What follows belongs to an exercise in optimizing a design on an open flow for small area; a production flow would make more cautious choices.
Function was checked by simulation only, so behaviour that the tests miss may differ from the original.
Not every run is shown, and edits may drop behaviour that the tests do not exercise.

### flow/config.mk
export PLATFORM = sky130hd
export DESIGN_NAME = router_top
export DESIGN_NICKNAME = router_top
export VERILOG_FILES = /design/flow/design.v
export SDC_FILE = /design/flow/constraint.sdc
export NUM_CORES = 4
export LEC_CHECK = 0
export CAP_MARGIN = 20
export CORE_MARGIN = 2
export CORE_UTILIZATION = 40
export SLEW_MARGIN = 20
### flow/constraint.sdc
create_clock -name core_clock -period 4.0 [get_ports {clk}]
set_input_delay 0.8000 -clock core_clock [delete_from_list [all_inputs] [get_ports {clk}]]
set_output_delay 0.8000 -clock core_clock [all_outputs]
set_load 0.01 [all_outputs]
### flow/design.v
module router_fifo(clk,rst,rd_en,we,din,dout,full,empty,sft_rst,lfd_state);
input clk,rst,rd_en,we,sft_rst,lfd_state;
input [7:0]din;
output reg [7:0]dout;
output full,empty;
reg [8:0]mem[15:0];
reg [4:0]wrp,rdp;
reg [6:0]count;
reg lfd_state_t;
always@(posedge clk)
begin
	if(!rst)
		lfd_state_t<=0;
	else
		lfd_state_t<=lfd_state;
end
always@(posedge clk)
begin
	if(!rst)
		count<=7'h0;
	else if(sft_rst)
		count<=7'h0;
	else if(rd_en && !empty)
		begin
			if(mem[rdp[3:0]][8]==1)
				count<=mem[rdp[3:0]][7:2]+1'b1;
		else if(count!=0)
		count<=count-1'b1;
end
end
always@(posedge clk)
begin
	if(!rst)
		dout<=8'h0;
	else if(sft_rst)
		dout<=8'h0;
	else if(rd_en&&!empty)
		dout<=mem[rdp[3:0]][7:0];
		else 
		dout<=8'h0;
end
always@(posedge clk)
begin
	if(!rst)
		mem[wrp[3:0]][8:0]<=9'h0;
	else if(sft_rst)
		mem[wrp[3:0]][8:0]<=9'h0;
	else if(we&&!full)
	begin
	if(lfd_state_t)
	begin
	mem[wrp[3:0]][8]<=1;
	mem[wrp[3:0]][7:0]<=din;
	end
	else
	begin
	mem[wrp[3:0]][8]<=0;
	mem[wrp[3:0]][7:0]<=din;
	end
	end
end
always@(posedge clk)
begin
	if(!rst)
		wrp<=5'h0;
	else if(sft_rst)
		wrp<=5'h0;
	else if(we &&!full)
		wrp<=wrp+1'b1;
end
always@(posedge clk)
begin
	if(!rst)
		rdp<=5'h0;
	else if(sft_rst)
		rdp<=5'h0;
	else if (rd_en && !empty)
		rdp<=rdp+1'b1;
end
assign full=((wrp=={~rdp[4],rdp[3:0]}))? 1'b1:1'b0;
assign empty =(wrp==rdp)||(sft_rst==1)? 1'b1:1'b0;
endmodule
module rfsm(clk,rst,parity_done,pkt_vld,sft_rst0,sft_rst1,sft_rst2,fifo_full,low_pkt_vld,fifo_empty0,fifo_empty1,fifo_empty2,din,busy,detect_add,ld_state,laf_state,full_state,write_enb_reg,rst_int_reg,lfd_state);
input clk,rst,parity_done,pkt_vld,sft_rst0,sft_rst1,sft_rst2,fifo_full,low_pkt_vld,fifo_empty0,fifo_empty1,fifo_empty2;
input [1:0]din;
output busy,detect_add,ld_state,laf_state,full_state,write_enb_reg,rst_int_reg,lfd_state;
parameter DECODE_ADDRESS = 3'b000,
	  WAIT_TILL_EMPTY=3'b001,
	  LOAD_FIRST_DATA = 3'b010,
	  LOAD_DATA = 3'b011,
	  LOAD_PARITY=3'b100,
	  FIFO_FULL_STATE=3'b101,
	  LOAD_AFTER_FULL=3'b110,
	  CHECK_PARITY_ERROR=3'b111;
reg [1:0] addr;
reg [2:0] state,next;
always @(posedge clk)
begin
	if(!rst)
		addr<=0;
	else if(state==DECODE_ADDRESS)
		addr<=din;
end
always@(posedge clk)
begin
	if(!rst)
		state<=DECODE_ADDRESS;
		else if(sft_rst0||sft_rst1||sft_rst2)
		state<=DECODE_ADDRESS;
	else
		state<=next;
end
always@(*)
begin
next=DECODE_ADDRESS;
	case(state)
		DECODE_ADDRESS:
		begin
			if((pkt_vld & din[1:0]==0 & fifo_empty0)|(pkt_vld & din[1:0]==1 & fifo_empty1)|(pkt_vld & din[1:0]==2 & fifo_empty2))
				next=LOAD_FIRST_DATA;
			else if((pkt_vld & din[1:0]==0 & ~fifo_empty0)|(pkt_vld & din[1:0]==1 & ~fifo_empty1)|(pkt_vld & din[1:0]==2 & ~fifo_empty2))
				next=WAIT_TILL_EMPTY;
			else
				next=DECODE_ADDRESS;
				end
		WAIT_TILL_EMPTY:
		begin
			if(fifo_empty0 &&(addr==2'd0)||fifo_empty1&&(addr==2'd1)||fifo_empty2&&(addr==2'd2))
				next=LOAD_FIRST_DATA;
			else
				next=WAIT_TILL_EMPTY;
				end
		LOAD_FIRST_DATA:
			next=LOAD_DATA;
		LOAD_DATA:
		begin
			if(!fifo_full && !pkt_vld)
				next=LOAD_PARITY;
			else if(fifo_full)
				next=FIFO_FULL_STATE;
			else
				next=LOAD_DATA;
				end
		LOAD_PARITY:
			next=CHECK_PARITY_ERROR;
		FIFO_FULL_STATE:
		begin
			if(fifo_full)
				next=FIFO_FULL_STATE;
			else 
				next=LOAD_AFTER_FULL;
				end
		LOAD_AFTER_FULL:
			begin
		   if(!parity_done && low_pkt_vld)
				next=LOAD_PARITY;
			else if(!parity_done && !low_pkt_vld)
				next=LOAD_DATA;
	   		else if(parity_done)
				next=DECODE_ADDRESS;
				end
		CHECK_PARITY_ERROR:
		begin
			if(fifo_full)
				next=FIFO_FULL_STATE;
			else if(!fifo_full)
				next=DECODE_ADDRESS;
				end
	endcase
end
assign lfd_state=(state==LOAD_FIRST_DATA)? 1'b1:1'b0;
assign detect_add=(state==DECODE_ADDRESS)? 1'b1:1'b0;
assign ld_state=(state==LOAD_DATA)? 1'b1:1'b0;
assign full_state=(state==FIFO_FULL_STATE)? 1'b1:1'b0;
assign laf_state=(state==LOAD_AFTER_FULL)? 1'b1:1'b0;
assign write_enb_reg=((state==LOAD_DATA)||(state==LOAD_PARITY)||(state==LOAD_AFTER_FULL))? 1'b1:1'b0;
assign rst_int_reg=(state==CHECK_PARITY_ERROR)? 1'b1:1'b0;
assign busy=((state==DECODE_ADDRESS)||(state==LOAD_DATA))? 1'b0:1'b1;
endmodule
module router_reg(clk,rst,pkt_vld,din,fifo_full,rst_int_reg,detect_add,ld_state,laf_state,full_state,lfd_state,parity_done,low_pkt_vld,err,dout);
input clk,rst,pkt_vld,fifo_full,rst_int_reg,detect_add,ld_state,laf_state,full_state,lfd_state;
input [7:0]din;
output reg parity_done,low_pkt_vld,err;
output reg [7:0]dout;
reg [7:0] packet_parity,header,internal_parity,fifo_full_state;
always@(posedge clk)
begin
	if(!rst)
		dout<=0;
	else if(lfd_state)
		dout<=header;
	else if(pkt_vld&&ld_state&&!fifo_full)
		dout<=din;
	else if(ld_state&&fifo_full)
	begin
	  fifo_full_state<=din;
	    if(laf_state)
			dout<=fifo_full_state;
			end
		else if(~pkt_vld)
	dout<=din;
	else
		dout<=dout;
end
always@(posedge clk)
begin
	if(!rst)
		header<=0;
	else if(detect_add && pkt_vld&&din[1:0]!=2'b11)
		header<=din;
	else
		header<=header;
end
always@(posedge clk)
begin
	if(!rst)
		low_pkt_vld<=0;
	else if(rst_int_reg)
		low_pkt_vld<=0;
	else if(ld_state && !pkt_vld)
		low_pkt_vld<=1;
	else
		low_pkt_vld<=low_pkt_vld;
end
always@(posedge clk)
begin
	if(!rst)
		packet_parity<=8'd0;
	else if(detect_add)
		packet_parity<=8'd0;
	else if((ld_state&&!pkt_vld&&!fifo_full)||(laf_state&&!parity_done&&low_pkt_vld))
		packet_parity<=din;
		else
		packet_parity<=packet_parity;
end
always@(posedge clk)
begin
	if(!rst)
		internal_parity<=8'd0;
	else if(detect_add)
		internal_parity<=8'd0;
	else if(lfd_state&&pkt_vld)
		internal_parity<=internal_parity^header;
	else if(ld_state && pkt_vld&&!full_state)
		internal_parity<=internal_parity^din;
        else
	 internal_parity<=internal_parity;
 end
always@(posedge clk)
begin
	if(!rst)
		parity_done<=1'b0;
	else if(detect_add)
		parity_done<=1'b0;
	else if((ld_state&&!pkt_vld&&!fifo_full)||(laf_state&&!parity_done&&low_pkt_vld))
		parity_done<=1'b1;
		else
		parity_done<=parity_done;
end
always@(posedge clk)
begin
	if(!rst)
		err<=0;
	else if(parity_done)
	begin
		if(internal_parity==packet_parity)
			err<=1'b0;
		else
			err<=1'b1;
	end
	else
		err<=0;
end
endmodule
module rsynch(detect_add,data_in,wrt_enb_reg,clk,rst,rd_en0,rd_en1,rd_en2,empty_0,empty_1,empty_2,full0,full1,full2,sft_rst0,sft_rst1,sft_rst2,vld_out0,vld_out1,vld_out2,fifo_full,wrt_enb);
input detect_add,wrt_enb_reg,clk,rst,rd_en0,rd_en1,rd_en2,empty_0,empty_1,empty_2,full0,full1,full2;
input [1:0] data_in;
output reg sft_rst0,sft_rst1,sft_rst2,fifo_full;
output vld_out0,vld_out1,vld_out2;
output reg [2:0]wrt_enb;
reg [1:0]fifo_add;
reg [4:0] count_sft_rst0,count_sft_rst1,count_sft_rst2;
wire w0,w1,w2;
always @(posedge clk)
begin
	if(!rst)
		fifo_add<=2'd0;
	else if(detect_add)
		fifo_add<=data_in;
end
always@(*)
begin
	if(wrt_enb_reg)
	begin
		case (fifo_add)
			2'b00:wrt_enb=3'b001;
			2'b01:wrt_enb=3'b010;
			2'b10:wrt_enb=3'b100;
			2'b11:wrt_enb=3'b000;
		endcase
	end
	else
		wrt_enb=3'b000;
end
always@(*)
begin
	case(fifo_add)
		2'b00:fifo_full=full0;
		2'b01:fifo_full=full1;
		2'b10:fifo_full=full2;
		2'b11:fifo_full=1'b0;
	endcase
end
assign vld_out0=!empty_0;
assign vld_out1=!empty_1;
assign vld_out2=!empty_2;
always @(posedge clk)
begin
	if(!rst)
	begin
	count_sft_rst0<=1;
	sft_rst0<=0;
        end
	else if(!vld_out0)
	begin
		count_sft_rst0<=1;
		sft_rst0<=0;
	end
	else if(rd_en0)
	begin
		count_sft_rst0<=1;
		sft_rst0<=0;
	end
        else if(w0)
	begin
		count_sft_rst0<=1;
		sft_rst0<=1;
	end
        else
	begin
		count_sft_rst0<=count_sft_rst0+1;
		sft_rst0<=0;
	end
end
always @(posedge clk)
begin
	if(!rst)
	begin
	count_sft_rst1<=1;
	sft_rst1<=0;
        end
	else if(!vld_out1)
	begin
		count_sft_rst1<=1;
		sft_rst1<=0;
	end
	else if(rd_en1)
	begin
		count_sft_rst1<=1;
		sft_rst1<=0;
	end
        else if(w1)
	begin
		count_sft_rst1<=1;
		sft_rst1<=1;
	end
        else
	begin
		count_sft_rst1<=count_sft_rst1+1;
		sft_rst1<=0;
	end
end
always @(posedge clk)
begin
	if(!rst)
	begin
	count_sft_rst2<=1;
	sft_rst2<=0;
        end
	else if(!vld_out2)
	begin
		count_sft_rst2<=1;
		sft_rst2<=0;
	end
	else if(rd_en2)
	begin
		count_sft_rst2<=1;
	sft_rst2<=0;
	end
        else if(w2)
	begin
		count_sft_rst2<=5'b1;
		sft_rst2<=1'b1;
	end
        else
	begin
		count_sft_rst2<=count_sft_rst2+1;
		sft_rst2<=1'b0;
	end
end
assign w0=(count_sft_rst0==5'd30)? 1'b1:1'b0;
assign w1=(count_sft_rst1==5'd30)? 1'b1:1'b0;
assign w2=(count_sft_rst2==5'd30)? 1'b1:1'b0;
endmodule
module router_top(clk,rst,din,rd_en0,rd_en1,rd_en2,pkt_vld,vld_out0,vld_out1,vld_out2,dout0,dout1,dout2,busy,err);
input clk,rst,rd_en0,rd_en1,rd_en2,pkt_vld;
input [7:0] din;
output vld_out0,vld_out1,vld_out2,busy,err;
output [7:0]dout0,dout1,dout2;
wire [2:0]write_enb;
wire [7:0]dout;
wire empty0,empty1,empty2,full0,full1,full2,sft_rst0,sft_rst1,sft_rst2,lfd_state,detect_add,ld_state,laf_state,full_state,write_enb_reg,rst_int_reg,low_pkt_vld,parity_done,fifo_full;
rfsm FSM(clk,rst,parity_done,pkt_vld,sft_rst0,sft_rst1,sft_rst2,fifo_full,low_pkt_vld,empty0,empty1,empty2,din[1:0],busy,detect_add,ld_state,laf_state,full_state,write_enb_reg,rst_int_reg,lfd_state);
rsynch SYN(detect_add,din[1:0],write_enb_reg,clk,rst,rd_en0,rd_en1,rd_en2,empty0,empty1,empty2,full0,full1,full2,sft_rst0,sft_rst1,sft_rst2,vld_out0,vld_out1,vld_out2,fifo_full,write_enb);
router_reg REG(clk,rst,pkt_vld,din,fifo_full,rst_int_reg,detect_add,ld_state,laf_state,full_state,lfd_state,parity_done,low_pkt_vld,err,dout);
router_fifo FIFO_0(clk,rst,rd_en0,write_enb[0],dout,dout0,full0,empty0,sft_rst0,lfd_state);
router_fifo FIFO_1(clk,rst,rd_en1,write_enb[1],dout,dout1,full1,empty1,sft_rst1,lfd_state);
router_fifo FIFO_2(clk,rst,rd_en2,write_enb[2],dout,dout2,full2,empty2,sft_rst2,lfd_state);
endmodule
### flow/run.sh
#!/bin/bash
# synth_recipe.tcl (not shown) runs the flow's synth.tcl, then flattens the netlist and writes it again
# the make line also repeats each setting of config.mk as NAME=value (left out here)
make -C /OpenROAD-flow-scripts/flow DESIGN_CONFIG=/design/flow/config.mk WORK_HOME=/design/flow/orfs CLKGATE_MAP_FILE= SYNTH_SCRIPT=/design/flow/synth_recipe.tcl finish
### Power grid, run 1

Pins as bars on the die edge.
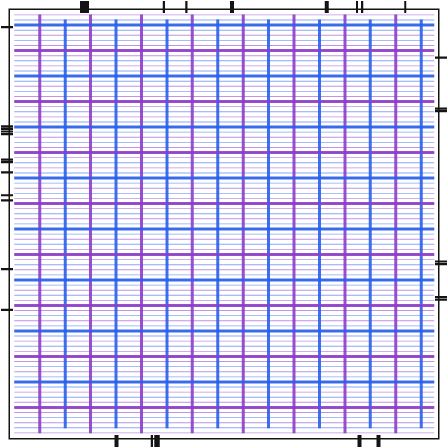
[purple] VSS
[blue] VDD
met4 straps: 16
met5 straps: 16
die height: 228.4 µm
die width: 228.4 µm

### Cells colored by class, run 1

The bar under the picture is 50 µm long.
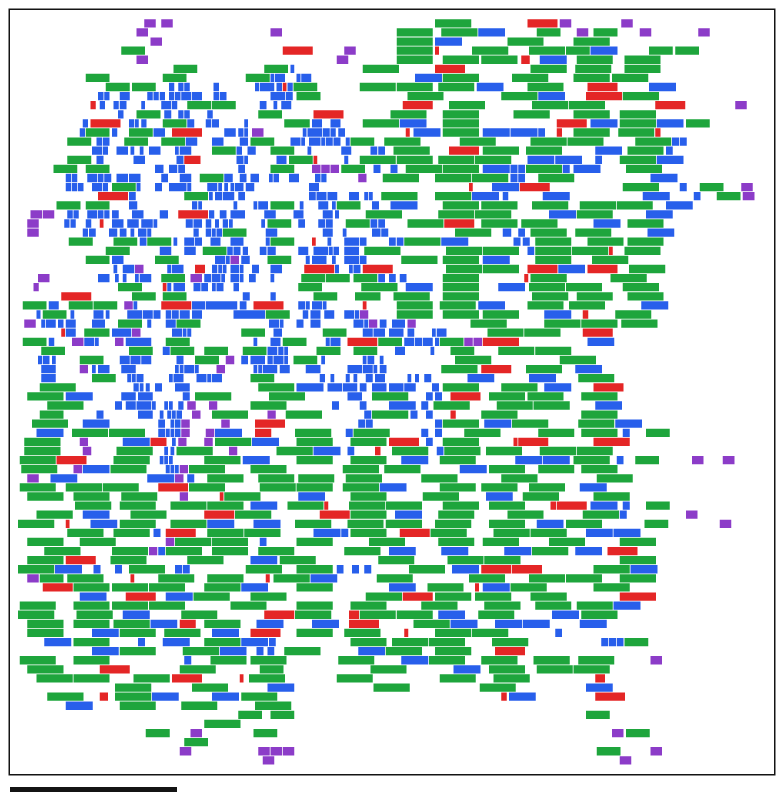
[red] clock drivers and dummy loads | cells: 93 | share of their area: 7.3%
[blue] remaining logic cells | cells: 623 | share of their area: 27%
[green] registers | cells: 496 | share of their area: 62%
[purple] remaining buffers and delay cells | cells: 78 | share of their area: 3.1%
# rows: 82
Final Core Density: 45.91%
final instance area: 0.02294 mm²
proportion of cell area occupied by registers: 60.06%
core region area: 0.04997 mm²

### Clock wires, drivers and flops, run 1

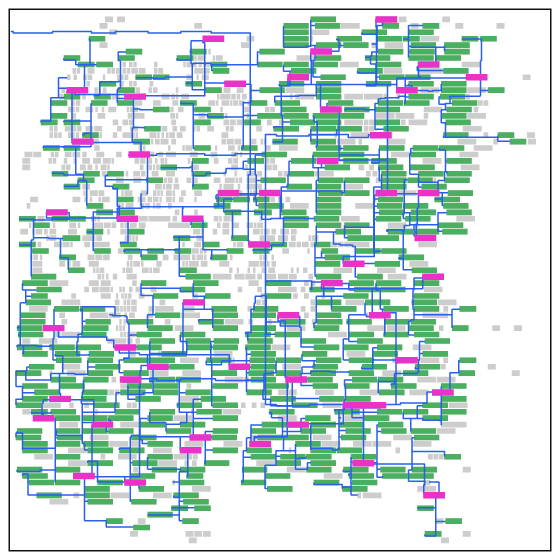
[green] flip-flops | count: 496
[blue] clock wires | length: 5740 µm
[magenta] clock-net drivers | count: 51
flops lie: all over the die
routed clock nets: 52
Worst Clk Skew: 0.01154 ns
worst skew pair latency: 0.58 ns

==> flow_summary_export.csv, run 1 <==
group,metric,value,unit
status,result_of_the_run,"complete, no violations",
finish,mostFrequentLayoutCell,"sky130_fd_sc_hd__edfxtp_1",
worst_setup_path,max_stage_delay,0.64,ns
yosys,synth.cells.most_frequent,"384 x sky130_fd_sc_hd__edfxtp_1, 120 x sky130_fd_sc_hd__mux4_2, 112 x sky130_fd_sc_hd__dfxtp_1",
worst_setup_path,path_class,"reg2out",
worst_setup_path,worstSetupStartpointType,"register",
yosys,asyncSetResetFlopFracSynth,0,%
grt,globalRouteOverflowTotal,0,
worst_setup_path,timing.critical_path.slowest_stage_cell,"sky130_fd_sc_hd__clkdlybuf4s50_1",
clock_tree,cts_inserted_buffers,51,
die,floorplan.io_pins,43,
worst_hold_path,class_of_the_tightest_hold_or_removal_check,"reg2reg",
grt,largest_net_degree_at_the_start_of_global_routing,36,
sta,finalCriticalPeriod,3.394,ns
worst_hold_path,worst_hold_startpoint,"REG.packet_parity[5]",
sta,maxClockFrequency,294.7,MHz
worst_setup_path,worstPathMaxFanout,12,
die,initial_utilization,40.31,%
worst_setup_path,worst_r2r_path_depth,6,
flow_run,cap_violations,0,
yosys,syn_inst,1183,
finish,flow.area_growth_from_synthesis,13.90,%
placed_design,gp_congestion,0.7796,
worst_setup_path,worstReg2RegEnd,"FIFO_0.mem[4][3]",
worst_setup_path,cp.arrival,2.59,ns
clock_tree,post-cts-setup-buffers,0,
routing,drt-vias-per-instance,5.264,
placed_design,buffer_ports.inserted,42,
routing,drtPass1Iterations,5,
sta,max-slew-margin-rel,36.07,%
sta,max_slew.worst_pin.slew,0.9564,ns
sta,fin_crit_sh,84.84,%
worst_setup_path,path_buf_inv,2,
worst_setup_path,levels_on_crit_path,5,
worst_setup_path,capturing_instance_or_port_of_the_critical_path,"vld_out0",
yosys,synth_flop_cell,"sky130_fd_sc_hd__edfxtp_1",
worst_setup_path,cpLargestDelayFamily,"buffers and inverters",
yosys,synth-seq-area-share,68.39,%
sta,slew_viol_final,0,
yosys,yosys.area.top_type_share,57.26,%
sta,setup_total_negative_slack,0,ns
grt,grt_pass1_vias,10568,
routing,drc,0,
yosys,synth.net_count,1218,
worst_setup_path,required,3.20,ns
clock_tree,cts_max_path_buffers,3,
worst_hold_path,min_delay_worst_endpoint,"REG.packet_parity[5]",
clock_tree,cts-root-buf,"sky130_fd_sc_hd__clkbuf_16",
routing,routedWlPerCell,21.42,µm
sta,finalWorstSetupSlack,0.6063,ns
routing,dr.first_iter.drc_count,632,
grt,initial_antenna_violation_count,0,
clock_tree,clock_tree_from_tritoncts,"yes",
yosys,yosys-top-cells-area,"sky130_fd_sc_hd__edfxtp_1 57%, sky130_fd_sc_hd__mux4_2 13%, sky130_fd_sc_hd__dfxtp_1 11%",
sta,setup_viol,0,
worst_hold_path,whs_path_depth,2,
routing,postRouteAntennaNets,0,
placed_design,total_half_perimeter_wirelength_after_legalization_and_detailed_placement,26.91,mm
finish,fraction_of_layout_instances_using_a_drive_strength_above_1,19.84,%
finish,multiInputGateArea,0.005978,mm²
grt,grt_pass1_wl,64.58,mm
placed_design,placement_setup_slack,1.092,ns
yosys,syn_area,0.02014,mm²
sta,grt_setup_unrepaired,"no",
yosys,post-synth-top-count-cell,"sky130_fd_sc_hd__edfxtp_1",
clock_tree,cts_repair_resize_count,0,
clock_tree,clk_pin_slew,0.05,ns
yosys,register_bit_total_from_synthesis,496,
die,dieArea,0.05216,mm²
placed_design,detailed_place.area,0.02133,mm²
yosys,synth.largest_area_cell,"sky130_fd_sc_hd__edfxtp_1",
clock_tree,ctsHtreeMaxLevel,2,
yosys,post_synth_num_cell_types,60,
clock_tree,postCtsHoldBufs,0,
finish,layout.area.seq,0.01378,mm²
yosys,synth_enable_flop_cells,384,
sta,endpoints_failing_hold,0,
worst_setup_path,crit-reg2reg-launch,"FSM.state[0]",
finish,layout.cells.non_filler,1962,
routing,dr_total_vias,10328,
sta,worst_hold_slack,0.4762,ns
worst_setup_path,worst_setup_path_startpoint,"FIFO_0.rdp[2]",
worst_setup_path,crit_path_cells,"buf_4 -> xor2_1 -> nor4_4 -> a21oi_1 -> clkdlybuf4s50_1",
finish,fillCellCount,4342,
worst_setup_path,critical_path_sink_type,"output port",
finish,insertedDiodeCount,0,
finish,final_nets,1285,
yosys,syn_area_per_cell,17.02,µm²
routing,route.final.wire_length,42.03,mm
placed_design,placed_cells,1869,
finish,commonest_cells_after_routing_fill_and_taps_aside,"384 x sky130_fd_sc_hd__edfxtp_1, 120 x sky130_fd_sc_hd__mux4_2, 109 x sky130_fd_sc_hd__dfxtp_1, 85 x sky130_fd_sc_hd__nor2_1, 59 x sky130_fd_sc_hd__and2_1",
grt,track_usage,16.32,%
worst_setup_path,regToRegSetupSlack,1.17,ns
clock_tree,numClockSinks,496,
yosys,yosysWarnings,4,
-- run 1: registers in the layout, summed over array words and instances (netlist names), 3 cells and up --
register             flops
FIFO_0.mem             128
FIFO_1.mem             128
FIFO_2.mem             128
FIFO_0.dout              8
FIFO_1.dout              8
FIFO_2.dout              8
REG.dout                 8
REG.header               8
REG.internal_parity      8
REG.packet_parity        8
FIFO_0.rdp               5
FIFO_0.wrp               5
FIFO_1.rdp               5
FIFO_1.wrp               5
FIFO_2.rdp               5
FIFO_2.wrp               5
SYN.count_sft_rst0       5
SYN.count_sft_rst1       5
SYN.count_sft_rst2       5
FSM.state                3
-- run 1: metal layers --
metal	track usage, %	part of all wire, %	vias to the layer above
met5	0	0	-
met4	3.922	1.7	0
met3	3.443	5.0	46
met2	27.15	49	230
met1	22.05	44	5329
li1	-	-	4723
-- run 1: area by class of cell --
class	instances	share of cell area, %
multi-input cells	611	26.06
clock inverters	23	0.9764
repair buffers	78	2.989
well taps	672	3.666
clock buffers	70	6.049
inverters	12	0.1964
flip-flops and latches	496	60.06
-- run 1: cell families after synthesis --
group	synth area share, %
buf+inv	1.926
fa+ha+maj	1.305
simple gates	8.667
xor+xnor	2.560
compound gates	2.392
flops	68.39
mux	14.76
## Run 2: files that changed since run 1, shown whole
==> flow/design.v <==
module router_fifo(clk,rst,rd_en,we,din,dout,full,cnt_nz,sft_rst,rd_eff);
input clk,rst,rd_en,we,sft_rst;
input [7:0]din;
output [7:0]dout;
output full,cnt_nz,rd_eff;
reg [7:0]mem[15:0];
reg [4:0]cnt;
reg rd_q;
integer i;
wire wr_eff;
assign full=cnt[4];
assign cnt_nz=|cnt;
assign rd_eff=rd_en&cnt_nz&!sft_rst;
assign wr_eff=we&!full&!sft_rst;
always@(posedge clk)
begin
	if(wr_eff)
	begin
		mem[0]<=din;
		for(i=1;i<16;i=i+1)
			mem[i]<=mem[i-1];
	end
end
always@(posedge clk)
begin
	if(!rst||sft_rst)
		cnt<=5'd0;
	else if(wr_eff&&!rd_eff)
		cnt<=cnt+1'b1;
	else if(rd_eff&&!wr_eff)
		cnt<=cnt-1'b1;
end
always@(posedge clk)
begin
	if(!rst)
		rd_q<=1'b0;
	else
		rd_q<=rd_eff;
end
assign dout=rd_q?mem[cnt[3:0]]:8'h00;
endmodule
module rfsm(clk,rst,pkt_vld,din,sft_any,cnt_nz0,cnt_nz1,cnt_nz2,fifo_full,parity_done,low_pkt_vld,addr,busy,detect_add,lfd_state,ld_state,laf_state,cpe_state,write_enb_reg);
input clk,rst,pkt_vld,sft_any,cnt_nz0,cnt_nz1,cnt_nz2,fifo_full,parity_done,low_pkt_vld;
input [1:0]din;
output reg [1:0]addr;
output busy,detect_add,lfd_state,ld_state,laf_state,cpe_state,write_enb_reg;
parameter DECODE_ADDRESS = 3'b000,
	  WAIT_TILL_EMPTY=3'b001,
	  LOAD_FIRST_DATA = 3'b010,
	  LOAD_DATA = 3'b011,
	  LOAD_PARITY=3'b100,
	  FIFO_FULL_STATE=3'b101,
	  LOAD_AFTER_FULL=3'b110,
	  CHECK_PARITY_ERROR=3'b111;
reg [2:0] state,next;
reg din_empty,addr_empty;
always@(posedge clk)
begin
	if(!rst)
		addr<=2'd0;
	else if(state==DECODE_ADDRESS)
		addr<=din;
end
always@(posedge clk)
begin
	if(!rst||sft_any)
		state<=DECODE_ADDRESS;
	else
		state<=next;
end
always@(*)
begin
	case(din)
		2'd0:din_empty=!cnt_nz0;
		2'd1:din_empty=!cnt_nz1;
		default:din_empty=!cnt_nz2;
	endcase
	case(addr)
		2'd0:addr_empty=!cnt_nz0;
		2'd1:addr_empty=!cnt_nz1;
		2'd2:addr_empty=!cnt_nz2;
		default:addr_empty=1'b0;
	endcase
end
always@(*)
begin
	next=DECODE_ADDRESS;
	case(state)
		DECODE_ADDRESS:
			if(pkt_vld&&din!=2'd3)
				next=din_empty?LOAD_FIRST_DATA:WAIT_TILL_EMPTY;
		WAIT_TILL_EMPTY:
			next=addr_empty?LOAD_FIRST_DATA:WAIT_TILL_EMPTY;
		LOAD_FIRST_DATA:
			next=LOAD_DATA;
		LOAD_DATA:
			if(fifo_full)
				next=FIFO_FULL_STATE;
			else if(!pkt_vld)
				next=LOAD_PARITY;
			else
				next=LOAD_DATA;
		LOAD_PARITY:
			next=CHECK_PARITY_ERROR;
		FIFO_FULL_STATE:
			next=fifo_full?FIFO_FULL_STATE:LOAD_AFTER_FULL;
		LOAD_AFTER_FULL:
			if(parity_done)
				next=DECODE_ADDRESS;
			else if(low_pkt_vld)
				next=LOAD_PARITY;
			else
				next=LOAD_DATA;
		CHECK_PARITY_ERROR:
			next=fifo_full?FIFO_FULL_STATE:DECODE_ADDRESS;
	endcase
end
assign detect_add=(state==DECODE_ADDRESS);
assign lfd_state=(state==LOAD_FIRST_DATA);
assign ld_state=(state==LOAD_DATA);
assign laf_state=(state==LOAD_AFTER_FULL);
assign cpe_state=(state==CHECK_PARITY_ERROR);
assign write_enb_reg=(state==LOAD_DATA)||(state==LOAD_PARITY)||(state==LOAD_AFTER_FULL);
assign busy=!((state==DECODE_ADDRESS)||(state==LOAD_DATA));
endmodule
module router_reg(clk,rst,pkt_vld,din,addr,fifo_full,detect_add,lfd_state,ld_state,laf_state,cpe_state,parity_done,low_pkt_vld,err,dout);
input clk,rst,pkt_vld,fifo_full,detect_add,lfd_state,ld_state,laf_state,cpe_state;
input [7:0]din;
input [1:0]addr;
output reg parity_done,low_pkt_vld,err;
output reg [7:0]dout;
reg [7:2]header;
reg [7:0]par;
wire [7:0]hdr={header,addr};
wire load_parity=(ld_state&&!pkt_vld&&!fifo_full)||(laf_state&&!parity_done&&low_pkt_vld);
always@(posedge clk)
begin
	if(!rst)
		dout<=8'd0;
	else if(lfd_state)
		dout<=hdr;
	else if(ld_state&&fifo_full)
		dout<=dout;
	else if(ld_state||!pkt_vld)
		dout<=din;
end
always@(posedge clk)
begin
	if(!rst)
		header<=6'd0;
	else if(detect_add&&pkt_vld&&din[1:0]!=2'b11)
		header<=din[7:2];
end
always@(posedge clk)
begin
	if(!rst||cpe_state)
		low_pkt_vld<=1'b0;
	else if(ld_state&&!pkt_vld)
		low_pkt_vld<=1'b1;
end
always@(posedge clk)
begin
	if(!rst||detect_add)
		par<=8'd0;
	else if(lfd_state&&pkt_vld)
		par<=par^hdr;
	else if((ld_state&&pkt_vld)||load_parity)
		par<=par^din;
end
always@(posedge clk)
begin
	if(!rst||detect_add)
		parity_done<=1'b0;
	else if(load_parity)
		parity_done<=1'b1;
end
always@(posedge clk)
begin
	if(!rst)
		err<=1'b0;
	else
		err<=parity_done&&(par!=8'd0);
end
endmodule
module rsynch(clk,rst,rd_en,vld_out,sft_rst);
input clk,rst,rd_en,vld_out;
output reg sft_rst;
reg [4:0]count;
always@(posedge clk)
begin
	if(!rst||!vld_out||rd_en)
	begin
		count<=5'd1;
		sft_rst<=1'b0;
	end
	else if(count==5'd30)
	begin
		count<=5'd1;
		sft_rst<=1'b1;
	end
	else
	begin
		count<=count+1'b1;
		sft_rst<=1'b0;
	end
end
endmodule
module router_top(clk,rst,din,rd_en0,rd_en1,rd_en2,pkt_vld,vld_out0,vld_out1,vld_out2,dout0,dout1,dout2,busy,err);
input clk,rst,rd_en0,rd_en1,rd_en2,pkt_vld;
input [7:0] din;
output vld_out0,vld_out1,vld_out2,busy,err;
output [7:0]dout0,dout1,dout2;
wire [7:0]data;
wire [1:0]addr;
wire full0,full1,full2,nz0,nz1,nz2,sft_rst0,sft_rst1,sft_rst2,rde0,rde1,rde2;
wire detect_add,lfd_state,ld_state,laf_state,cpe_state,write_enb_reg,parity_done,low_pkt_vld;
reg fifo_full;
always@(*)
begin
	case(addr)
		2'd0:fifo_full=full0;
		2'd1:fifo_full=full1;
		2'd2:fifo_full=full2;
		default:fifo_full=1'b0;
	endcase
end
assign vld_out0=nz0&!sft_rst0;
assign vld_out1=nz1&!sft_rst1;
assign vld_out2=nz2&!sft_rst2;
rfsm FSM(clk,rst,pkt_vld,din[1:0],sft_rst0|sft_rst1|sft_rst2,nz0,nz1,nz2,fifo_full,parity_done,low_pkt_vld,addr,busy,detect_add,lfd_state,ld_state,laf_state,cpe_state,write_enb_reg);
router_reg REG(clk,rst,pkt_vld,din,addr,fifo_full,detect_add,lfd_state,ld_state,laf_state,cpe_state,parity_done,low_pkt_vld,err,data);
rsynch SYN0(clk,rst,rd_en0,vld_out0,sft_rst0);
rsynch SYN1(clk,rst,rd_en1,vld_out1,sft_rst1);
rsynch SYN2(clk,rst,rd_en2,vld_out2,sft_rst2);
router_fifo FIFO_0(clk,rst,rd_en0,write_enb_reg&&addr==2'd0,data,dout0,full0,nz0,sft_rst0,rde0);
router_fifo FIFO_1(clk,rst,rd_en1,write_enb_reg&&addr==2'd1,data,dout1,full1,nz1,sft_rst1,rde1);
router_fifo FIFO_2(clk,rst,rd_en2,write_enb_reg&&addr==2'd2,data,dout2,full2,nz2,sft_rst2,rde2);
endmodule
==> flow/config.mk <==
export PLATFORM = sky130hd
export DESIGN_NAME = router_top
export DESIGN_NICKNAME = router_top
export VERILOG_FILES = /design/flow/design.v
export SDC_FILE = /design/flow/constraint.sdc
export NUM_CORES = 4
export LEC_CHECK = 0
export CAP_MARGIN = 20
export CORE_MARGIN = 2
export CORE_UTILIZATION = 40
export CTS_BUF_LIST = sky130_fd_sc_hd__clkbuf_4 sky130_fd_sc_hd__clkbuf_8
export SLEW_MARGIN = 20
### Cells colored by class, run 2

The bar under the picture is 50 µm long.
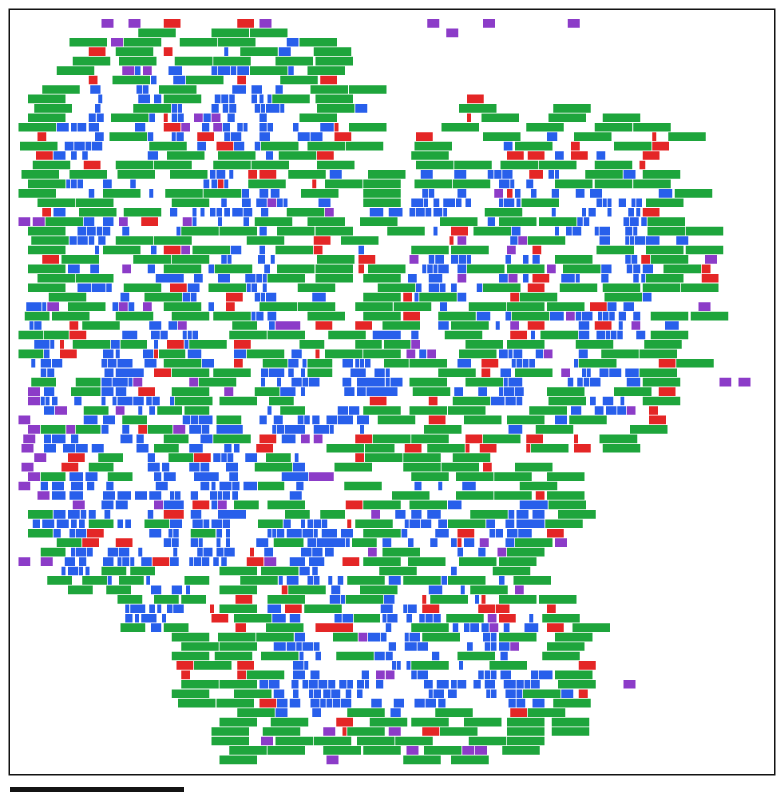
[red] clock drivers and dummy loads | cells: 141 | share of their area: 7.4%
[blue] remaining logic cells | cells: 795 | share of their area: 27%
[green] registers | cells: 450 | share of their area: 62%
[purple] remaining buffers and delay cells | cells: 95 | share of their area: 4.0%
proportion of cell area occupied by registers: 59.52%
# rows: 79
core region area: 0.04636 mm²
Final Core Density: 46.65%

### Power grid, run 2

Pins as bars on the die edge.
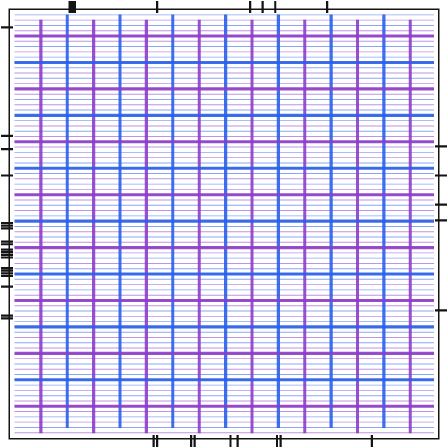
[blue] VDD
[purple] VSS
signal pins: 43
rows: 79
met4 straps: 15
met1 rails: 80
met5 straps: 15
die height: 220.1 µm
die width: 220.1 µm

### Placed standard cells, run 2

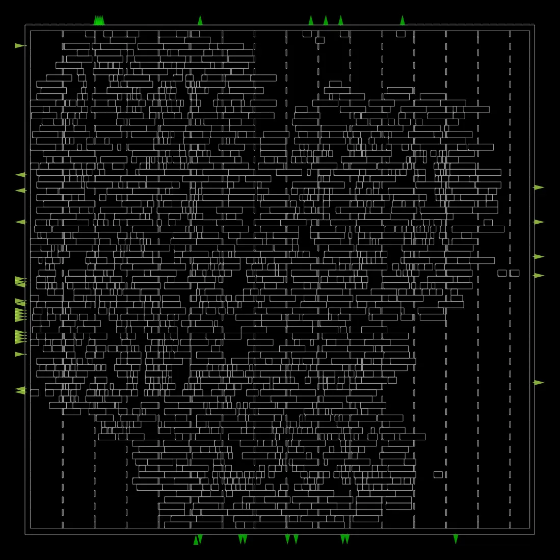
filler cell count in the final layout: 3966
fin cells: 2088

### Signal wires by layer, run 2

The bar under the picture is 50 µm long.
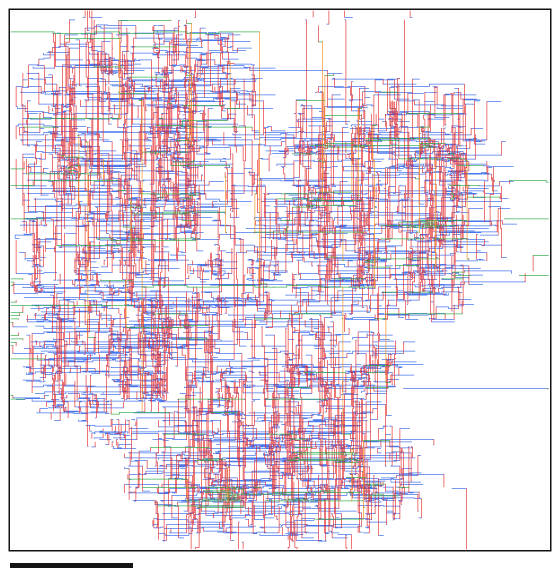
[green] M3 | wire length: 2450 µm
[orange] M4 | wire length: 1090 µm
[red] M2 | wire length: 19000 µm
[blue] M1 | wire length: 19700 µm
Routed wire per std cell: 20.22 µm
global-route usage over all layers: 17.70%
overall via count from detail_route: 11569
total routed wirelength: 42.21 mm

==> run 2 against run 1 <==
First-iteration DRC count increased by 52%. Synthesized cell count increased by 12%. Fmax fell by 12%. Non-clock buffer count grew 17. Still clean. Wire length is 0.44% higher. Sequential share of layout area decreased by 0.54 points. Via count increased by 12%. Core utilization is 0.74 points higher. Final cell count rose by 6.4%. Die area shrank 7.1%. Register-to-register slack worse by 0.57 ns.
==> flow_summary_export.csv, run 2 <==
group,metric,value,unit
clock_tree,postCtsHoldBufs,0,
sta,slew_viol_final,0,
placed_design,placement_setup_slack,0.5965,ns
worst_setup_path,required,3.20,ns
placed_design,placed_cells,1944,
grt,grt_use_met1,25.60,%
clock_tree,cts_max_path_buffers,3,
yosys,synth_enable_flop_cells,384,
placed_design,detailed_place.area,0.02004,mm²
placed_design,buffer_ports.inserted,42,
sta,endpoints_failing_hold,0,
grt,initial_antenna_violation_count,0,
grt,gr-usage-met2,26.37,%
clock_tree,ctsHtreeMaxLevel,3,
sta,worst_hold_slack,0.4263,ns
sta,fin_crit_sh,96.02,%
die,initial_utilization,40.29,%
yosys,syn_area,0.01868,mm²
flow_run,cap_violations,0,
clock_tree,numClockSinks,450,
grt,grt_pass1_wl,66.16,mm
status,result_of_the_run,"complete, no violations",
sta,max-slew-margin-rel,35.12,%
grt,globalRouteOverflowTotal,0,
die,floorplan.io_pins,43,
worst_hold_path,class_of_the_tightest_hold_or_removal_check,"reg2reg",
yosys,syn_area_per_cell,14.11,µm²
grt,grt_pass1_vias,11608,
yosys,post-synth-top-count-cell,"sky130_fd_sc_hd__edfxtp_1",
worst_setup_path,path_buf_inv,2,
finish,insertedDiodeCount,0,
sta,max_slew.worst_pin.slew,0.9713,ns
routing,drt-vias-per-instance,5.541,
yosys,synth-seq-area-share,68.81,%
yosys,post_synth_num_cell_types,71,
sta,maxClockFrequency,260.4,MHz
worst_setup_path,timing.critical_path.slowest_stage_cell,"sky130_fd_sc_hd__clkdlybuf4s50_1",
yosys,synth_flop_cell,"sky130_fd_sc_hd__edfxtp_1",
yosys,synth_simple_gate_area_share,8.816,%
worst_setup_path,path_class,"reg2out",
yosys,yosys-top-cells-area,"sky130_fd_sc_hd__edfxtp_1 62%, sky130_fd_sc_hd__dfxtp_1 7.1%, sky130_fd_sc_hd__mux2i_1 3.5%",
worst_setup_path,cp.arrival,3.04,ns
yosys,yosys.area.top_type_share,61.74,%
clock_tree,clk_pin_slew,0.06,ns
placed_design,gp_congestion,0.8370,
routing,postRouteAntennaNets,0,
worst_setup_path,cpLargestDelayFamily,"simple AND/OR/NAND/NOR gates",
clock_tree,cts_inserted_buffers,77,
yosys,asyncSetResetFlopFracSynth,0,%
routing,drtPass1Iterations,5,
finish,final_instance_area,0.02162,mm²
sta,setup_viol,0,
yosys,synthAdderAreaFrac,1.527,%
sta,final.setup_skew,0.02436,ns
routing,drc,0,
grt,gr-max-usage-layer,"met2",
grt,grt_use_met3,3.285,%
finish,commonest_cells_after_routing_fill_and_taps_aside,"384 x sky130_fd_sc_hd__edfxtp_1, 85 x sky130_fd_sc_hd__clkbuf_8, 71 x sky130_fd_sc_hd__nor2_1, 65 x sky130_fd_sc_hd__mux2i_1, 62 x sky130_fd_sc_hd__a21oi_1",
sta,finalWorstSetupSlack,0.1593,ns
clock_tree,clock_latency,0.64,ns
sta,finalCriticalPeriod,3.841,ns
worst_setup_path,worstSetupStartpointType,"register",
sta,grt_setup_unrepaired,"no",
yosys,register_bit_total_from_synthesis,450,
yosys,syn_inst,1324,
clock_tree,cts-root-buf,"sky130_fd_sc_hd__clkbuf_8",
placed_design,total_half_perimeter_wirelength_after_legalization_and_detailed_placement,27.28,mm
sta,setup_total_negative_slack,0,ns
finish,flow.area_growth_from_synthesis,15.78,%
worst_setup_path,crit_path_cells,"buf_4 -> nor2b_1 -> a22oi_1 -> nand2_1 -> or4b_1 -> a21oi_1 -> clkdlybuf4s50_1",
yosys,yosysWarnings,6,
yosys,share_of_the_synthesized_area_in_compound_gates_ao_oa_aoi_oai,10.96,%
yosys,synth.cells.most_frequent,"384 x sky130_fd_sc_hd__edfxtp_1, 72 x sky130_fd_sc_hd__nor2_1, 66 x sky130_fd_sc_hd__a21oi_1, 66 x sky130_fd_sc_hd__dfxtp_1, 66 x sky130_fd_sc_hd__mux2i_1",
yosys,synth.net_count,1359,
grt,largest_net_degree_at_the_start_of_global_routing,129,
clock_tree,clock_tree_from_tritoncts,"yes",
finish,final_nets,1454,
worst_setup_path,critical_path_sink_type,"output port",
die,dieArea,0.04844,mm²
yosys,synth.largest_area_cell,"sky130_fd_sc_hd__edfxtp_1",
worst_setup_path,worstPathMaxFanout,17,
worst_setup_path,max_stage_delay,0.57,ns
yosys,yosys-mux-area-fraction,6.310,%
yosys,synth_top_family_by_area,"compound AO/OA/AOI/OAI gates",
routing,dr.first_iter.drc_count,961,
finish,fraction_of_layout_instances_using_a_drive_strength_above_1,17.35,%
finish,mostFrequentLayoutCell,"sky130_fd_sc_hd__edfxtp_1",
yosys,synth_xor_area_share,1.360,%
run 2: metal layers:
metal / vias to the layer above / part of all wire (%) / wire length, µm
met3: 73 / 5.8 / 2445
met1: 5744 / 47 / 19700
li1: 5357 / - / -
met5: - / 0 / 0
met2: 395 / 45 / 18970
met4: 0 / 2.6 / 1087
run 2: cell type report:
cell class	instances	area, µm²
inverters	23	90.09
fillers	3966	24730
well taps	607	759.5
flip-flops and latches	450	12870
multi-input cells	772	5514
repair buffers	95	843.3
clock inverters	32	196.4
clock buffers	109	1350
run 2: final timing paths:
check | slack, ns | to | startpoint | depth (start not counted)
worst max-delay path | 0.16 | dout1[0] | FIFO_1.cnt[1] | 7
worst min-delay path | 0.43 | FIFO_0.mem[10][6] | FIFO_0.mem[9][6] | 0
worst max register to register | 0.60 | FIFO_0.mem[14][1] | FSM.state[2] | 5
worst min register to register | 0.43 | FIFO_0.mem[10][6] | FIFO_0.mem[9][6] | 0
run 2: timing repair:
action / 4_1_cts / 5_1_grt
setup buffers: 0 / 3
endpoints found under the setup margin: 10 / 6
pin swaps: 0 / 0
gates resized for setup: 5 / 5
### Clock wires, drivers and flops, run 2

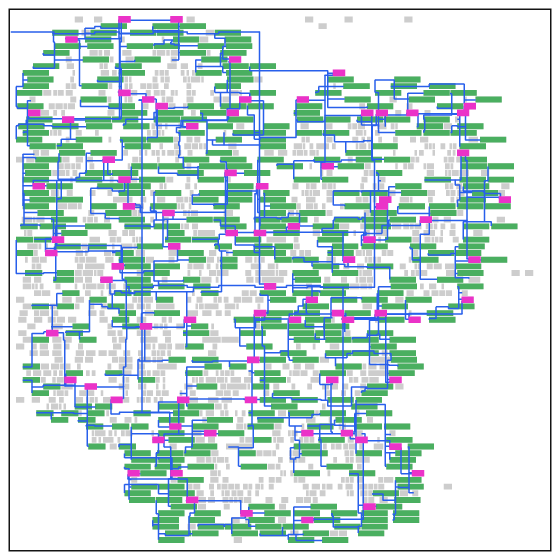

## Run 3: what changed since run 2
--- a/flow/config.mk
+++ b/flow/config.mk
@@ -9,4 +9,3 @@
 export CORE_MARGIN = 2
 export CORE_UTILIZATION = 40
-export CTS_BUF_LIST = sky130_fd_sc_hd__clkbuf_4 sky130_fd_sc_hd__clkbuf_8
 export SLEW_MARGIN = 20
### Clock wires, drivers and flops, run 3

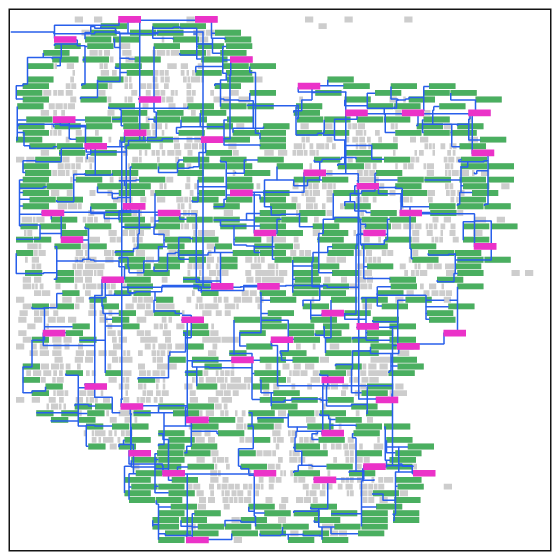
[green] flip-flops | count: 450
[blue] clock wires | length: 5870 µm
[magenta] clock-net drivers | count: 49
routed clock nets: 50
flops lie: all over the die
Worst Clk Skew: 0.02042 ns
worst skew pair latency: 0.59 ns

### Signal wires by layer, run 3

The bar under the picture is 50 µm long.
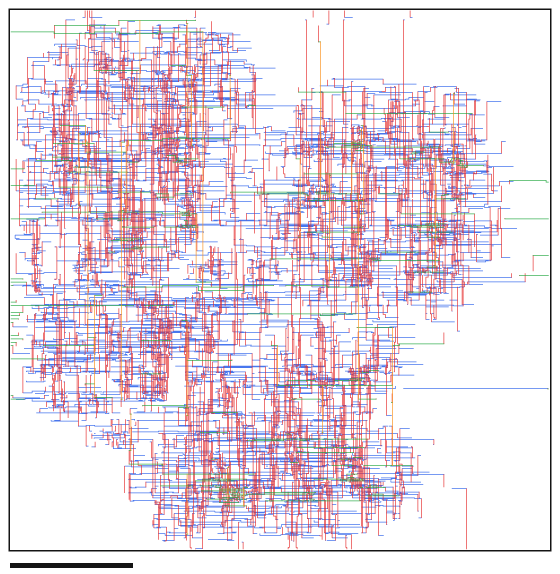
[blue] M1 | wire length: 19600 µm
[orange] M4 | wire length: 1130 µm
[green] M3 | wire length: 2300 µm
[red] M2 | wire length: 18900 µm
global-route usage over all layers: 17.48%
overall via count from detail_route: 11426

==> run 3 against run 2 <==
Still clean. Fmax is 0.78% lower. Final cell count down 2.4%. Design area about the same. Clock skew decreased by 0.0039 ns. Setup slack worse by 0.030 ns. Area after synthesis unchanged. Clock-buffer cell count fell by 37. Critical endpoint is now dout2[7]. Largest cell class unchanged.
==> flow_summary_export.csv, run 3 <==
group,metric,value,unit
yosys,synth_xor_area_share,1.360,%
yosys,synth_top_family_by_area,"compound AO/OA/AOI/OAI gates",
worst_setup_path,timing.critical_path.slowest_stage_cell,"sky130_fd_sc_hd__clkdlybuf4s50_1",
sta,grt_setup_unrepaired,"no",
yosys,yosysWarnings,6,
finish,commonest_cells_after_routing_fill_and_taps_aside,"384 x sky130_fd_sc_hd__edfxtp_1, 72 x sky130_fd_sc_hd__nor2_1, 65 x sky130_fd_sc_hd__mux2i_1, 62 x sky130_fd_sc_hd__a21oi_1, 61 x sky130_fd_sc_hd__o21ai_0",
routing,topRoutingLayerUsed,"met4",
sta,finalCriticalPeriod,3.871,ns
grt,grt_use_met3,2.940,%
die,die_h,220.1,µm
grt,gr-usage-met2,26.40,%
worst_hold_path,whs_path_depth,0,
routing,dr.first_iter.drc_count,1029,
yosys,register_bit_total_from_synthesis,450,
worst_setup_path,max_stage_delay,0.59,ns
finish,insertedDiodeCount,0,
placed_design,detailed_place.area,0.02004,mm²
grt,grt_pass1_wl,65.49,mm
sta,fin_crit_sh,96.78,%
sta,maxClockFrequency,258.3,MHz
routing,detailroute.wirelength.met2,18.94,mm
yosys,asyncSetResetFlopFracSynth,0,%
sta,setup_viol,0,
yosys,post_synth_num_cell_types,71,
placed_design,placement_setup_slack,0.5965,ns
worst_setup_path,worst_r2r_path_depth,5,
placed_design,gp_congestion,0.8370,
routing,detailroute.wirelength.met3,2.303,mm
die,rows,79,
clock_tree,ctsHtreeMaxLevel,2,
yosys,synth_enable_flop_cells,384,
grt,largest_net_degree_at_the_start_of_global_routing,129,
finish,final_nets,1426,
routing,postRouteAntennaNets,0,
sta,endpoints_failing_hold,0,
worst_hold_path,class_of_the_tightest_hold_or_removal_check,"reg2reg",
worst_setup_path,worstPathMaxFanout,25,
yosys,synth.net_count,1359,
yosys,syn_area,0.01868,mm²
die,dieArea,0.04844,mm²
worst_hold_path,min_delay_worst_endpoint,"FIFO_0.mem[10][4]",
yosys,yosys.area.top_type_share,61.74,%
worst_setup_path,regToRegSetupSlack,0.60,ns
status,result_of_the_run,"complete, no violations",
finish,fraction_of_layout_instances_using_a_drive_strength_above_1,14.33,%
clock_tree,cts_inserted_buffers,49,
routing,drt-vias-per-instance,5.606,
yosys,synth-seq-area-share,68.81,%
worst_setup_path,path_class,"reg2out",
worst_hold_path,worst_hold_startpoint,"FIFO_0.mem[9][4]",
clock_tree,clk_pin_slew,0.06,ns
die,initial_utilization,40.29,%
grt,initial_antenna_violation_count,0,
yosys,synth.cells.most_frequent,"384 x sky130_fd_sc_hd__edfxtp_1, 72 x sky130_fd_sc_hd__nor2_1, 66 x sky130_fd_sc_hd__a21oi_1, 66 x sky130_fd_sc_hd__dfxtp_1, 66 x sky130_fd_sc_hd__mux2i_1",
sta,max_slew.worst_pin.slew,0.9640,ns
grt,grt_use_met1,25.54,%
sta,finalWorstSetupSlack,0.1289,ns
flow_run,cap_violations,0,
yosys,synth.largest_area_cell,"sky130_fd_sc_hd__edfxtp_1",
routing,route.final.wire_length,41.93,mm
clock_tree,clock_tree_from_tritoncts,"yes",
worst_setup_path,worstReg2RegEnd,"FIFO_0.mem[12][2]",
sta,slew_viol_final,0,
yosys,syn_inst,1324,
grt,gr-max-usage-layer,"met2",
clock_tree,postCtsHoldBufs,0,
worst_setup_path,required,3.20,ns
clock_tree,cts_repair_resize_count,3,
routing,drc,0,
worst_setup_path,worstSetupStartpointType,"register",
### Placed standard cells, run 3

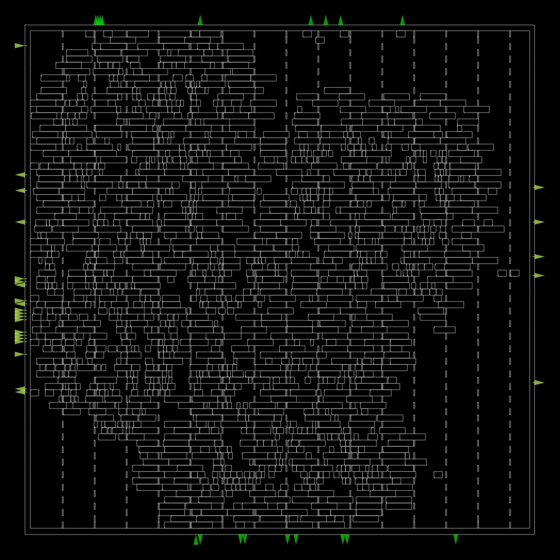
filler cell count in the final layout: 3948
fin cells: 2038
Final Core Density: 46.61%

### Cells colored by class, run 3

The bar under the picture is 50 µm long.
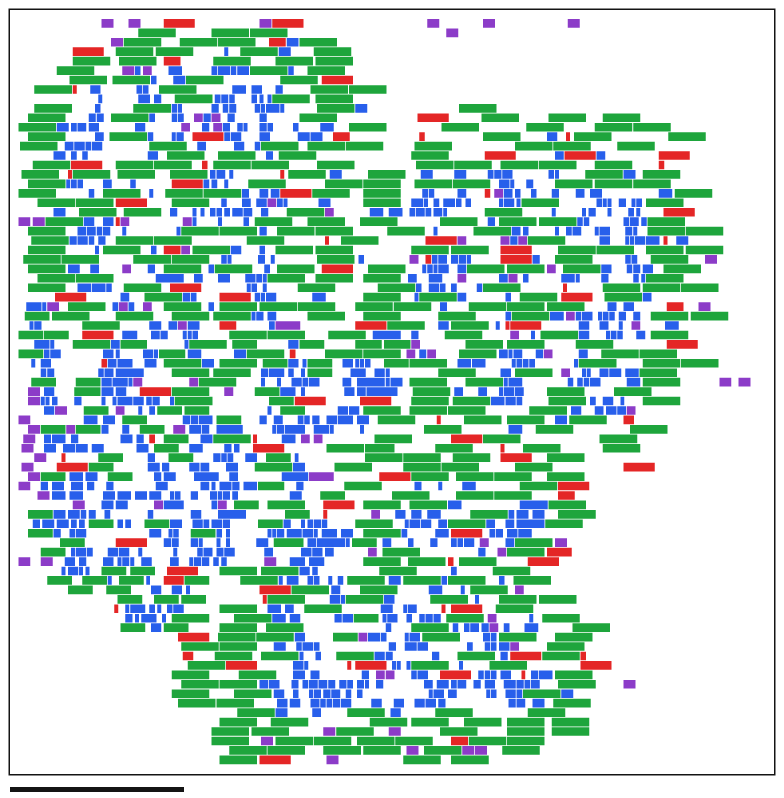
[purple] remaining buffers and delay cells | cells: 95 | share of their area: 4.0%
[blue] remaining logic cells | cells: 795 | share of their area: 27%
[green] registers | cells: 450 | share of their area: 62%
[red] clock drivers and dummy loads | cells: 91 | share of their area: 7.4%
final instance area: 0.02161 mm²
proportion of cell area occupied by registers: 59.55%

==> run 3: cell type report <==
| cell class | count | area, µm² | share of cell area (%) |
|---|---|---|---|
| Clock inverter | 19 | 122.6 | 0.5675 |
| Timing Repair Buffer | 95 | 843.3 | 3.903 |
| Multi-Input combinational cell | 772 | 5512 | 25.51 |
| Tap cell | 607 | 759.5 | 3.515 |
| Sequential cell | 450 | 12870 | 59.55 |
| Inverter | 23 | 90.09 | 0.4169 |
| Clock buffer | 72 | 1414 | 6.543 |
==> run 3: metrics by stage <==
stage / cells / hold slack [ns] / setup TNS (ns)
floorplan: 1324 / 0.4168 / -383.40
global placement: 1944 / 0.4249 / 0
detailed placement: 1944 / 0.4284 / 0
CTS: 2035 / 0.4426 / 0
global route: 2038 / 0.4526 / 0
finish: 2038 / 0.4409 / 0
==> run 4: a larger rewrite; changed files in full <==
==> flow/design.v <==
module router_fifo(clk,rst,rd_en,we,din,dout,full,cnt_nz,sft_rst,rd_eff);
input clk,rst,rd_en,we,sft_rst;
input [7:0]din;
output [7:0]dout;
output full,cnt_nz,rd_eff;
reg [7:0]mem[15:0];
reg [4:0]cnt;
reg rd_q;
integer i;
wire wr_eff;
assign full=cnt[4];
assign cnt_nz=|cnt;
assign rd_eff=rd_en&cnt_nz&!sft_rst;
assign wr_eff=we&!full&!sft_rst;
always@(posedge clk)
begin
	if(wr_eff)
	begin
		mem[0]<=din;
		for(i=1;i<16;i=i+1)
			mem[i]<=mem[i-1];
	end
end
always@(posedge clk)
begin
	if(!rst||sft_rst)
		cnt<=5'd0;
	else if(wr_eff&&!rd_eff)
		cnt<=cnt+1'b1;
	else if(rd_eff&&!wr_eff)
		cnt<=cnt-1'b1;
end
always@(posedge clk)
begin
	if(!rst)
		rd_q<=1'b0;
	else
		rd_q<=rd_eff;
end
reg [7:0]mo;
always@(*)
begin
	mo=8'h00;
	for(i=0;i<16;i=i+1)
		mo=mo|({8{rd_q&&cnt[3:0]==i}}&mem[i]);
end
assign dout=mo;
endmodule
module rfsm(clk,rst,pkt_vld,din,sft_any,cnt_nz0,cnt_nz1,cnt_nz2,fifo_full,parity_done,low_pkt_vld,addr,busy,detect_add,wait_state,lfd_state,ld_state,laf_state,cpe_state,write_enb_reg);
input clk,rst,pkt_vld,sft_any,cnt_nz0,cnt_nz1,cnt_nz2,fifo_full,parity_done,low_pkt_vld;
input [1:0]din;
output reg [1:0]addr;
output busy,detect_add,wait_state,lfd_state,ld_state,laf_state,cpe_state,write_enb_reg;
parameter DECODE_ADDRESS = 3'b000,
	  WAIT_TILL_EMPTY=3'b001,
	  LOAD_FIRST_DATA = 3'b010,
	  LOAD_DATA = 3'b011,
	  LOAD_PARITY=3'b100,
	  FIFO_FULL_STATE=3'b101,
	  LOAD_AFTER_FULL=3'b110,
	  CHECK_PARITY_ERROR=3'b111;
reg [2:0] state,next;
reg din_empty,addr_empty;
always@(posedge clk)
begin
	if(!rst)
		addr<=2'd0;
	else if(state==DECODE_ADDRESS)
		addr<=din;
end
always@(posedge clk)
begin
	if(!rst||sft_any)
		state<=DECODE_ADDRESS;
	else
		state<=next;
end
always@(*)
begin
	case(din)
		2'd0:din_empty=!cnt_nz0;
		2'd1:din_empty=!cnt_nz1;
		default:din_empty=!cnt_nz2;
	endcase
	case(addr)
		2'd0:addr_empty=!cnt_nz0;
		2'd1:addr_empty=!cnt_nz1;
		2'd2:addr_empty=!cnt_nz2;
		default:addr_empty=1'b0;
	endcase
end
always@(*)
begin
	next=DECODE_ADDRESS;
	case(state)
		DECODE_ADDRESS:
			if(pkt_vld&&din!=2'd3)
				next=din_empty?LOAD_FIRST_DATA:WAIT_TILL_EMPTY;
		WAIT_TILL_EMPTY:
			next=addr_empty?LOAD_FIRST_DATA:WAIT_TILL_EMPTY;
		LOAD_FIRST_DATA:
			next=LOAD_DATA;
		LOAD_DATA:
			if(fifo_full)
				next=FIFO_FULL_STATE;
			else if(!pkt_vld)
				next=LOAD_PARITY;
			else
				next=LOAD_DATA;
		LOAD_PARITY:
			next=CHECK_PARITY_ERROR;
		FIFO_FULL_STATE:
			next=fifo_full?FIFO_FULL_STATE:LOAD_AFTER_FULL;
		LOAD_AFTER_FULL:
			if(parity_done)
				next=DECODE_ADDRESS;
			else if(low_pkt_vld)
				next=LOAD_PARITY;
			else
				next=LOAD_DATA;
		CHECK_PARITY_ERROR:
			next=fifo_full?FIFO_FULL_STATE:DECODE_ADDRESS;
	endcase
end
assign detect_add=(state==DECODE_ADDRESS);
assign wait_state=(state==WAIT_TILL_EMPTY);
assign lfd_state=(state==LOAD_FIRST_DATA);
assign ld_state=(state==LOAD_DATA);
assign laf_state=(state==LOAD_AFTER_FULL);
assign cpe_state=(state==CHECK_PARITY_ERROR);
assign write_enb_reg=(state==LOAD_DATA)||(state==LOAD_PARITY)||(state==LOAD_AFTER_FULL);
assign busy=!((state==DECODE_ADDRESS)||(state==LOAD_DATA));
endmodule
module router_reg(clk,rst,pkt_vld,din,fifo_full,detect_add,wait_state,lfd_state,ld_state,laf_state,cpe_state,parity_done,low_pkt_vld,err,dout);
input clk,rst,pkt_vld,fifo_full,detect_add,wait_state,lfd_state,ld_state,laf_state,cpe_state;
input [7:0]din;
output reg parity_done,low_pkt_vld,err;
output reg [7:0]dout;
reg [7:0]par;
wire load_parity=(ld_state&&!pkt_vld&&!fifo_full)||(laf_state&&!parity_done&&low_pkt_vld);
always@(posedge clk)
begin
	if(detect_add||(ld_state&&!fifo_full)||(!pkt_vld&&!ld_state&&!wait_state&&!lfd_state))
		dout<=din;
end
always@(posedge clk)
begin
	if(!rst||cpe_state)
		low_pkt_vld<=1'b0;
	else if(ld_state&&!pkt_vld)
		low_pkt_vld<=1'b1;
end
always@(posedge clk)
begin
	if(detect_add)
		par<=din;
	else if(lfd_state&&!pkt_vld)
		par<=8'd0;
	else if((ld_state&&pkt_vld)||load_parity)
		par<=par^din;
end
always@(posedge clk)
begin
	if(!rst||detect_add)
		parity_done<=1'b0;
	else if(load_parity)
		parity_done<=1'b1;
end
always@(posedge clk)
begin
	if(!rst)
		err<=1'b0;
	else
		err<=parity_done&&(par!=8'd0);
end
endmodule
module rsynch(clk,rst,rd_en,cnt_nz,vld_out,sft_rst);
input clk,rst,rd_en,cnt_nz;
output vld_out,sft_rst;
reg [4:0]count;
assign sft_rst=&count;
assign vld_out=cnt_nz&!sft_rst;
always@(posedge clk)
begin
	if(!rst||!vld_out||rd_en)
		count<=5'b11110;
	else
		count<={count[3:0],count[4]^count[2]};
end
endmodule
module router_top(clk,rst,din,rd_en0,rd_en1,rd_en2,pkt_vld,vld_out0,vld_out1,vld_out2,dout0,dout1,dout2,busy,err);
input clk,rst,rd_en0,rd_en1,rd_en2,pkt_vld;
input [7:0] din;
output vld_out0,vld_out1,vld_out2,busy,err;
output [7:0]dout0,dout1,dout2;
wire [7:0]data;
wire [1:0]addr;
wire full0,full1,full2,nz0,nz1,nz2,sft_rst0,sft_rst1,sft_rst2,rde0,rde1,rde2;
wire detect_add,wait_state,lfd_state,ld_state,laf_state,cpe_state,write_enb_reg,parity_done,low_pkt_vld;
reg fifo_full;
always@(*)
begin
	case(addr)
		2'd0:fifo_full=full0;
		2'd1:fifo_full=full1;
		2'd2:fifo_full=full2;
		default:fifo_full=1'b0;
	endcase
end
rfsm FSM(clk,rst,pkt_vld,din[1:0],sft_rst0|sft_rst1|sft_rst2,nz0,nz1,nz2,fifo_full,parity_done,low_pkt_vld,addr,busy,detect_add,wait_state,lfd_state,ld_state,laf_state,cpe_state,write_enb_reg);
router_reg REG(clk,rst,pkt_vld,din,fifo_full,detect_add,wait_state,lfd_state,ld_state,laf_state,cpe_state,parity_done,low_pkt_vld,err,data);
rsynch SYN0(clk,rst,rd_en0,nz0,vld_out0,sft_rst0);
rsynch SYN1(clk,rst,rd_en1,nz1,vld_out1,sft_rst1);
rsynch SYN2(clk,rst,rd_en2,nz2,vld_out2,sft_rst2);
router_fifo FIFO_0(clk,rst,rd_en0,write_enb_reg&&addr==2'd0,data,dout0,full0,nz0,sft_rst0,rde0);
router_fifo FIFO_1(clk,rst,rd_en1,write_enb_reg&&addr==2'd1,data,dout1,full1,nz1,sft_rst1,rde1);
router_fifo FIFO_2(clk,rst,rd_en2,write_enb_reg&&addr==2'd2,data,dout2,full2,nz2,sft_rst2,rde2);
endmodule
==> flow/config.mk <==
export PLATFORM = sky130hd
export DESIGN_NAME = router_top
export DESIGN_NICKNAME = router_top
export VERILOG_FILES = /design/flow/design.v
export SDC_FILE = /design/flow/constraint.sdc
export NUM_CORES = 4
export LEC_CHECK = 0
export CAP_MARGIN = 20
export CORE_MARGIN = 2
export CORE_UTILIZATION = 40
export CTS_BUF_LIST = sky130_fd_sc_hd__clkbuf_16
export CTS_CLUSTER_DIAMETER = 80
export CTS_CLUSTER_SIZE = 28
export SLEW_MARGIN = 20
### Clock wires, drivers and flops, run 4

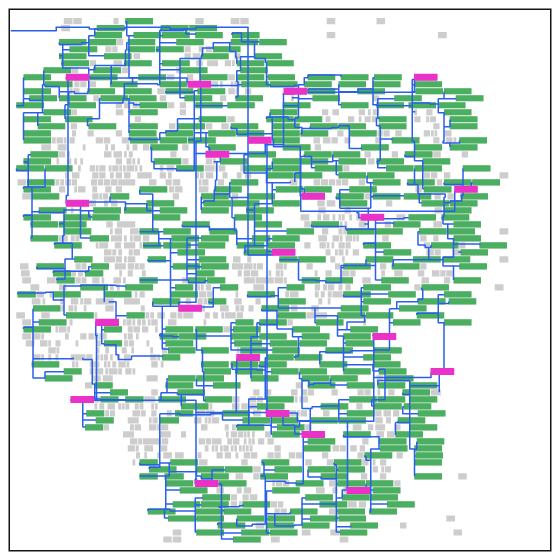
[green] flip-flops | count: 441
[magenta] clock-net drivers | count: 21
[blue] clock wires | length: 4690 µm
routed clock nets: 22
Worst Clk Skew: 0.03718 ns

### Cells colored by class, run 4

The bar under the picture is 50 µm long.
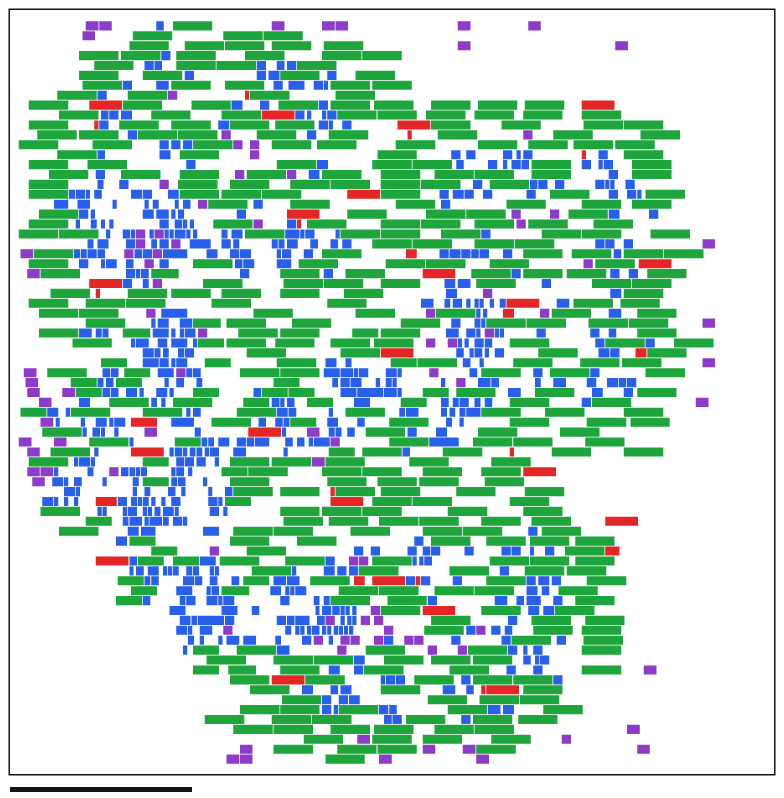
[green] registers | cells: 441 | share of their area: 70%
[blue] remaining logic cells | cells: 597 | share of their area: 22%
[purple] remaining buffers and delay cells | cells: 98 | share of their area: 4.6%
[red] clock drivers and dummy loads | cells: 38 | share of their area: 3.5%
core region area: 0.04185 mm²
# rows: 75
Final Core Density: 45.36%

### Power grid, run 4

Pins as bars on the die edge.
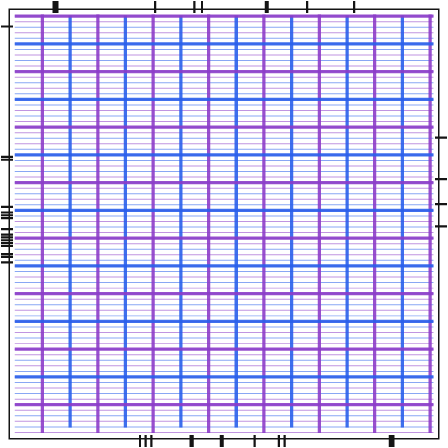
[blue] VDD
[purple] VSS
met1 rails: 76
signal pins: 43
met5 straps: 15
die width: 209.7 µm

### Signal wires by layer, run 4

The bar under the picture is 50 µm long.
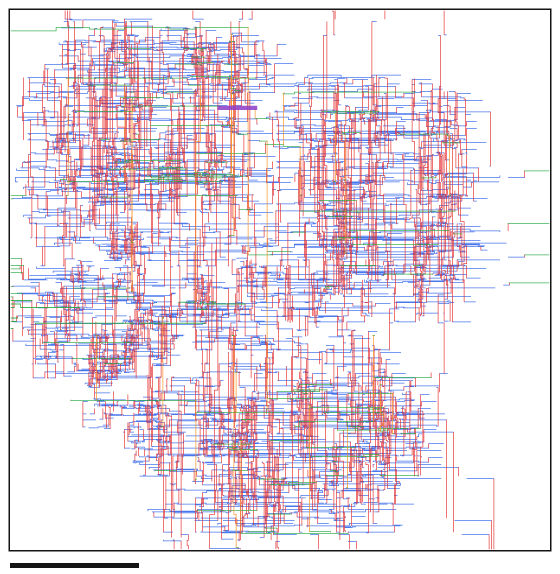
[orange] M4 | wire length: 1060 µm
[purple] M5 | wire length: 13.8 µm
[blue] M1 | wire length: 17900 µm
[red] M2 | wire length: 16800 µm
[green] M3 | wire length: 2020 µm
global-route usage over all layers: 17.04%
overall via count from detail_route: 9705
total routed wirelength: 37.80 mm

==> run 4 against run 3 <==
Still clean on timing, DRC and antenna. Fmax decreased by 1.3%. Wire length decreased by 9.9%. Worst hold slack improved by 0.0024 ns. Highest routed layer is now met5.
==> flow_summary_export.csv, run 4 <==
group,metric,value,unit
worst_setup_path,timing.critical_path.slowest_stage_cell,"sky130_fd_sc_hd__clkdlybuf4s50_1",
grt,largest_net_degree_at_the_start_of_global_routing,81,
worst_setup_path,max_stage_delay,0.56,ns
yosys,synth.cells.most_frequent,"400 x sky130_fd_sc_hd__edfxtp_1, 134 x sky130_fd_sc_hd__a22oi_1, 83 x sky130_fd_sc_hd__nor2_1",
finish,final_instance_area,0.01899,mm²
sta,grt_setup_unrepaired,"no",
worst_setup_path,critical_path_sink_type,"output port",
worst_hold_path,class_of_the_tightest_hold_or_removal_check,"reg2reg",
grt,globalRouteOverflowTotal,0,
worst_setup_path,cpLargestDelayFamily,"simple AND/OR/NAND/NOR gates",
sta,setup_total_negative_slack,0,ns
clock_tree,numClockSinks,441,
clock_tree,post-cts-setup-buffers,0,
clock_tree,clock_tree_from_tritoncts,"yes",
placed_design,placed_cells,1675,
worst_hold_path,worst_hold_startpoint,"SYN0.count[1]",
sta,max_slew.worst_pin.slew,0.9969,ns
yosys,synth_xor_area_share,1.190,%
yosys,asyncSetResetFlopFracSynth,0,%
clock_tree,ctsHtreeMaxLevel,1,
sta,worst_hold_slack,0.4433,ns
yosys,yosys.area.top_type_share,70.96,%
sta,finalCriticalPeriod,3.922,ns
worst_setup_path,path_buf_inv,1,
yosys,share_of_the_synthesized_area_in_compound_gates_ao_oa_aoi_oai,10.19,%
worst_setup_path,cp.arrival,3.12,ns
flow_run,cap_violations,0,
worst_setup_path,regToRegSetupSlack,0.66,ns
yosys,post_synth_num_cell_types,65,
sta,maxClockFrequency,255.0,MHz
clock_tree,cts_max_path_buffers,3,
placed_design,total_half_perimeter_wirelength_after_legalization_and_detailed_placement,25.35,mm
routing,drt-vias-per-instance,5.665,
sta,fin_crit_sh,98.04,%
sta,slew_viol_final,0,
clock_tree,clk_pin_slew,0.10,ns
worst_setup_path,crit_path_cells,"or3b_4 -> nor2_1 -> a22oi_1 -> and4_1 -> nand4_1 -> clkdlybuf4s50_1",
routing,dr.first_iter.drc_count,960,
yosys,syn_area_per_cell,15.88,µm²
yosys,synthAdderAreaFrac,1.242,%
placed_design,detailed_place.area,0.01832,mm²
yosys,synth_flop_cell,"sky130_fd_sc_hd__edfxtp_1",
sta,endpoints_failing_hold,0,
worst_setup_path,required,3.20,ns
worst_setup_path,crit-reg2reg-launch,"FSM.state[2]",
placed_design,gp_congestion,0.8282,
finish,commonest_cells_after_routing_fill_and_taps_aside,"400 x sky130_fd_sc_hd__edfxtp_1, 134 x sky130_fd_sc_hd__a22oi_1, 79 x sky130_fd_sc_hd__nor2_1, 62 x sky130_fd_sc_hd__nand2_1, 56 x sky130_fd_sc_hd__buf_4",
finish,final_nets,1188,
finish,layout.cells.non_filler,1713,
sta,max-slew-margin-rel,33.54,%
worst_setup_path,path_class,"reg2out",
clock_tree,cts-root-buf,"sky130_fd_sc_hd__clkbuf_16",
yosys,synth_simple_gate_area_share,9.062,%
yosys,yosysWarnings,6,
routing,postRouteAntennaNets,0,
finish,insertedDiodeCount,0,
grt,grt_pass1_vias,9550,
sta,setup_viol,0,
yosys,yosys-mux-area-fraction,1.456,%
die,floorplan.io_pins,43,
finish,fillCellCount,3701,
yosys,synth-seq-area-share,75.81,%
placed_design,placement_setup_slack,0.6409,ns
finish,fraction_of_layout_instances_using_a_drive_strength_above_1,10.14,%
yosys,syn_area,0.01693,mm²
die,dieArea,0.04398,mm²
routing,drc,0,
placed_design,buffer_ports.inserted,42,
yosys,yosys-top-cells-area,"sky130_fd_sc_hd__edfxtp_1 71%, sky130_fd_sc_hd__a22oi_1 5.9%, sky130_fd_sc_hd__dfxtp_1 4.8%",
yosys,post-synth-top-count-cell,"sky130_fd_sc_hd__edfxtp_1",
status,result_of_the_run,"complete, no violations",
clock_tree,cts_inserted_buffers,21,
clock_tree,clock_latency,0.57,ns
worst_setup_path,worst_setup_path_startpoint,"FIFO_1.rd_q",
yosys,synth_top_family_by_area,"compound AO/OA/AOI/OAI gates",
yosys,register_bit_total_from_synthesis,441,
routing,drtPass1Iterations,5,
grt,grt_pass1_wl,57.73,mm
finish,mostFrequentLayoutCell,"sky130_fd_sc_hd__edfxtp_1",
grt,initial_antenna_violation_count,1,
yosys,synth.net_count,1095,
worst_setup_path,worstSetupStartpointType,"register",
finish,flow.area_growth_from_synthesis,12.16,%
yosys,synth_enable_flop_cells,400,
yosys,synth.largest_area_cell,"sky130_fd_sc_hd__edfxtp_1",
routing,routedWlPerCell,22.06,µm
die,initial_utilization,40.45,%
sta,finalWorstSetupSlack,0.07834,ns
yosys,syn_inst,1066,
worst_setup_path,worstPathMaxFanout,8,
run 4: layout make-up:
type                       count  area (µm²)  area share (%)
inverter                      10       37.54          0.1977
timing repair buffer          98       840.8           4.429
tap                          539       674.4           3.552
clock buffer                  21       525.5           2.768
multi-input combinational    587        3949           20.80
sequential                   441       12840           67.62
clock inverter                17       120.1          0.6327
run 4: worst paths after layout:
path                                          end  cells after the start
worst max register to register  FIFO_2.mem[11][4]                      5
worst min-delay path                SYN0.count[2]                      1
worst min register to register      SYN0.count[2]                      1
worst max-delay path                     dout1[5]                      6
run 4: layer usage:
metal  wire [µm]  track usage (%)  vias up
li1            -                -     4448
met5          13                0        -
met1       17870            26.02     4883
met4        1059            5.625        2
met3        2018            2.200       60
met2       16840            25.28      312
run 4: timing repair:
action                                  4_1_cts  5_1_grt
pin swaps                                     0        0
gates resized for setup                       1        9
hold buffers                                  0        0
endpoints found under the setup margin        1       10
hold endpoints to repair                      0        0
## Run 5: what changed since run 4
--- a/flow/config.mk
+++ b/flow/config.mk
@@ -9,6 +9,7 @@
 export CORE_MARGIN = 2
 export CORE_UTILIZATION = 40
-export CTS_BUF_LIST = sky130_fd_sc_hd__clkbuf_16
+export CTS_BUF_LIST = sky130_fd_sc_hd__clkbuf_8
 export CTS_CLUSTER_DIAMETER = 80
-export CTS_CLUSTER_SIZE = 28
+export CTS_CLUSTER_SIZE = 16
+export GPL_TIMING_DRIVEN = 0
 export SLEW_MARGIN = 20
==> run 5 against run 4 <==
Sequential cell count unchanged. Global-route usage increased by 0.13 points. Worst hold slack got worse by 0.0099 ns. Non-clock buffer count decreased by 6. Die area unchanged. Synthesized cell count unchanged. Register-to-register slack got worse by 0.39 ns. Clock-buffer cell count increased by 11. Via count increased by 1.8%. Critical endpoint is now dout1[6].
==> flow_summary_export.csv, run 5 <==
group,metric,value,unit
worst_setup_path,worstReg2RegEnd,"FIFO_2.cnt[4]",
yosys,yosys.area.top_type_share,70.96,%
die,initial_utilization,40.45,%
yosys,synth-seq-area-share,75.81,%
finish,insertedDiodeCount,0,
yosys,post_synth_num_cell_types,65,
worst_hold_path,whs_path_depth,1,
yosys,synthAdderAreaFrac,1.242,%
grt,grt_pass1_wl,58.13,mm
finish,layout.area.seq,0.01284,mm²
worst_setup_path,worst_r2r_path_depth,13,
routing,drtPass1Iterations,5,
finish,layout.cells.non_filler,1729,
status,result_of_the_run,"complete, no violations",
sta,finalCriticalPeriod,3.910,ns
grt,gr-max-usage-layer,"met2",
die,dieArea,0.04398,mm²
routing,detailroute.wirelength.met2,17.60,mm
yosys,register_bit_total_from_synthesis,441,
finish,clock_cell_area_share,2.835,%
placed_design,gp_congestion,0.8379,
die,floorplan.io_pins,43,
yosys,synth.largest_area_cell,"sky130_fd_sc_hd__edfxtp_1",
yosys,post-synth-top-count-cell,"sky130_fd_sc_hd__edfxtp_1",
placed_design,detailed_place.area,0.01819,mm²
yosys,syn_area,0.01693,mm²
worst_hold_path,worst_hold_startpoint,"SYN0.count[0]",
finish,non_clock_buffer_count,92,
clock_tree,postCtsHoldBufs,0,
yosys,synth_flop_cell,"sky130_fd_sc_hd__edfxtp_1",
worst_setup_path,critical_path_sink_type,"output port",
worst_hold_path,class_of_the_tightest_hold_or_removal_check,"reg2reg",
yosys,syn_area_per_cell,15.88,µm²
sta,maxClockFrequency,255.7,MHz
routing,m1WireLength,17.81,mm
die,core_region_area,0.04185,mm²
placed_design,placed_cells,1652,
finish,n_clock_buffer,32,
sta,worst_hold_slack,0.4334,ns
routing,dr.first_iter.drc_count,1004,
routing,drc,0,
clock_tree,clock_tree_from_tritoncts,"yes",
yosys,share_of_the_synthesized_area_in_compound_gates_ao_oa_aoi_oai,10.19,%
worst_setup_path,cpLargestDelayFamily,"simple AND/OR/NAND/NOR gates",
finish,n_sequential_cell,441,
sta,max_slew.worst_pin.slew,0.8986,ns
worst_setup_path,timing.critical_path.slowest_stage_cell,"sky130_fd_sc_hd__nor2_1",
grt,grt_use_met3,2.963,%
finish,flow.area_growth_from_synthesis,13.67,%
yosys,asyncSetResetFlopFracSynth,0,%
routing,postRouteAntennaNets,0,
sta,setup_viol,0,
worst_setup_path,worstSetupStartpointType,"register",
placed_design,placement_setup_slack,-0.01122,ns
clock_tree,numClockSinks,441,
sta,setup_total_negative_slack,0,ns
worst_setup_path,max_stage_delay,0.67,ns
clock_tree,clk_pin_slew,0.10,ns
finish,num-multi-input-gates,589,
finish,buf_share,4.415,%
worst_setup_path,cp.arrival,3.11,ns
placed_design,total_half_perimeter_wirelength_after_legalization_and_detailed_placement,24.22,mm
clock_tree,ctsHtreeMaxLevel,1,
grt,gr-usage-met2,26.04,%
yosys,synth.net_count,1095,
clock_tree,cts_inserted_buffers,31,
worst_setup_path,levels_on_crit_path,6,
yosys,syn_inst,1066,
worst_setup_path,path_buf_inv,1,
finish,num-nonclk-inverters,10,
sta,slew_viol_final,0,
die,rows,75,
finish,commonest_cells_after_routing_fill_and_taps_aside,"400 x sky130_fd_sc_hd__edfxtp_1, 134 x sky130_fd_sc_hd__a22oi_1, 59 x sky130_fd_sc_hd__nand2_1, 46 x sky130_fd_sc_hd__nor2_1, 41 x sky130_fd_sc_hd__clkdlybuf4s50_1",
finish,multi_input_area_share,22.34,%
worst_setup_path,required,3.20,ns
worst_hold_path,min_delay_worst_endpoint,"SYN0.count[1]",
yosys,yosysWarnings,6,
yosys,synth_xor_area_share,1.190,%
worst_setup_path,crit_path_cells,"nand3b_1 -> nor2_1 -> a22oi_1 -> nand4_1 -> nand4b_1 -> clkdlybuf4s50_1",
yosys,yosys-mux-area-fraction,1.456,%
grt,largest_net_degree_at_the_start_of_global_routing,60,
worst_setup_path,worstPathMaxFanout,7,
die,floorplan.die.width,209.7,µm
finish,multiInputGateArea,0.004299,mm²
worst_setup_path,path_class,"reg2out",
clock_tree,cts_max_path_buffers,3,
grt,initial_antenna_violation_count,1,
placed_design,buffer_ports.inserted,41,
finish,mostFrequentLayoutCell,"sky130_fd_sc_hd__edfxtp_1",
routing,detailroute.wirelength.met3,2.528,mm
finish,fraction_of_layout_instances_using_a_drive_strength_above_1,13.28,%
finish,biggestCellCategory,"sequential cells",
routing,drt-vias-per-instance,5.715,
sta,endpoints_failing_hold,0,
worst_setup_path,crit-reg2reg-launch,"FSM.state[0]",
grt,globalRouteOverflowTotal,0,
grt,grt_use_met1,25.53,%
routing,topRoutingLayerUsed,"met4",
yosys,synth_simple_gate_area_share,9.062,%
yosys,synth.cells.most_frequent,"400 x sky130_fd_sc_hd__edfxtp_1, 134 x sky130_fd_sc_hd__a22oi_1, 83 x sky130_fd_sc_hd__nor2_1",
yosys,yosys-top-cells-area,"sky130_fd_sc_hd__edfxtp_1 71%, sky130_fd_sc_hd__a22oi_1 5.9%, sky130_fd_sc_hd__dfxtp_1 4.8%",
sta,fin_crit_sh,97.76,%
die,die_h,209.7,µm
sta,max-slew-margin-rel,40.10,%
worst_setup_path,regToRegSetupSlack,0.27,ns
flow_run,cap_violations,0,
sta,grt_setup_unrepaired,"yes",
finish,final_nets,1194,
yosys,synth_enable_flop_cells,400,
sta,finalWorstSetupSlack,0.08952,ns
grt,grt_pass1_vias,9682,
yosys,synth_top_family_by_area,"compound AO/OA/AOI/OAI gates",
clock_tree,cts-root-buf,"sky130_fd_sc_hd__clkbuf_8",
==> run 5: cell count changes in the layout (fill, tap and decap cells not counted), moves of 9 or more <==
cell and delta:
sky130_fd_sc_hd__buf_4 -38, sky130_fd_sc_hd__buf_2 +10, sky130_fd_sc_hd__clkbuf_8 +32, sky130_fd_sc_hd__clkbuf_1 +9
sky130_fd_sc_hd__nor2_4 +31, sky130_fd_sc_hd__inv_1 +14, sky130_fd_sc_hd__nor2_1 -33, sky130_fd_sc_hd__clkbuf_16 -21
==> run 5: timing repair <==
item	CTS	global route
pin swaps	2	11
setup endpoints to repair	25	27
hold endpoints to repair	0	0
resized for setup	42	54
setup buffers	0	17
cloned	1	1
==> run 5: how the worst max path moves through the flow <==
stage | slack (ns) | end | startpoint
final | 0.09 | dout1[6] | FIFO_1.cnt[3]
after global routing | -0.10 | dout1[6] | FIFO_1.cnt[2]
after CTS | -0.04 | FIFO_0.cnt[4] | FSM.state[0]
after detailed placement | -0.01 | FIFO_2.cnt[4] | FSM.state[0]
after global placement | -1.39 | FIFO_2.cnt[4] | FSM.state[0]
after floorplan | -0.41 | FIFO_2.cnt[4] | FSM.state[0]
### Placed standard cells, run 5

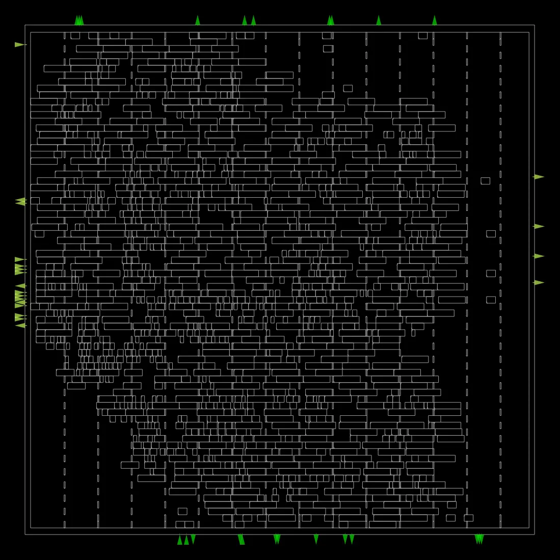
number of tap cells added at floorplan: 539
proportion of cell area occupied by registers: 66.71%
filler cell count in the final layout: 3636

### Signal wires by layer, run 5

The bar under the picture is 50 µm long.
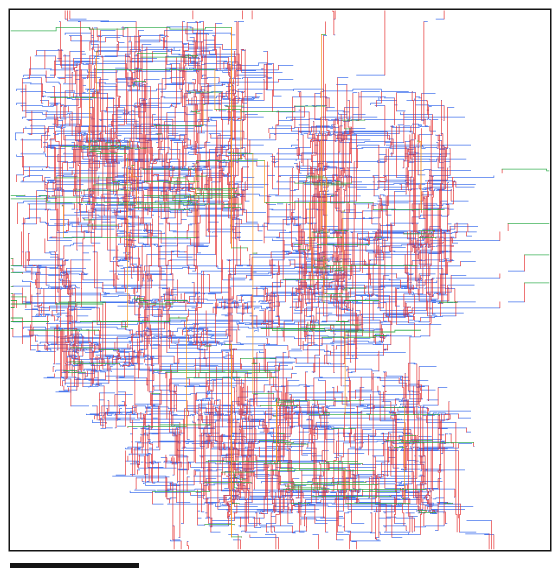
[red] M2 | wire length: 17600 µm
[blue] M1 | wire length: 17800 µm
[green] M3 | wire length: 2530 µm
[orange] M4 | wire length: 839 µm
total routed wirelength: 38.79 mm
global-route usage over all layers: 17.17%
overall via count from detail_route: 9882
Routed wire per std cell: 22.43 µm

### Clock wires, drivers and flops, run 5

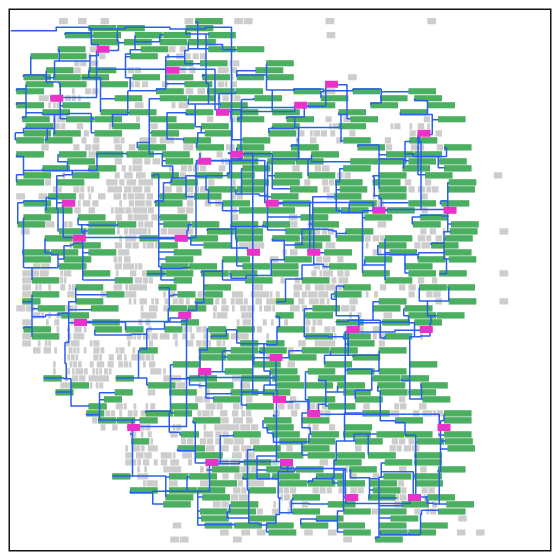
[green] flip-flops | count: 441
[magenta] clock-net drivers | count: 31
[blue] clock wires | length: 5040 µm
flops lie: all over the die
worst skew pair latency: 0.65 ns
Worst Clk Skew: 0.02704 ns

### Cells colored by class, run 5

The bar under the picture is 50 µm long.
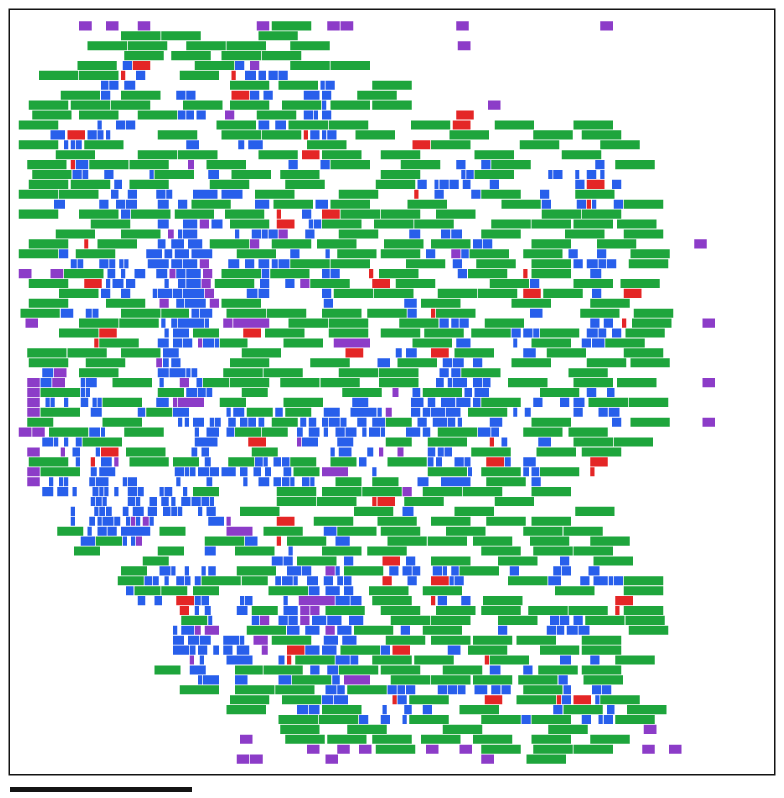
[purple] remaining buffers and delay cells | cells: 92 | share of their area: 4.6%
[green] registers | cells: 441 | share of their area: 69%
[red] clock drivers and dummy loads | cells: 58 | share of their area: 2.9%
[blue] remaining logic cells | cells: 599 | share of their area: 23%
final instance area: 0.01924 mm²
Final Core Density: 45.98%

## Run 6: what changed since run 5
--- a/flow/config.mk
+++ b/flow/config.mk
@@ -12,4 +12,3 @@
 export CTS_CLUSTER_DIAMETER = 80
 export CTS_CLUSTER_SIZE = 16
-export GPL_TIMING_DRIVEN = 0
 export SLEW_MARGIN = 20
### Placed standard cells, run 6

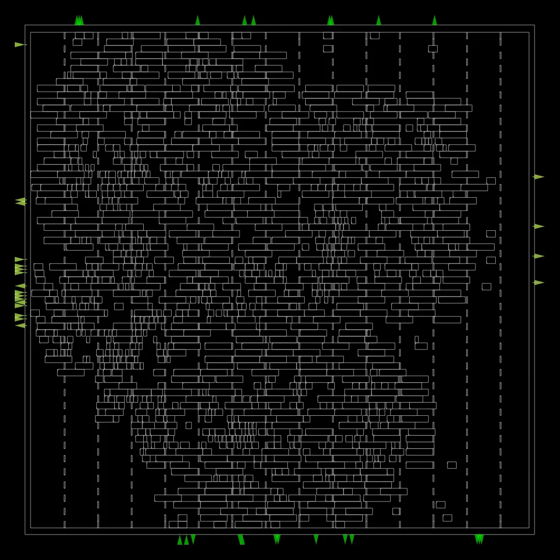
proportion of cell area occupied by registers: 67.94%
fin cells: 1733
Seq Cell Count: 441
filler cell count in the final layout: 3734
Final Core Density: 45.16%

### Clock wires, drivers and flops, run 6

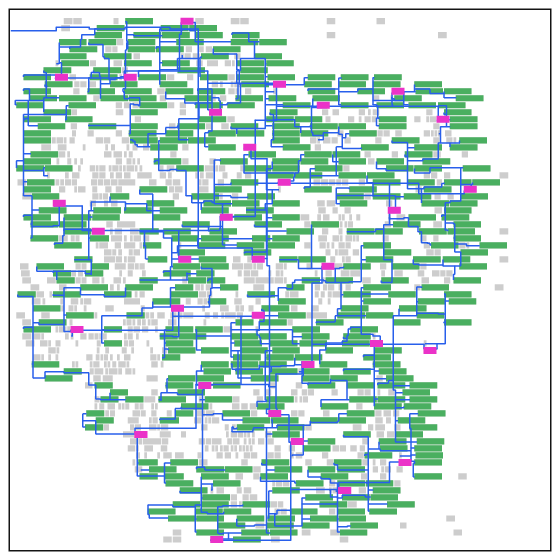
[magenta] clock-net drivers | count: 31
[green] flip-flops | count: 441
[blue] clock wires | length: 4920 µm
routed clock nets: 32
flops lie: all over the die
Worst Clk Skew: 0.02294 ns
worst skew pair latency: 0.64 ns

==> run 6 against run 5 <==
Still clean on timing, DRC and antenna. Sequential share of layout area increased by 1.2 points.
==> flow_summary_export.csv, run 6 <==
group,metric,value,unit
yosys,post_synth_num_cell_types,65,
finish,buf_share,4.449,%
sta,fin_crit_sh,96.58,%
yosys,syn_area,0.01693,mm²
worst_setup_path,path_buf_inv,2,
clock_tree,ctsHtreeMaxLevel,1,
grt,largest_net_degree_at_the_start_of_global_routing,81,
clock_tree,cts_max_path_buffers,3,
yosys,yosys-mux-area-fraction,1.456,%
yosys,synth.net_count,1095,
sta,finalWorstSetupSlack,0.1370,ns
sta,grt_setup_unrepaired,"no",
finish,insertedDiodeCount,0,
routing,dr.first_iter.drc_count,1048,
finish,mostFrequentLayoutCell,"sky130_fd_sc_hd__edfxtp_1",
yosys,synth-seq-area-share,75.81,%
routing,postRouteAntennaNets,0,
routing,drc,0,
yosys,synth_enable_flop_cells,400,
finish,n_clock_buffer,31,
yosys,synth_xor_area_share,1.190,%
finish,clock_cell_area_share,2.840,%
status,result_of_the_run,"complete, no violations",
sta,maxClockFrequency,258.9,MHz
yosys,synth.largest_area_cell,"sky130_fd_sc_hd__edfxtp_1",
sta,finalCriticalPeriod,3.863,ns
finish,multiInputGateArea,0.003969,mm²
placed_design,buffer_ports.inserted,42,
clock_tree,cts_repair_resize_count,7,
finish,flow.area_growth_from_synthesis,11.65,%
grt,initial_antenna_violation_count,1,
worst_setup_path,timing.critical_path.slowest_stage_cell,"sky130_fd_sc_hd__clkdlybuf4s50_1",
worst_setup_path,max_stage_delay,0.56,ns
finish,num-multi-input-gates,587,
worst_setup_path,worstPathMaxFanout,8,
placed_design,total_half_perimeter_wirelength_after_legalization_and_detailed_placement,25.35,mm
yosys,post-synth-top-count-cell,"sky130_fd_sc_hd__edfxtp_1",
grt,globalRouteOverflowTotal,0,
sta,max-slew-margin-rel,32.81,%
die,die_h,209.7,µm
sta,endpoints_failing_hold,0,
clock_tree,numClockSinks,441,
yosys,yosysWarnings,6,
yosys,share_of_the_synthesized_area_in_compound_gates_ao_oa_aoi_oai,10.19,%
yosys,asyncSetResetFlopFracSynth,0,%
yosys,synthAdderAreaFrac,1.242,%
die,floorplan.die.width,209.7,µm
finish,layout.area.seq,0.01284,mm²
sta,worst_hold_slack,0.4282,ns
finish,biggestCellCategory,"sequential cells",
clock_tree,cts-root-buf,"sky130_fd_sc_hd__clkbuf_8",
sta,max_slew.worst_pin.slew,1.008,ns
placed_design,placement_setup_slack,0.6409,ns
placed_design,gp_congestion,0.8282,
yosys,syn_inst,1066,
worst_setup_path,path_class,"reg2out",
finish,fraction_of_layout_instances_using_a_drive_strength_above_1,10.89,%
yosys,synth_top_family_by_area,"compound AO/OA/AOI/OAI gates",
die,dieArea,0.04398,mm²
worst_hold_path,class_of_the_tightest_hold_or_removal_check,"reg2reg",
worst_setup_path,cp.arrival,3.06,ns
finish,commonest_cells_after_routing_fill_and_taps_aside,"400 x sky130_fd_sc_hd__edfxtp_1, 134 x sky130_fd_sc_hd__a22oi_1, 76 x sky130_fd_sc_hd__nor2_1, 62 x sky130_fd_sc_hd__nand2_1, 56 x sky130_fd_sc_hd__buf_4",
grt,grt_pass1_wl,58.29,mm
yosys,yosys-top-cells-area,"sky130_fd_sc_hd__edfxtp_1 71%, sky130_fd_sc_hd__a22oi_1 5.9%, sky130_fd_sc_hd__dfxtp_1 4.8%",
worst_setup_path,crit_path_cells,"or3b_4 -> nor2_1 -> buf_4 -> a221oi_1 -> nand4b_1 -> clkdlybuf4s50_1",
yosys,synth.cells.most_frequent,"400 x sky130_fd_sc_hd__edfxtp_1, 134 x sky130_fd_sc_hd__a22oi_1, 83 x sky130_fd_sc_hd__nor2_1",
clock_tree,clock_tree_from_tritoncts,"yes",
yosys,syn_area_per_cell,15.88,µm²
### Signal wires by layer, run 6

The bar under the picture is 50 µm long.
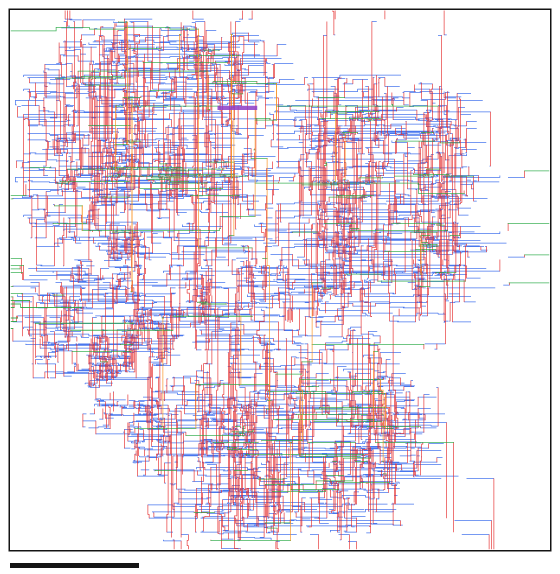
[purple] M5 | wire length: 13.8 µm
[blue] M1 | wire length: 17600 µm
[orange] M4 | wire length: 875 µm
[red] M2 | wire length: 17000 µm
[green] M3 | wire length: 2490 µm
overall via count from detail_route: 9811
Routed wire per std cell: 21.92 µm
total routed wirelength: 37.99 mm
global-route usage over all layers: 17.16%

### Cells colored by class, run 6

The bar under the picture is 50 µm long.
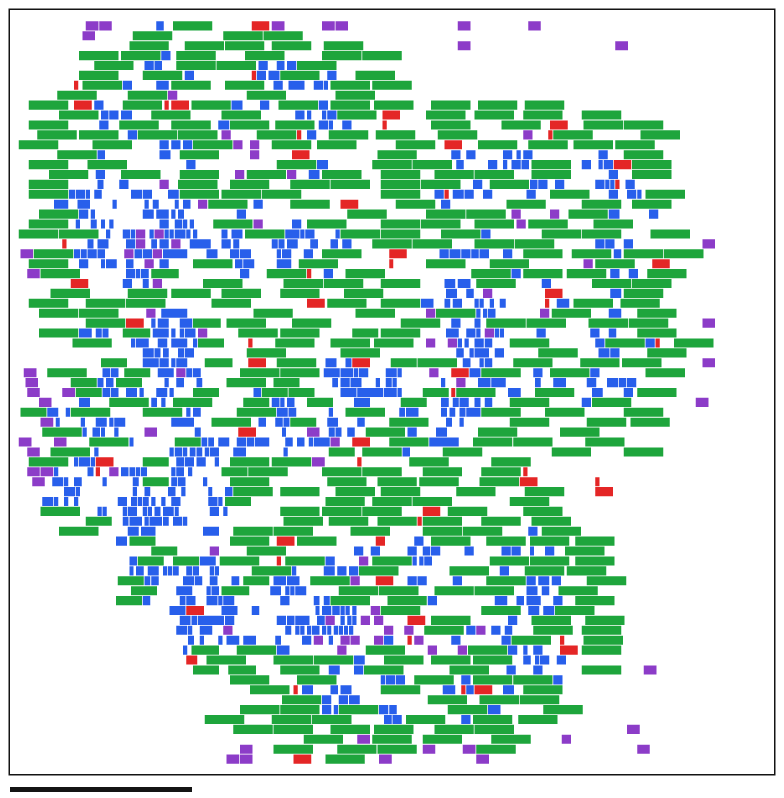
[blue] remaining logic cells | cells: 597 | share of their area: 22%
[purple] remaining buffers and delay cells | cells: 98 | share of their area: 4.6%
[green] registers | cells: 441 | share of their area: 70%
[red] clock drivers and dummy loads | cells: 58 | share of their area: 2.9%
final instance area: 0.01890 mm²

run 6: final timing paths:
check                                          to  cells after the start     startpoint  slack (ns)
worst max-delay path                     dout1[6]                      6    FIFO_1.rd_q        0.14
worst min-delay path                SYN2.count[2]                      1  SYN2.count[1]        0.43
worst max register to register  FIFO_1.mem[11][1]                      5   FSM.state[2]        0.63
worst min register to register      SYN2.count[2]                      1  SYN2.count[1]        0.43
run 6: routing by layer:
layer | vias up | part of all wire [%] | GRT usage [%]
met5 | - | 0.034 | 0
met4 | 2 | 2.3 | 5.062
met3 | 61 | 6.5 | 2.574
met2 | 335 | 45 | 25.67
met1 | 4945 | 46 | 26.00
li1 | 4468 | - | -
run 6: per-stage QoR:
| step | instances | setup TNS (ns) | util (%) | area (µm²) |
|---|---|---|---|---|
| 6_report | 1733 | 0 | 45.16 | 18900 |
| 2_1_floorplan | 1066 | -0.9460 | - | 16940 |
| 3_3_place_gp | 1675 | 0 | 43.77 | 18320 |
| 3_5_place_dp | 1675 | 0 | 43.77 | 18320 |
| 4_1_cts | 1733 | 0 | 45.09 | 18870 |
| 5_1_grt | 1733 | 0 | 45.16 | 18900 |
## Run 7: what changed since run 6
==> flow/flow/run.sh (new file) <==
#!/bin/bash
# Own layout flow: the standard layout (standard.sh) with smaller port
# buffers and a clock tree of clkbuf_8 leaves without dummy loads.
set -euo pipefail
export BUFFER_PORTS_ARGS="-buffer_cell sky130_fd_sc_hd__buf_1"
export CTS_ARGS="-sink_clustering_enable -repair_clock_nets -sink_clustering_size 16 -sink_clustering_max_diameter 80 -buf_list sky130_fd_sc_hd__clkbuf_8 -dont_use_dummy_load"
bash standard.sh finish > standard_flow.log 2>&1
==> flow/standard.sh (new file) <==
#!/bin/bash
# synth_recipe.tcl (not shown) runs the flow's synth.tcl, then flattens the netlist and writes it again
# the make line also repeats each setting of config.mk as NAME=value (left out here)
make -C /OpenROAD-flow-scripts/flow DESIGN_CONFIG=/design/flow/config.mk WORK_HOME=/design/flow/orfs CLKGATE_MAP_FILE= SYNTH_SCRIPT=/design/flow/synth_recipe.tcl "${@:-finish}"
--- a/flow/config.mk
+++ b/flow/config.mk
@@ -9,6 +9,3 @@
 export CORE_MARGIN = 2
 export CORE_UTILIZATION = 40
-export CTS_BUF_LIST = sky130_fd_sc_hd__clkbuf_8
-export CTS_CLUSTER_DIAMETER = 80
-export CTS_CLUSTER_SIZE = 16
 export SLEW_MARGIN = 20
removed: flow/run.sh
### Placed standard cells, run 7

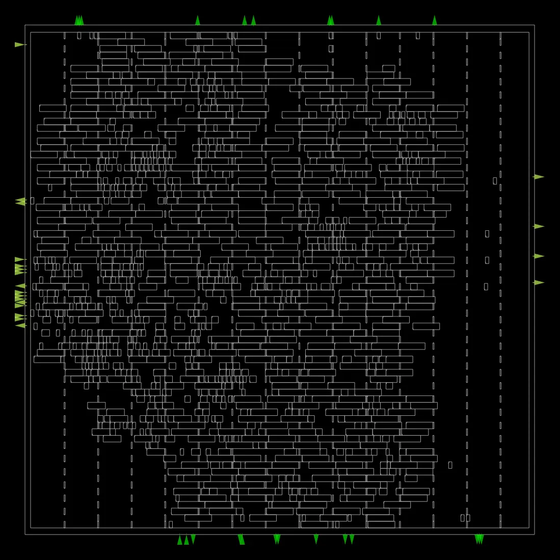
proportion of cell area occupied by registers: 69.89%
filler cell count in the final layout: 3700

### Clock wires, drivers and flops, run 7

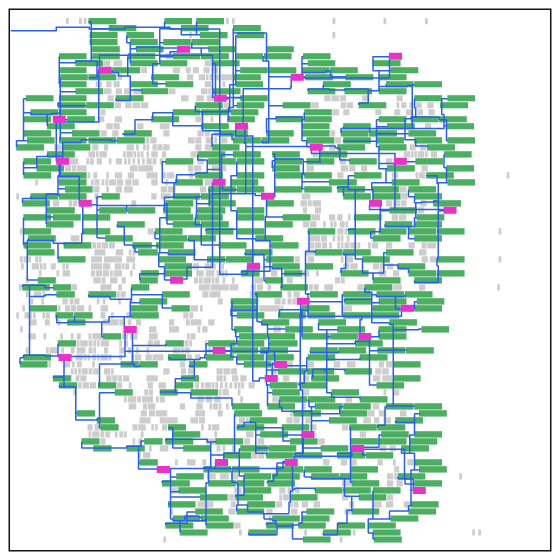
[blue] clock wires | length: 4800 µm
[magenta] clock-net drivers | count: 31
[green] flip-flops | count: 441
flops lie: all over the die
worst skew pair latency: 0.63 ns

### Signal wires by layer, run 7

The bar under the picture is 50 µm long.
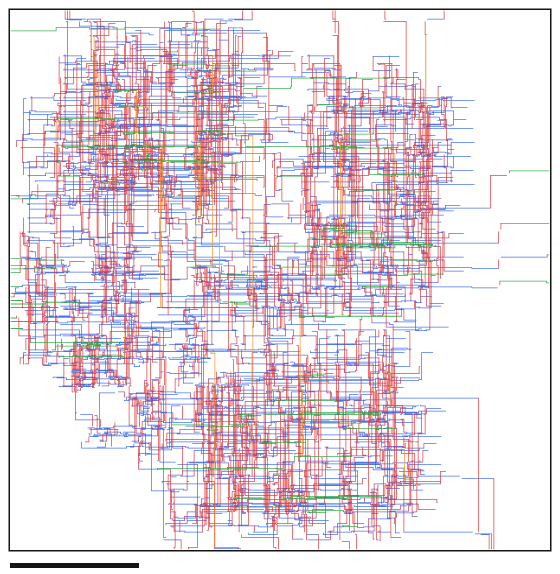
[blue] M1 | wire length: 16800 µm
[red] M2 | wire length: 16900 µm
[orange] M4 | wire length: 930 µm
[green] M3 | wire length: 2830 µm
overall via count from detail_route: 9719
global-route usage over all layers: 17.02%

### Cells colored by class, run 7

The bar under the picture is 50 µm long.
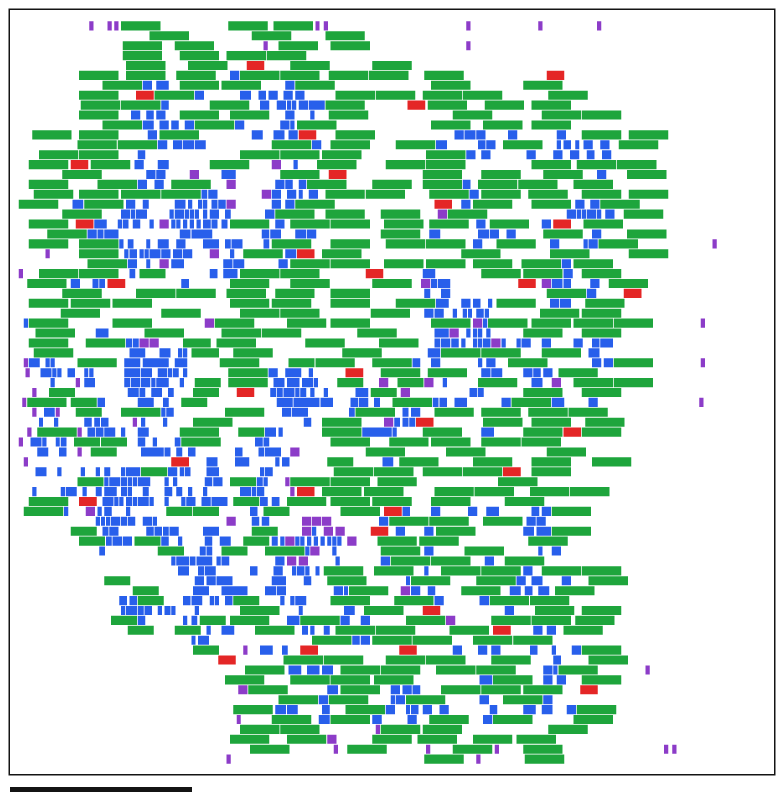
[blue] remaining logic cells | cells: 597 | share of their area: 22%
[green] registers | cells: 441 | share of their area: 73%
[red] clock-net drivers | cells: 31 | share of their area: 2.4%
[purple] remaining buffers and delay cells | cells: 82 | share of their area: 2.6%
Final Core Density: 43.88%
final instance area: 0.01836 mm²

==> run 7 against run 6 <==
Worst hold slack improved by 0.0031 ns. Register-to-register slack improved by 0.11 ns. Non-clock buffer count fell by 16. First-iteration DRC count rose by 9.0%. Design area fell by 2.8%. Critical path depth did not move. Synthesized cell count did not move. Final cell count fell by 2.5%. Core utilization fell by 1.3 points.
==> flow_summary_export.csv, run 7 <==
group,metric,value,unit
status,result_of_the_run,"complete, no violations",
sta,final.setup_skew,0.05088,ns
yosys,post-synth-top-count-cell,"sky130_fd_sc_hd__edfxtp_1",
yosys,post_synth_num_cell_types,65,
yosys,syn_inst,1066,
clock_tree,numClockSinks,441,
worst_setup_path,worst_r2r_path_depth,12,
routing,dr.first_iter.drc_count,1142,
yosys,synth.largest_area_cell,"sky130_fd_sc_hd__edfxtp_1",
sta,max-slew-margin-rel,39.60,%
yosys,synth.cells.most_frequent,"400 x sky130_fd_sc_hd__edfxtp_1, 134 x sky130_fd_sc_hd__a22oi_1, 83 x sky130_fd_sc_hd__nor2_1",
sta,finalWorstSetupSlack,0.2123,ns
sta,worst_hold_slack,0.4313,ns
yosys,syn_area,0.01693,mm²
grt,globalRouteOverflowTotal,0,
worst_setup_path,regToRegSetupSlack,0.74,ns
finish,flow.area_growth_from_synthesis,8.486,%
yosys,syn_area_per_cell,15.88,µm²
clock_tree,clock_tree_from_tritoncts,"yes",
yosys,synth_enable_flop_cells,400,
finish,fraction_of_layout_instances_using_a_drive_strength_above_1,8.601,%
worst_hold_path,class_of_the_tightest_hold_or_removal_check,"reg2reg",
finish,insertedDiodeCount,0,
placed_design,placement_setup_slack,0.7529,ns
grt,largest_net_degree_at_the_start_of_global_routing,74,
worst_setup_path,cp.arrival,2.99,ns
die,die_h,209.7,µm
routing,postRouteAntennaNets,0,
worst_setup_path,capturing_instance_or_port_of_the_critical_path,"dout0[5]",
sta,endpoints_failing_hold,0,
routing,drc,0,
worst_setup_path,path_class,"reg2out",
routing,routedWlPerCell,22.17,µm
clock_tree,ctsHtreeMaxLevel,1,
worst_hold_path,worst_hold_startpoint,"FIFO_1.mem[8][2]",
routing,route.final.wire_length,37.47,mm
placed_design,detailed_place.area,0.01793,mm²
sta,grt_setup_unrepaired,"no",
worst_setup_path,crit_path_cells,"nand3_1 -> nor2_1 -> a22oi_1 -> and4_1 -> nand4_1 -> buf_1",
yosys,share_of_the_synthesized_area_in_compound_gates_ao_oa_aoi_oai,10.19,%
worst_setup_path,timing.critical_path.slowest_stage_cell,"sky130_fd_sc_hd__dfxtp_1",
worst_setup_path,crit-reg2reg-launch,"FIFO_2.cnt[1]",
clock_tree,cts_max_path_buffers,3,
finish,final_nets,1182,
die,floorplan.die.width,209.7,µm
sta,max_slew.worst_pin.slew,0.9060,ns
die,dieArea,0.04398,mm²
worst_setup_path,worstReg2RegEnd,"FIFO_2.cnt[4]",
yosys,synthAdderAreaFrac,1.242,%
finish,mostFrequentLayoutCell,"sky130_fd_sc_hd__edfxtp_1",
yosys,asyncSetResetFlopFracSynth,0,%
placed_design,buffer_ports.inserted,42,
yosys,synth.net_count,1095,
worst_setup_path,worst_setup_path_startpoint,"FIFO_0.cnt[3]",
placed_design,gp_congestion,0.8559,
placed_design,placed_cells,1659,
worst_hold_path,min_delay_worst_endpoint,"FIFO_1.mem[9][2]",
sta,finalCriticalPeriod,3.788,ns
clock_tree,cts-root-buf,"sky130_fd_sc_hd__clkbuf_8",
yosys,synth_xor_area_share,1.190,%
placed_design,total_half_perimeter_wirelength_after_legalization_and_detailed_placement,24.69,mm
worst_hold_path,whs_path_depth,0,
grt,initial_antenna_violation_count,0,
[run 7: timing repair]
item                       4_1_cts  5_1_grt
setup buffers                    0        0
setup endpoints to repair        0        4
gates resized for setup          0        2
[run 7: worst max-delay path, delay by kind of cell, from the launching register on]
family	cells	cell delay, ns
simple gates	4	1.20
compound gates	1	0.18
flops	1	0.78
buf+inv	1	0.19
[run 7: cell type report]
| type | count | area (µm²) | area share (%) |
|---|---|---|---|
| flip-flops and latches | 441 | 12830 | 69.89 |
| multi-input cells | 587 | 3933 | 21.41 |
| well taps | 539 | 674.4 | 3.672 |
| repair buffers | 82 | 457.9 | 2.494 |
| clock buffers | 31 | 426.7 | 2.323 |
| inverters | 10 | 37.54 | 0.2044 |
[run 7: metal layers]
metal  global-route usage, %  vias to the layer above  share of wire, %
met3                   2.634                       68               7.5
li1                        -                     4408                 -
met4                   5.258                        0               2.5
met1                   25.05                     4843                45
met2                   26.17                      400                45
met5                       0                        -                 0
## Run 8: what changed since run 7
==> flow/flow/run.sh (replaced) <==
#!/bin/bash
# Own layout flow: the standard layout (standard.sh) with
#  - the standard synthesis script, but an area-oriented ABC mapping script
#    (flow/area.abc) for the combinational logic; registers are mapped by
#    dfflibmap before ABC exactly as in the standard synthesis,
#  - smaller port buffers,
#  - a clock tree of clkbuf_8 leaves without dummy loads.
set -euo pipefail
W=$PWD
sed "s#log_cmd abc {\*}\$abc_args#set abc_args [lreplace \$abc_args 1 1 $W/flow/area.abc]; log_cmd abc {*}\$abc_args#" \
  "$FLOW_HOME/scripts/synth.tcl" > "$W/synth_area.tcl"
grep -q "flow/area.abc" "$W/synth_area.tcl"
sed "s#source \$::env(SCRIPTS_DIR)/synth.tcl#source $W/synth_area.tcl#" synth_recipe.tcl > "$W/synth_recipe_area.tcl"
grep -q "synth_area.tcl" "$W/synth_recipe_area.tcl"
sed "s#SYNTH_SCRIPT=[^ ]*#SYNTH_SCRIPT=$W/synth_recipe_area.tcl#" standard.sh > "$W/standard_area.sh"
grep -q "synth_recipe_area.tcl" "$W/standard_area.sh"
export BUFFER_PORTS_ARGS="-buffer_cell sky130_fd_sc_hd__buf_1"
export CTS_ARGS="-sink_clustering_enable -repair_clock_nets -sink_clustering_size 16 -sink_clustering_max_diameter 80 -buf_list sky130_fd_sc_hd__clkbuf_8 -dont_use_dummy_load"
bash "$W/standard_area.sh" finish > standard_flow.log 2>&1
==> flow/flow/area.abc (new file) <==
strash
&get -n
&st
&syn2
&dch -f
&nf -a -R 100
&put
topo
stime -c
--- a/flow/config.mk
+++ b/flow/config.mk
@@ -6,6 +6,7 @@
 export NUM_CORES = 4
 export LEC_CHECK = 0
-export CAP_MARGIN = 20
+export CAP_MARGIN = 0
 export CORE_MARGIN = 2
-export CORE_UTILIZATION = 40
-export SLEW_MARGIN = 20
+export CORE_UTILIZATION = 65
+export PLACE_DENSITY = 0.75
+export SLEW_MARGIN = 0
### Placed standard cells, run 8

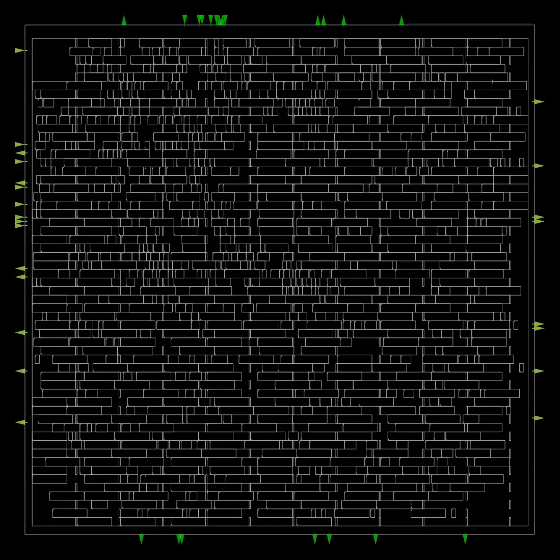
Final Core Density: 72.00%
fin cells: 1387

### Power grid, run 8

Pins as bars on the die edge.
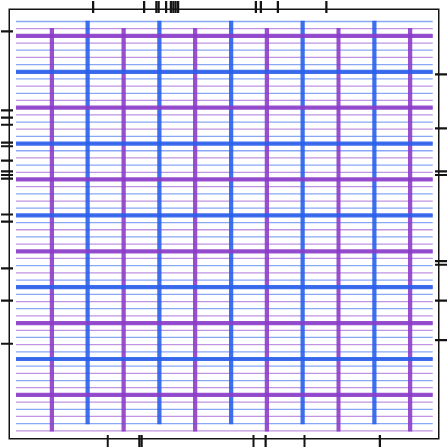
[purple] VSS
[blue] VDD
met1 rails: 58
met4 straps: 11
die width: 162.1 µm
core region area: 0.02446 mm²

==> run 8 against run 7 <==
Still clean. Register-to-register slack got worse by 0.06 ns. Setup slack better by 0.023 ns. Wire length is 10% lower. Critical path depth stayed put. Critical endpoint is now dout1[6].
==> flow_summary_export.csv, run 8 <==
group,metric,value,unit
status,result_of_the_run,"complete, no violations",
worst_setup_path,worst_r2r_path_depth,13,
yosys,yosys-mux-area-fraction,0.4312,%
routing,drc,0,
placed_design,placed_cells,1356,
worst_setup_path,worstSetupStartpointType,"register",
worst_setup_path,regToRegSetupSlack,0.68,ns
sta,endpoints_failing_hold,0,
yosys,asyncSetResetFlopFracSynth,0,%
sta,finalCriticalPeriod,3.764,ns
yosys,syn_inst,954,
worst_setup_path,path_buf_inv,1,
yosys,yosys.area.top_type_share,73.91,%
finish,fillCellCount,1546,
worst_hold_path,whs_path_depth,3,
grt,largest_net_degree_at_the_start_of_global_routing,93,
placed_design,gp_congestion,0.8530,
worst_setup_path,required,3.20,ns
worst_setup_path,cpLargestDelayFamily,"simple AND/OR/NAND/NOR gates",
routing,dr.first_iter.drc_count,1244,
clock_tree,post-cts-setup-buffers,0,
sta,max-slew-margin-rel,16.26,%
routing,postRouteAntennaNets,0,
grt,initial_antenna_violation_count,1,
yosys,share_of_the_synthesized_area_in_compound_gates_ao_oa_aoi_oai,10.12,%
worst_setup_path,crit_path_cells,"nand3b_1 -> nor2_1 -> a222oi_1 -> and3_1 -> nand4_1 -> buf_1",
placed_design,total_half_perimeter_wirelength_after_legalization_and_detailed_placement,21.35,mm
worst_hold_path,class_of_the_tightest_hold_or_removal_check,"in2reg",
yosys,syn_area_per_cell,17.03,µm²
clock_tree,ctsHtreeMaxLevel,1,
yosys,synth.net_count,983,
clock_tree,postCtsHoldBufs,0,
finish,final_instance_area,0.01761,mm²
finish,flow.area_growth_from_synthesis,8.377,%
finish,fraction_of_layout_instances_using_a_drive_strength_above_1,8.467,%
sta,worst_hold_slack,0.4154,ns
placed_design,detailed_place.area,0.01719,mm²
clock_tree,numClockSinks,441,
worst_setup_path,levels_on_crit_path,6,
die,initial_utilization,66.43,%
routing,routedWlPerCell,24.24,µm
sta,max_slew.worst_pin.slew,1.247,ns
worst_setup_path,worstPathMaxFanout,8,
grt,globalRouteOverflowTotal,0,
routing,dr_total_vias,9288,
placed_design,placement_setup_slack,0.6439,ns
finish,mostFrequentLayoutCell,"sky130_fd_sc_hd__edfxtp_1",
finish,insertedDiodeCount,0,
sta,finalWorstSetupSlack,0.2357,ns
yosys,synth_flop_cell,"sky130_fd_sc_hd__edfxtp_1",
worst_setup_path,timing.critical_path.slowest_stage_cell,"sky130_fd_sc_hd__nor2_1",
worst_setup_path,path_class,"reg2out",
die,rows,57,
sta,setup_viol,0,
yosys,post_synth_num_cell_types,35,
yosys,synth_top_family_by_area,"compound AO/OA/AOI/OAI gates",
yosys,synth.largest_area_cell,"sky130_fd_sc_hd__edfxtp_1",
die,dieArea,0.02628,mm²
yosys,synth_enable_flop_cells,400,
clock_tree,cts-root-buf,"sky130_fd_sc_hd__clkbuf_8",
yosys,post-synth-top-count-cell,"sky130_fd_sc_hd__edfxtp_1",
grt,grt_pass1_vias,9024,
finish,final_nets,1094,
placed_design,buffer_ports.inserted,42,
clock_tree,cts_repair_resize_count,0,
yosys,synth_xor_area_share,1.078,%
clock_tree,cts_max_path_buffers,3,
yosys,syn_area,0.01625,mm²
yosys,synthAdderAreaFrac,1.294,%
worst_setup_path,cp.arrival,2.96,ns
yosys,synth_simple_gate_area_share,7.946,%
yosys,yosysWarnings,6,
yosys,synth.cells.most_frequent,"400 x sky130_fd_sc_hd__edfxtp_1, 83 x sky130_fd_sc_hd__nor2_1, 68 x sky130_fd_sc_hd__a222oi_1",
clock_tree,clock_tree_from_tritoncts,"yes",
sta,grt_setup_unrepaired,"no",
### Clock wires, drivers and flops, run 8

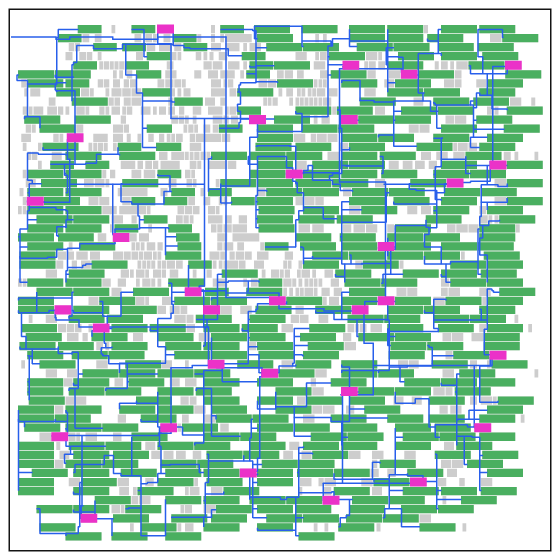
[blue] clock wires | length: 4290 µm
[magenta] clock-net drivers | count: 31
[green] flip-flops | count: 441
flops lie: all over the die
worst skew pair latency: 0.62 ns
Worst Clk Skew: 0.03354 ns

### Signal wires by layer, run 8

The bar under the picture is 50 µm long.
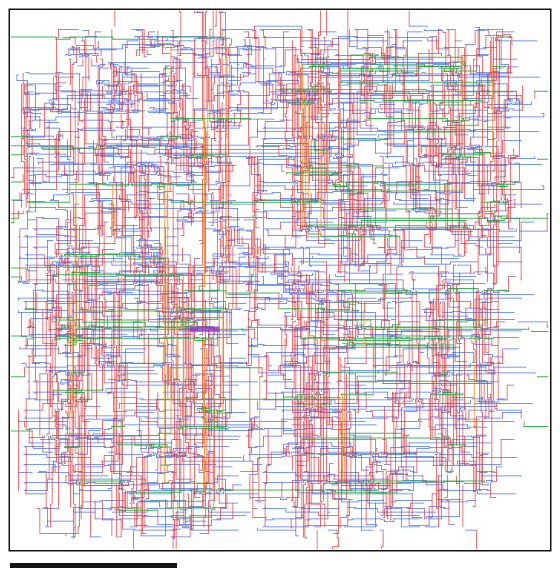
[red] M2 | wire length: 15600 µm
[purple] M5 | wire length: 7.40 µm
[orange] M4 | wire length: 1220 µm
[green] M3 | wire length: 3210 µm
[blue] M1 | wire length: 13500 µm
global-route usage over all layers: 25.92%
total routed wirelength: 33.63 mm

## run 8: cell count changes in the layout (fill, tap and decap cells not counted), sizes merged, moves of 5 or more
cell,change
nor3b,-5
nand2,-7
o21ai,+5
a222oi,+61
nor3,-5
and3,+6
nand2b,+9
inv,-10
a22o,+14
clkinv,+7
a221oi,+9
nand3,-5
mux2i,-12
a22oi,-101
## run 8: worst paths after layout
path | start | to
worst max-delay path | FIFO_1.cnt[0] | dout1[6]
worst min register to register | FIFO_0.mem[8][6] | FIFO_0.mem[9][6]
worst max register to register | FIFO_2.cnt[2] | FIFO_2.cnt[4]
worst min-delay path | rd_en2 | FIFO_2.rd_q
## run 8: cell type report
class / count / area [µm²] / area share (%)
well taps: 324 / 405.4 / 2.302
clock buffers: 31 / 426.7 / 2.423
repair buffers: 78 / 427.9 / 2.430
flip-flops and latches: 441 / 12840 / 72.93
inverters: 7 / 30.03 / 0.1705
multi-input cells: 506 / 3478 / 19.75
## run 8: per-layer routing
metal / GRT usage [%] / vias to the layer above / routed length, µm
met1: 37.95 / 4542 / 13540
met4: 9.171 / 2 / 1223
met2: 40.37 / 507 / 15650
met5: 0 / - / 7
li1: - / 4155 / -
met3: 4.341 / 82 / 3205

==> what the ideal ports hide <==
In the flow no input, the clock included, has a driving cell. The finished layouts below were timed again as built, in two steps.
Step 1: set_driving_cell puts a clkbuf_16 on clk and a buf_2 on each other input, an assumption about the parent block.
Step 2 times the ports against the registers' clock, not the clock port: input delays grow and output delays shrink by t, the midpoint of the rising clock arrivals with the driver on.
a / b / c = ideal / step 1 / step 2; a / b = the first two.
run | t, ns | slack for setup (ns) | hold slack, ns | worst setup path after step 2 | worst register clock-pin slew, ns
run 1 | 0.623 | 0.606 / 0.555 / 1.095 | 0.476 / 0.476 / 0.476 | input to register | 0.06 / 0.06
run 2 | 0.674 | 0.159 / 0.107 / 0.603 | 0.426 / 0.426 / 0.426 | register to register | 0.07 / 0.07
run 3 | 0.639 | 0.129 / 0.074 / 0.602 | 0.441 / 0.441 / 0.441 | register to register | 0.06 / 0.06
run 4 | 0.601 | 0.078 / 0.027 / 0.627 | 0.443 / 0.443 / 0.443 | register to output | 0.12 / 0.12
run 5 | 0.683 | 0.090 / 0.039 / 0.269 | 0.433 / 0.433 / 0.433 | register to register | 0.11 / 0.11
run 6 | 0.685 | 0.137 / 0.087 / 0.628 | 0.428 / 0.428 / 0.428 | register to register | 0.11 / 0.11
run 7 | 0.656 | 0.212 / 0.162 / 0.744 | 0.431 / 0.431 / 0.431 | register to register | 0.11 / 0.11
run 8 | 0.649 | 0.236 / 0.188 / 0.684 | 0.415 / 0.415 / 0.424 | register to register | 0.10 / 0.10
After both steps setup and hold are still met in every run listed.
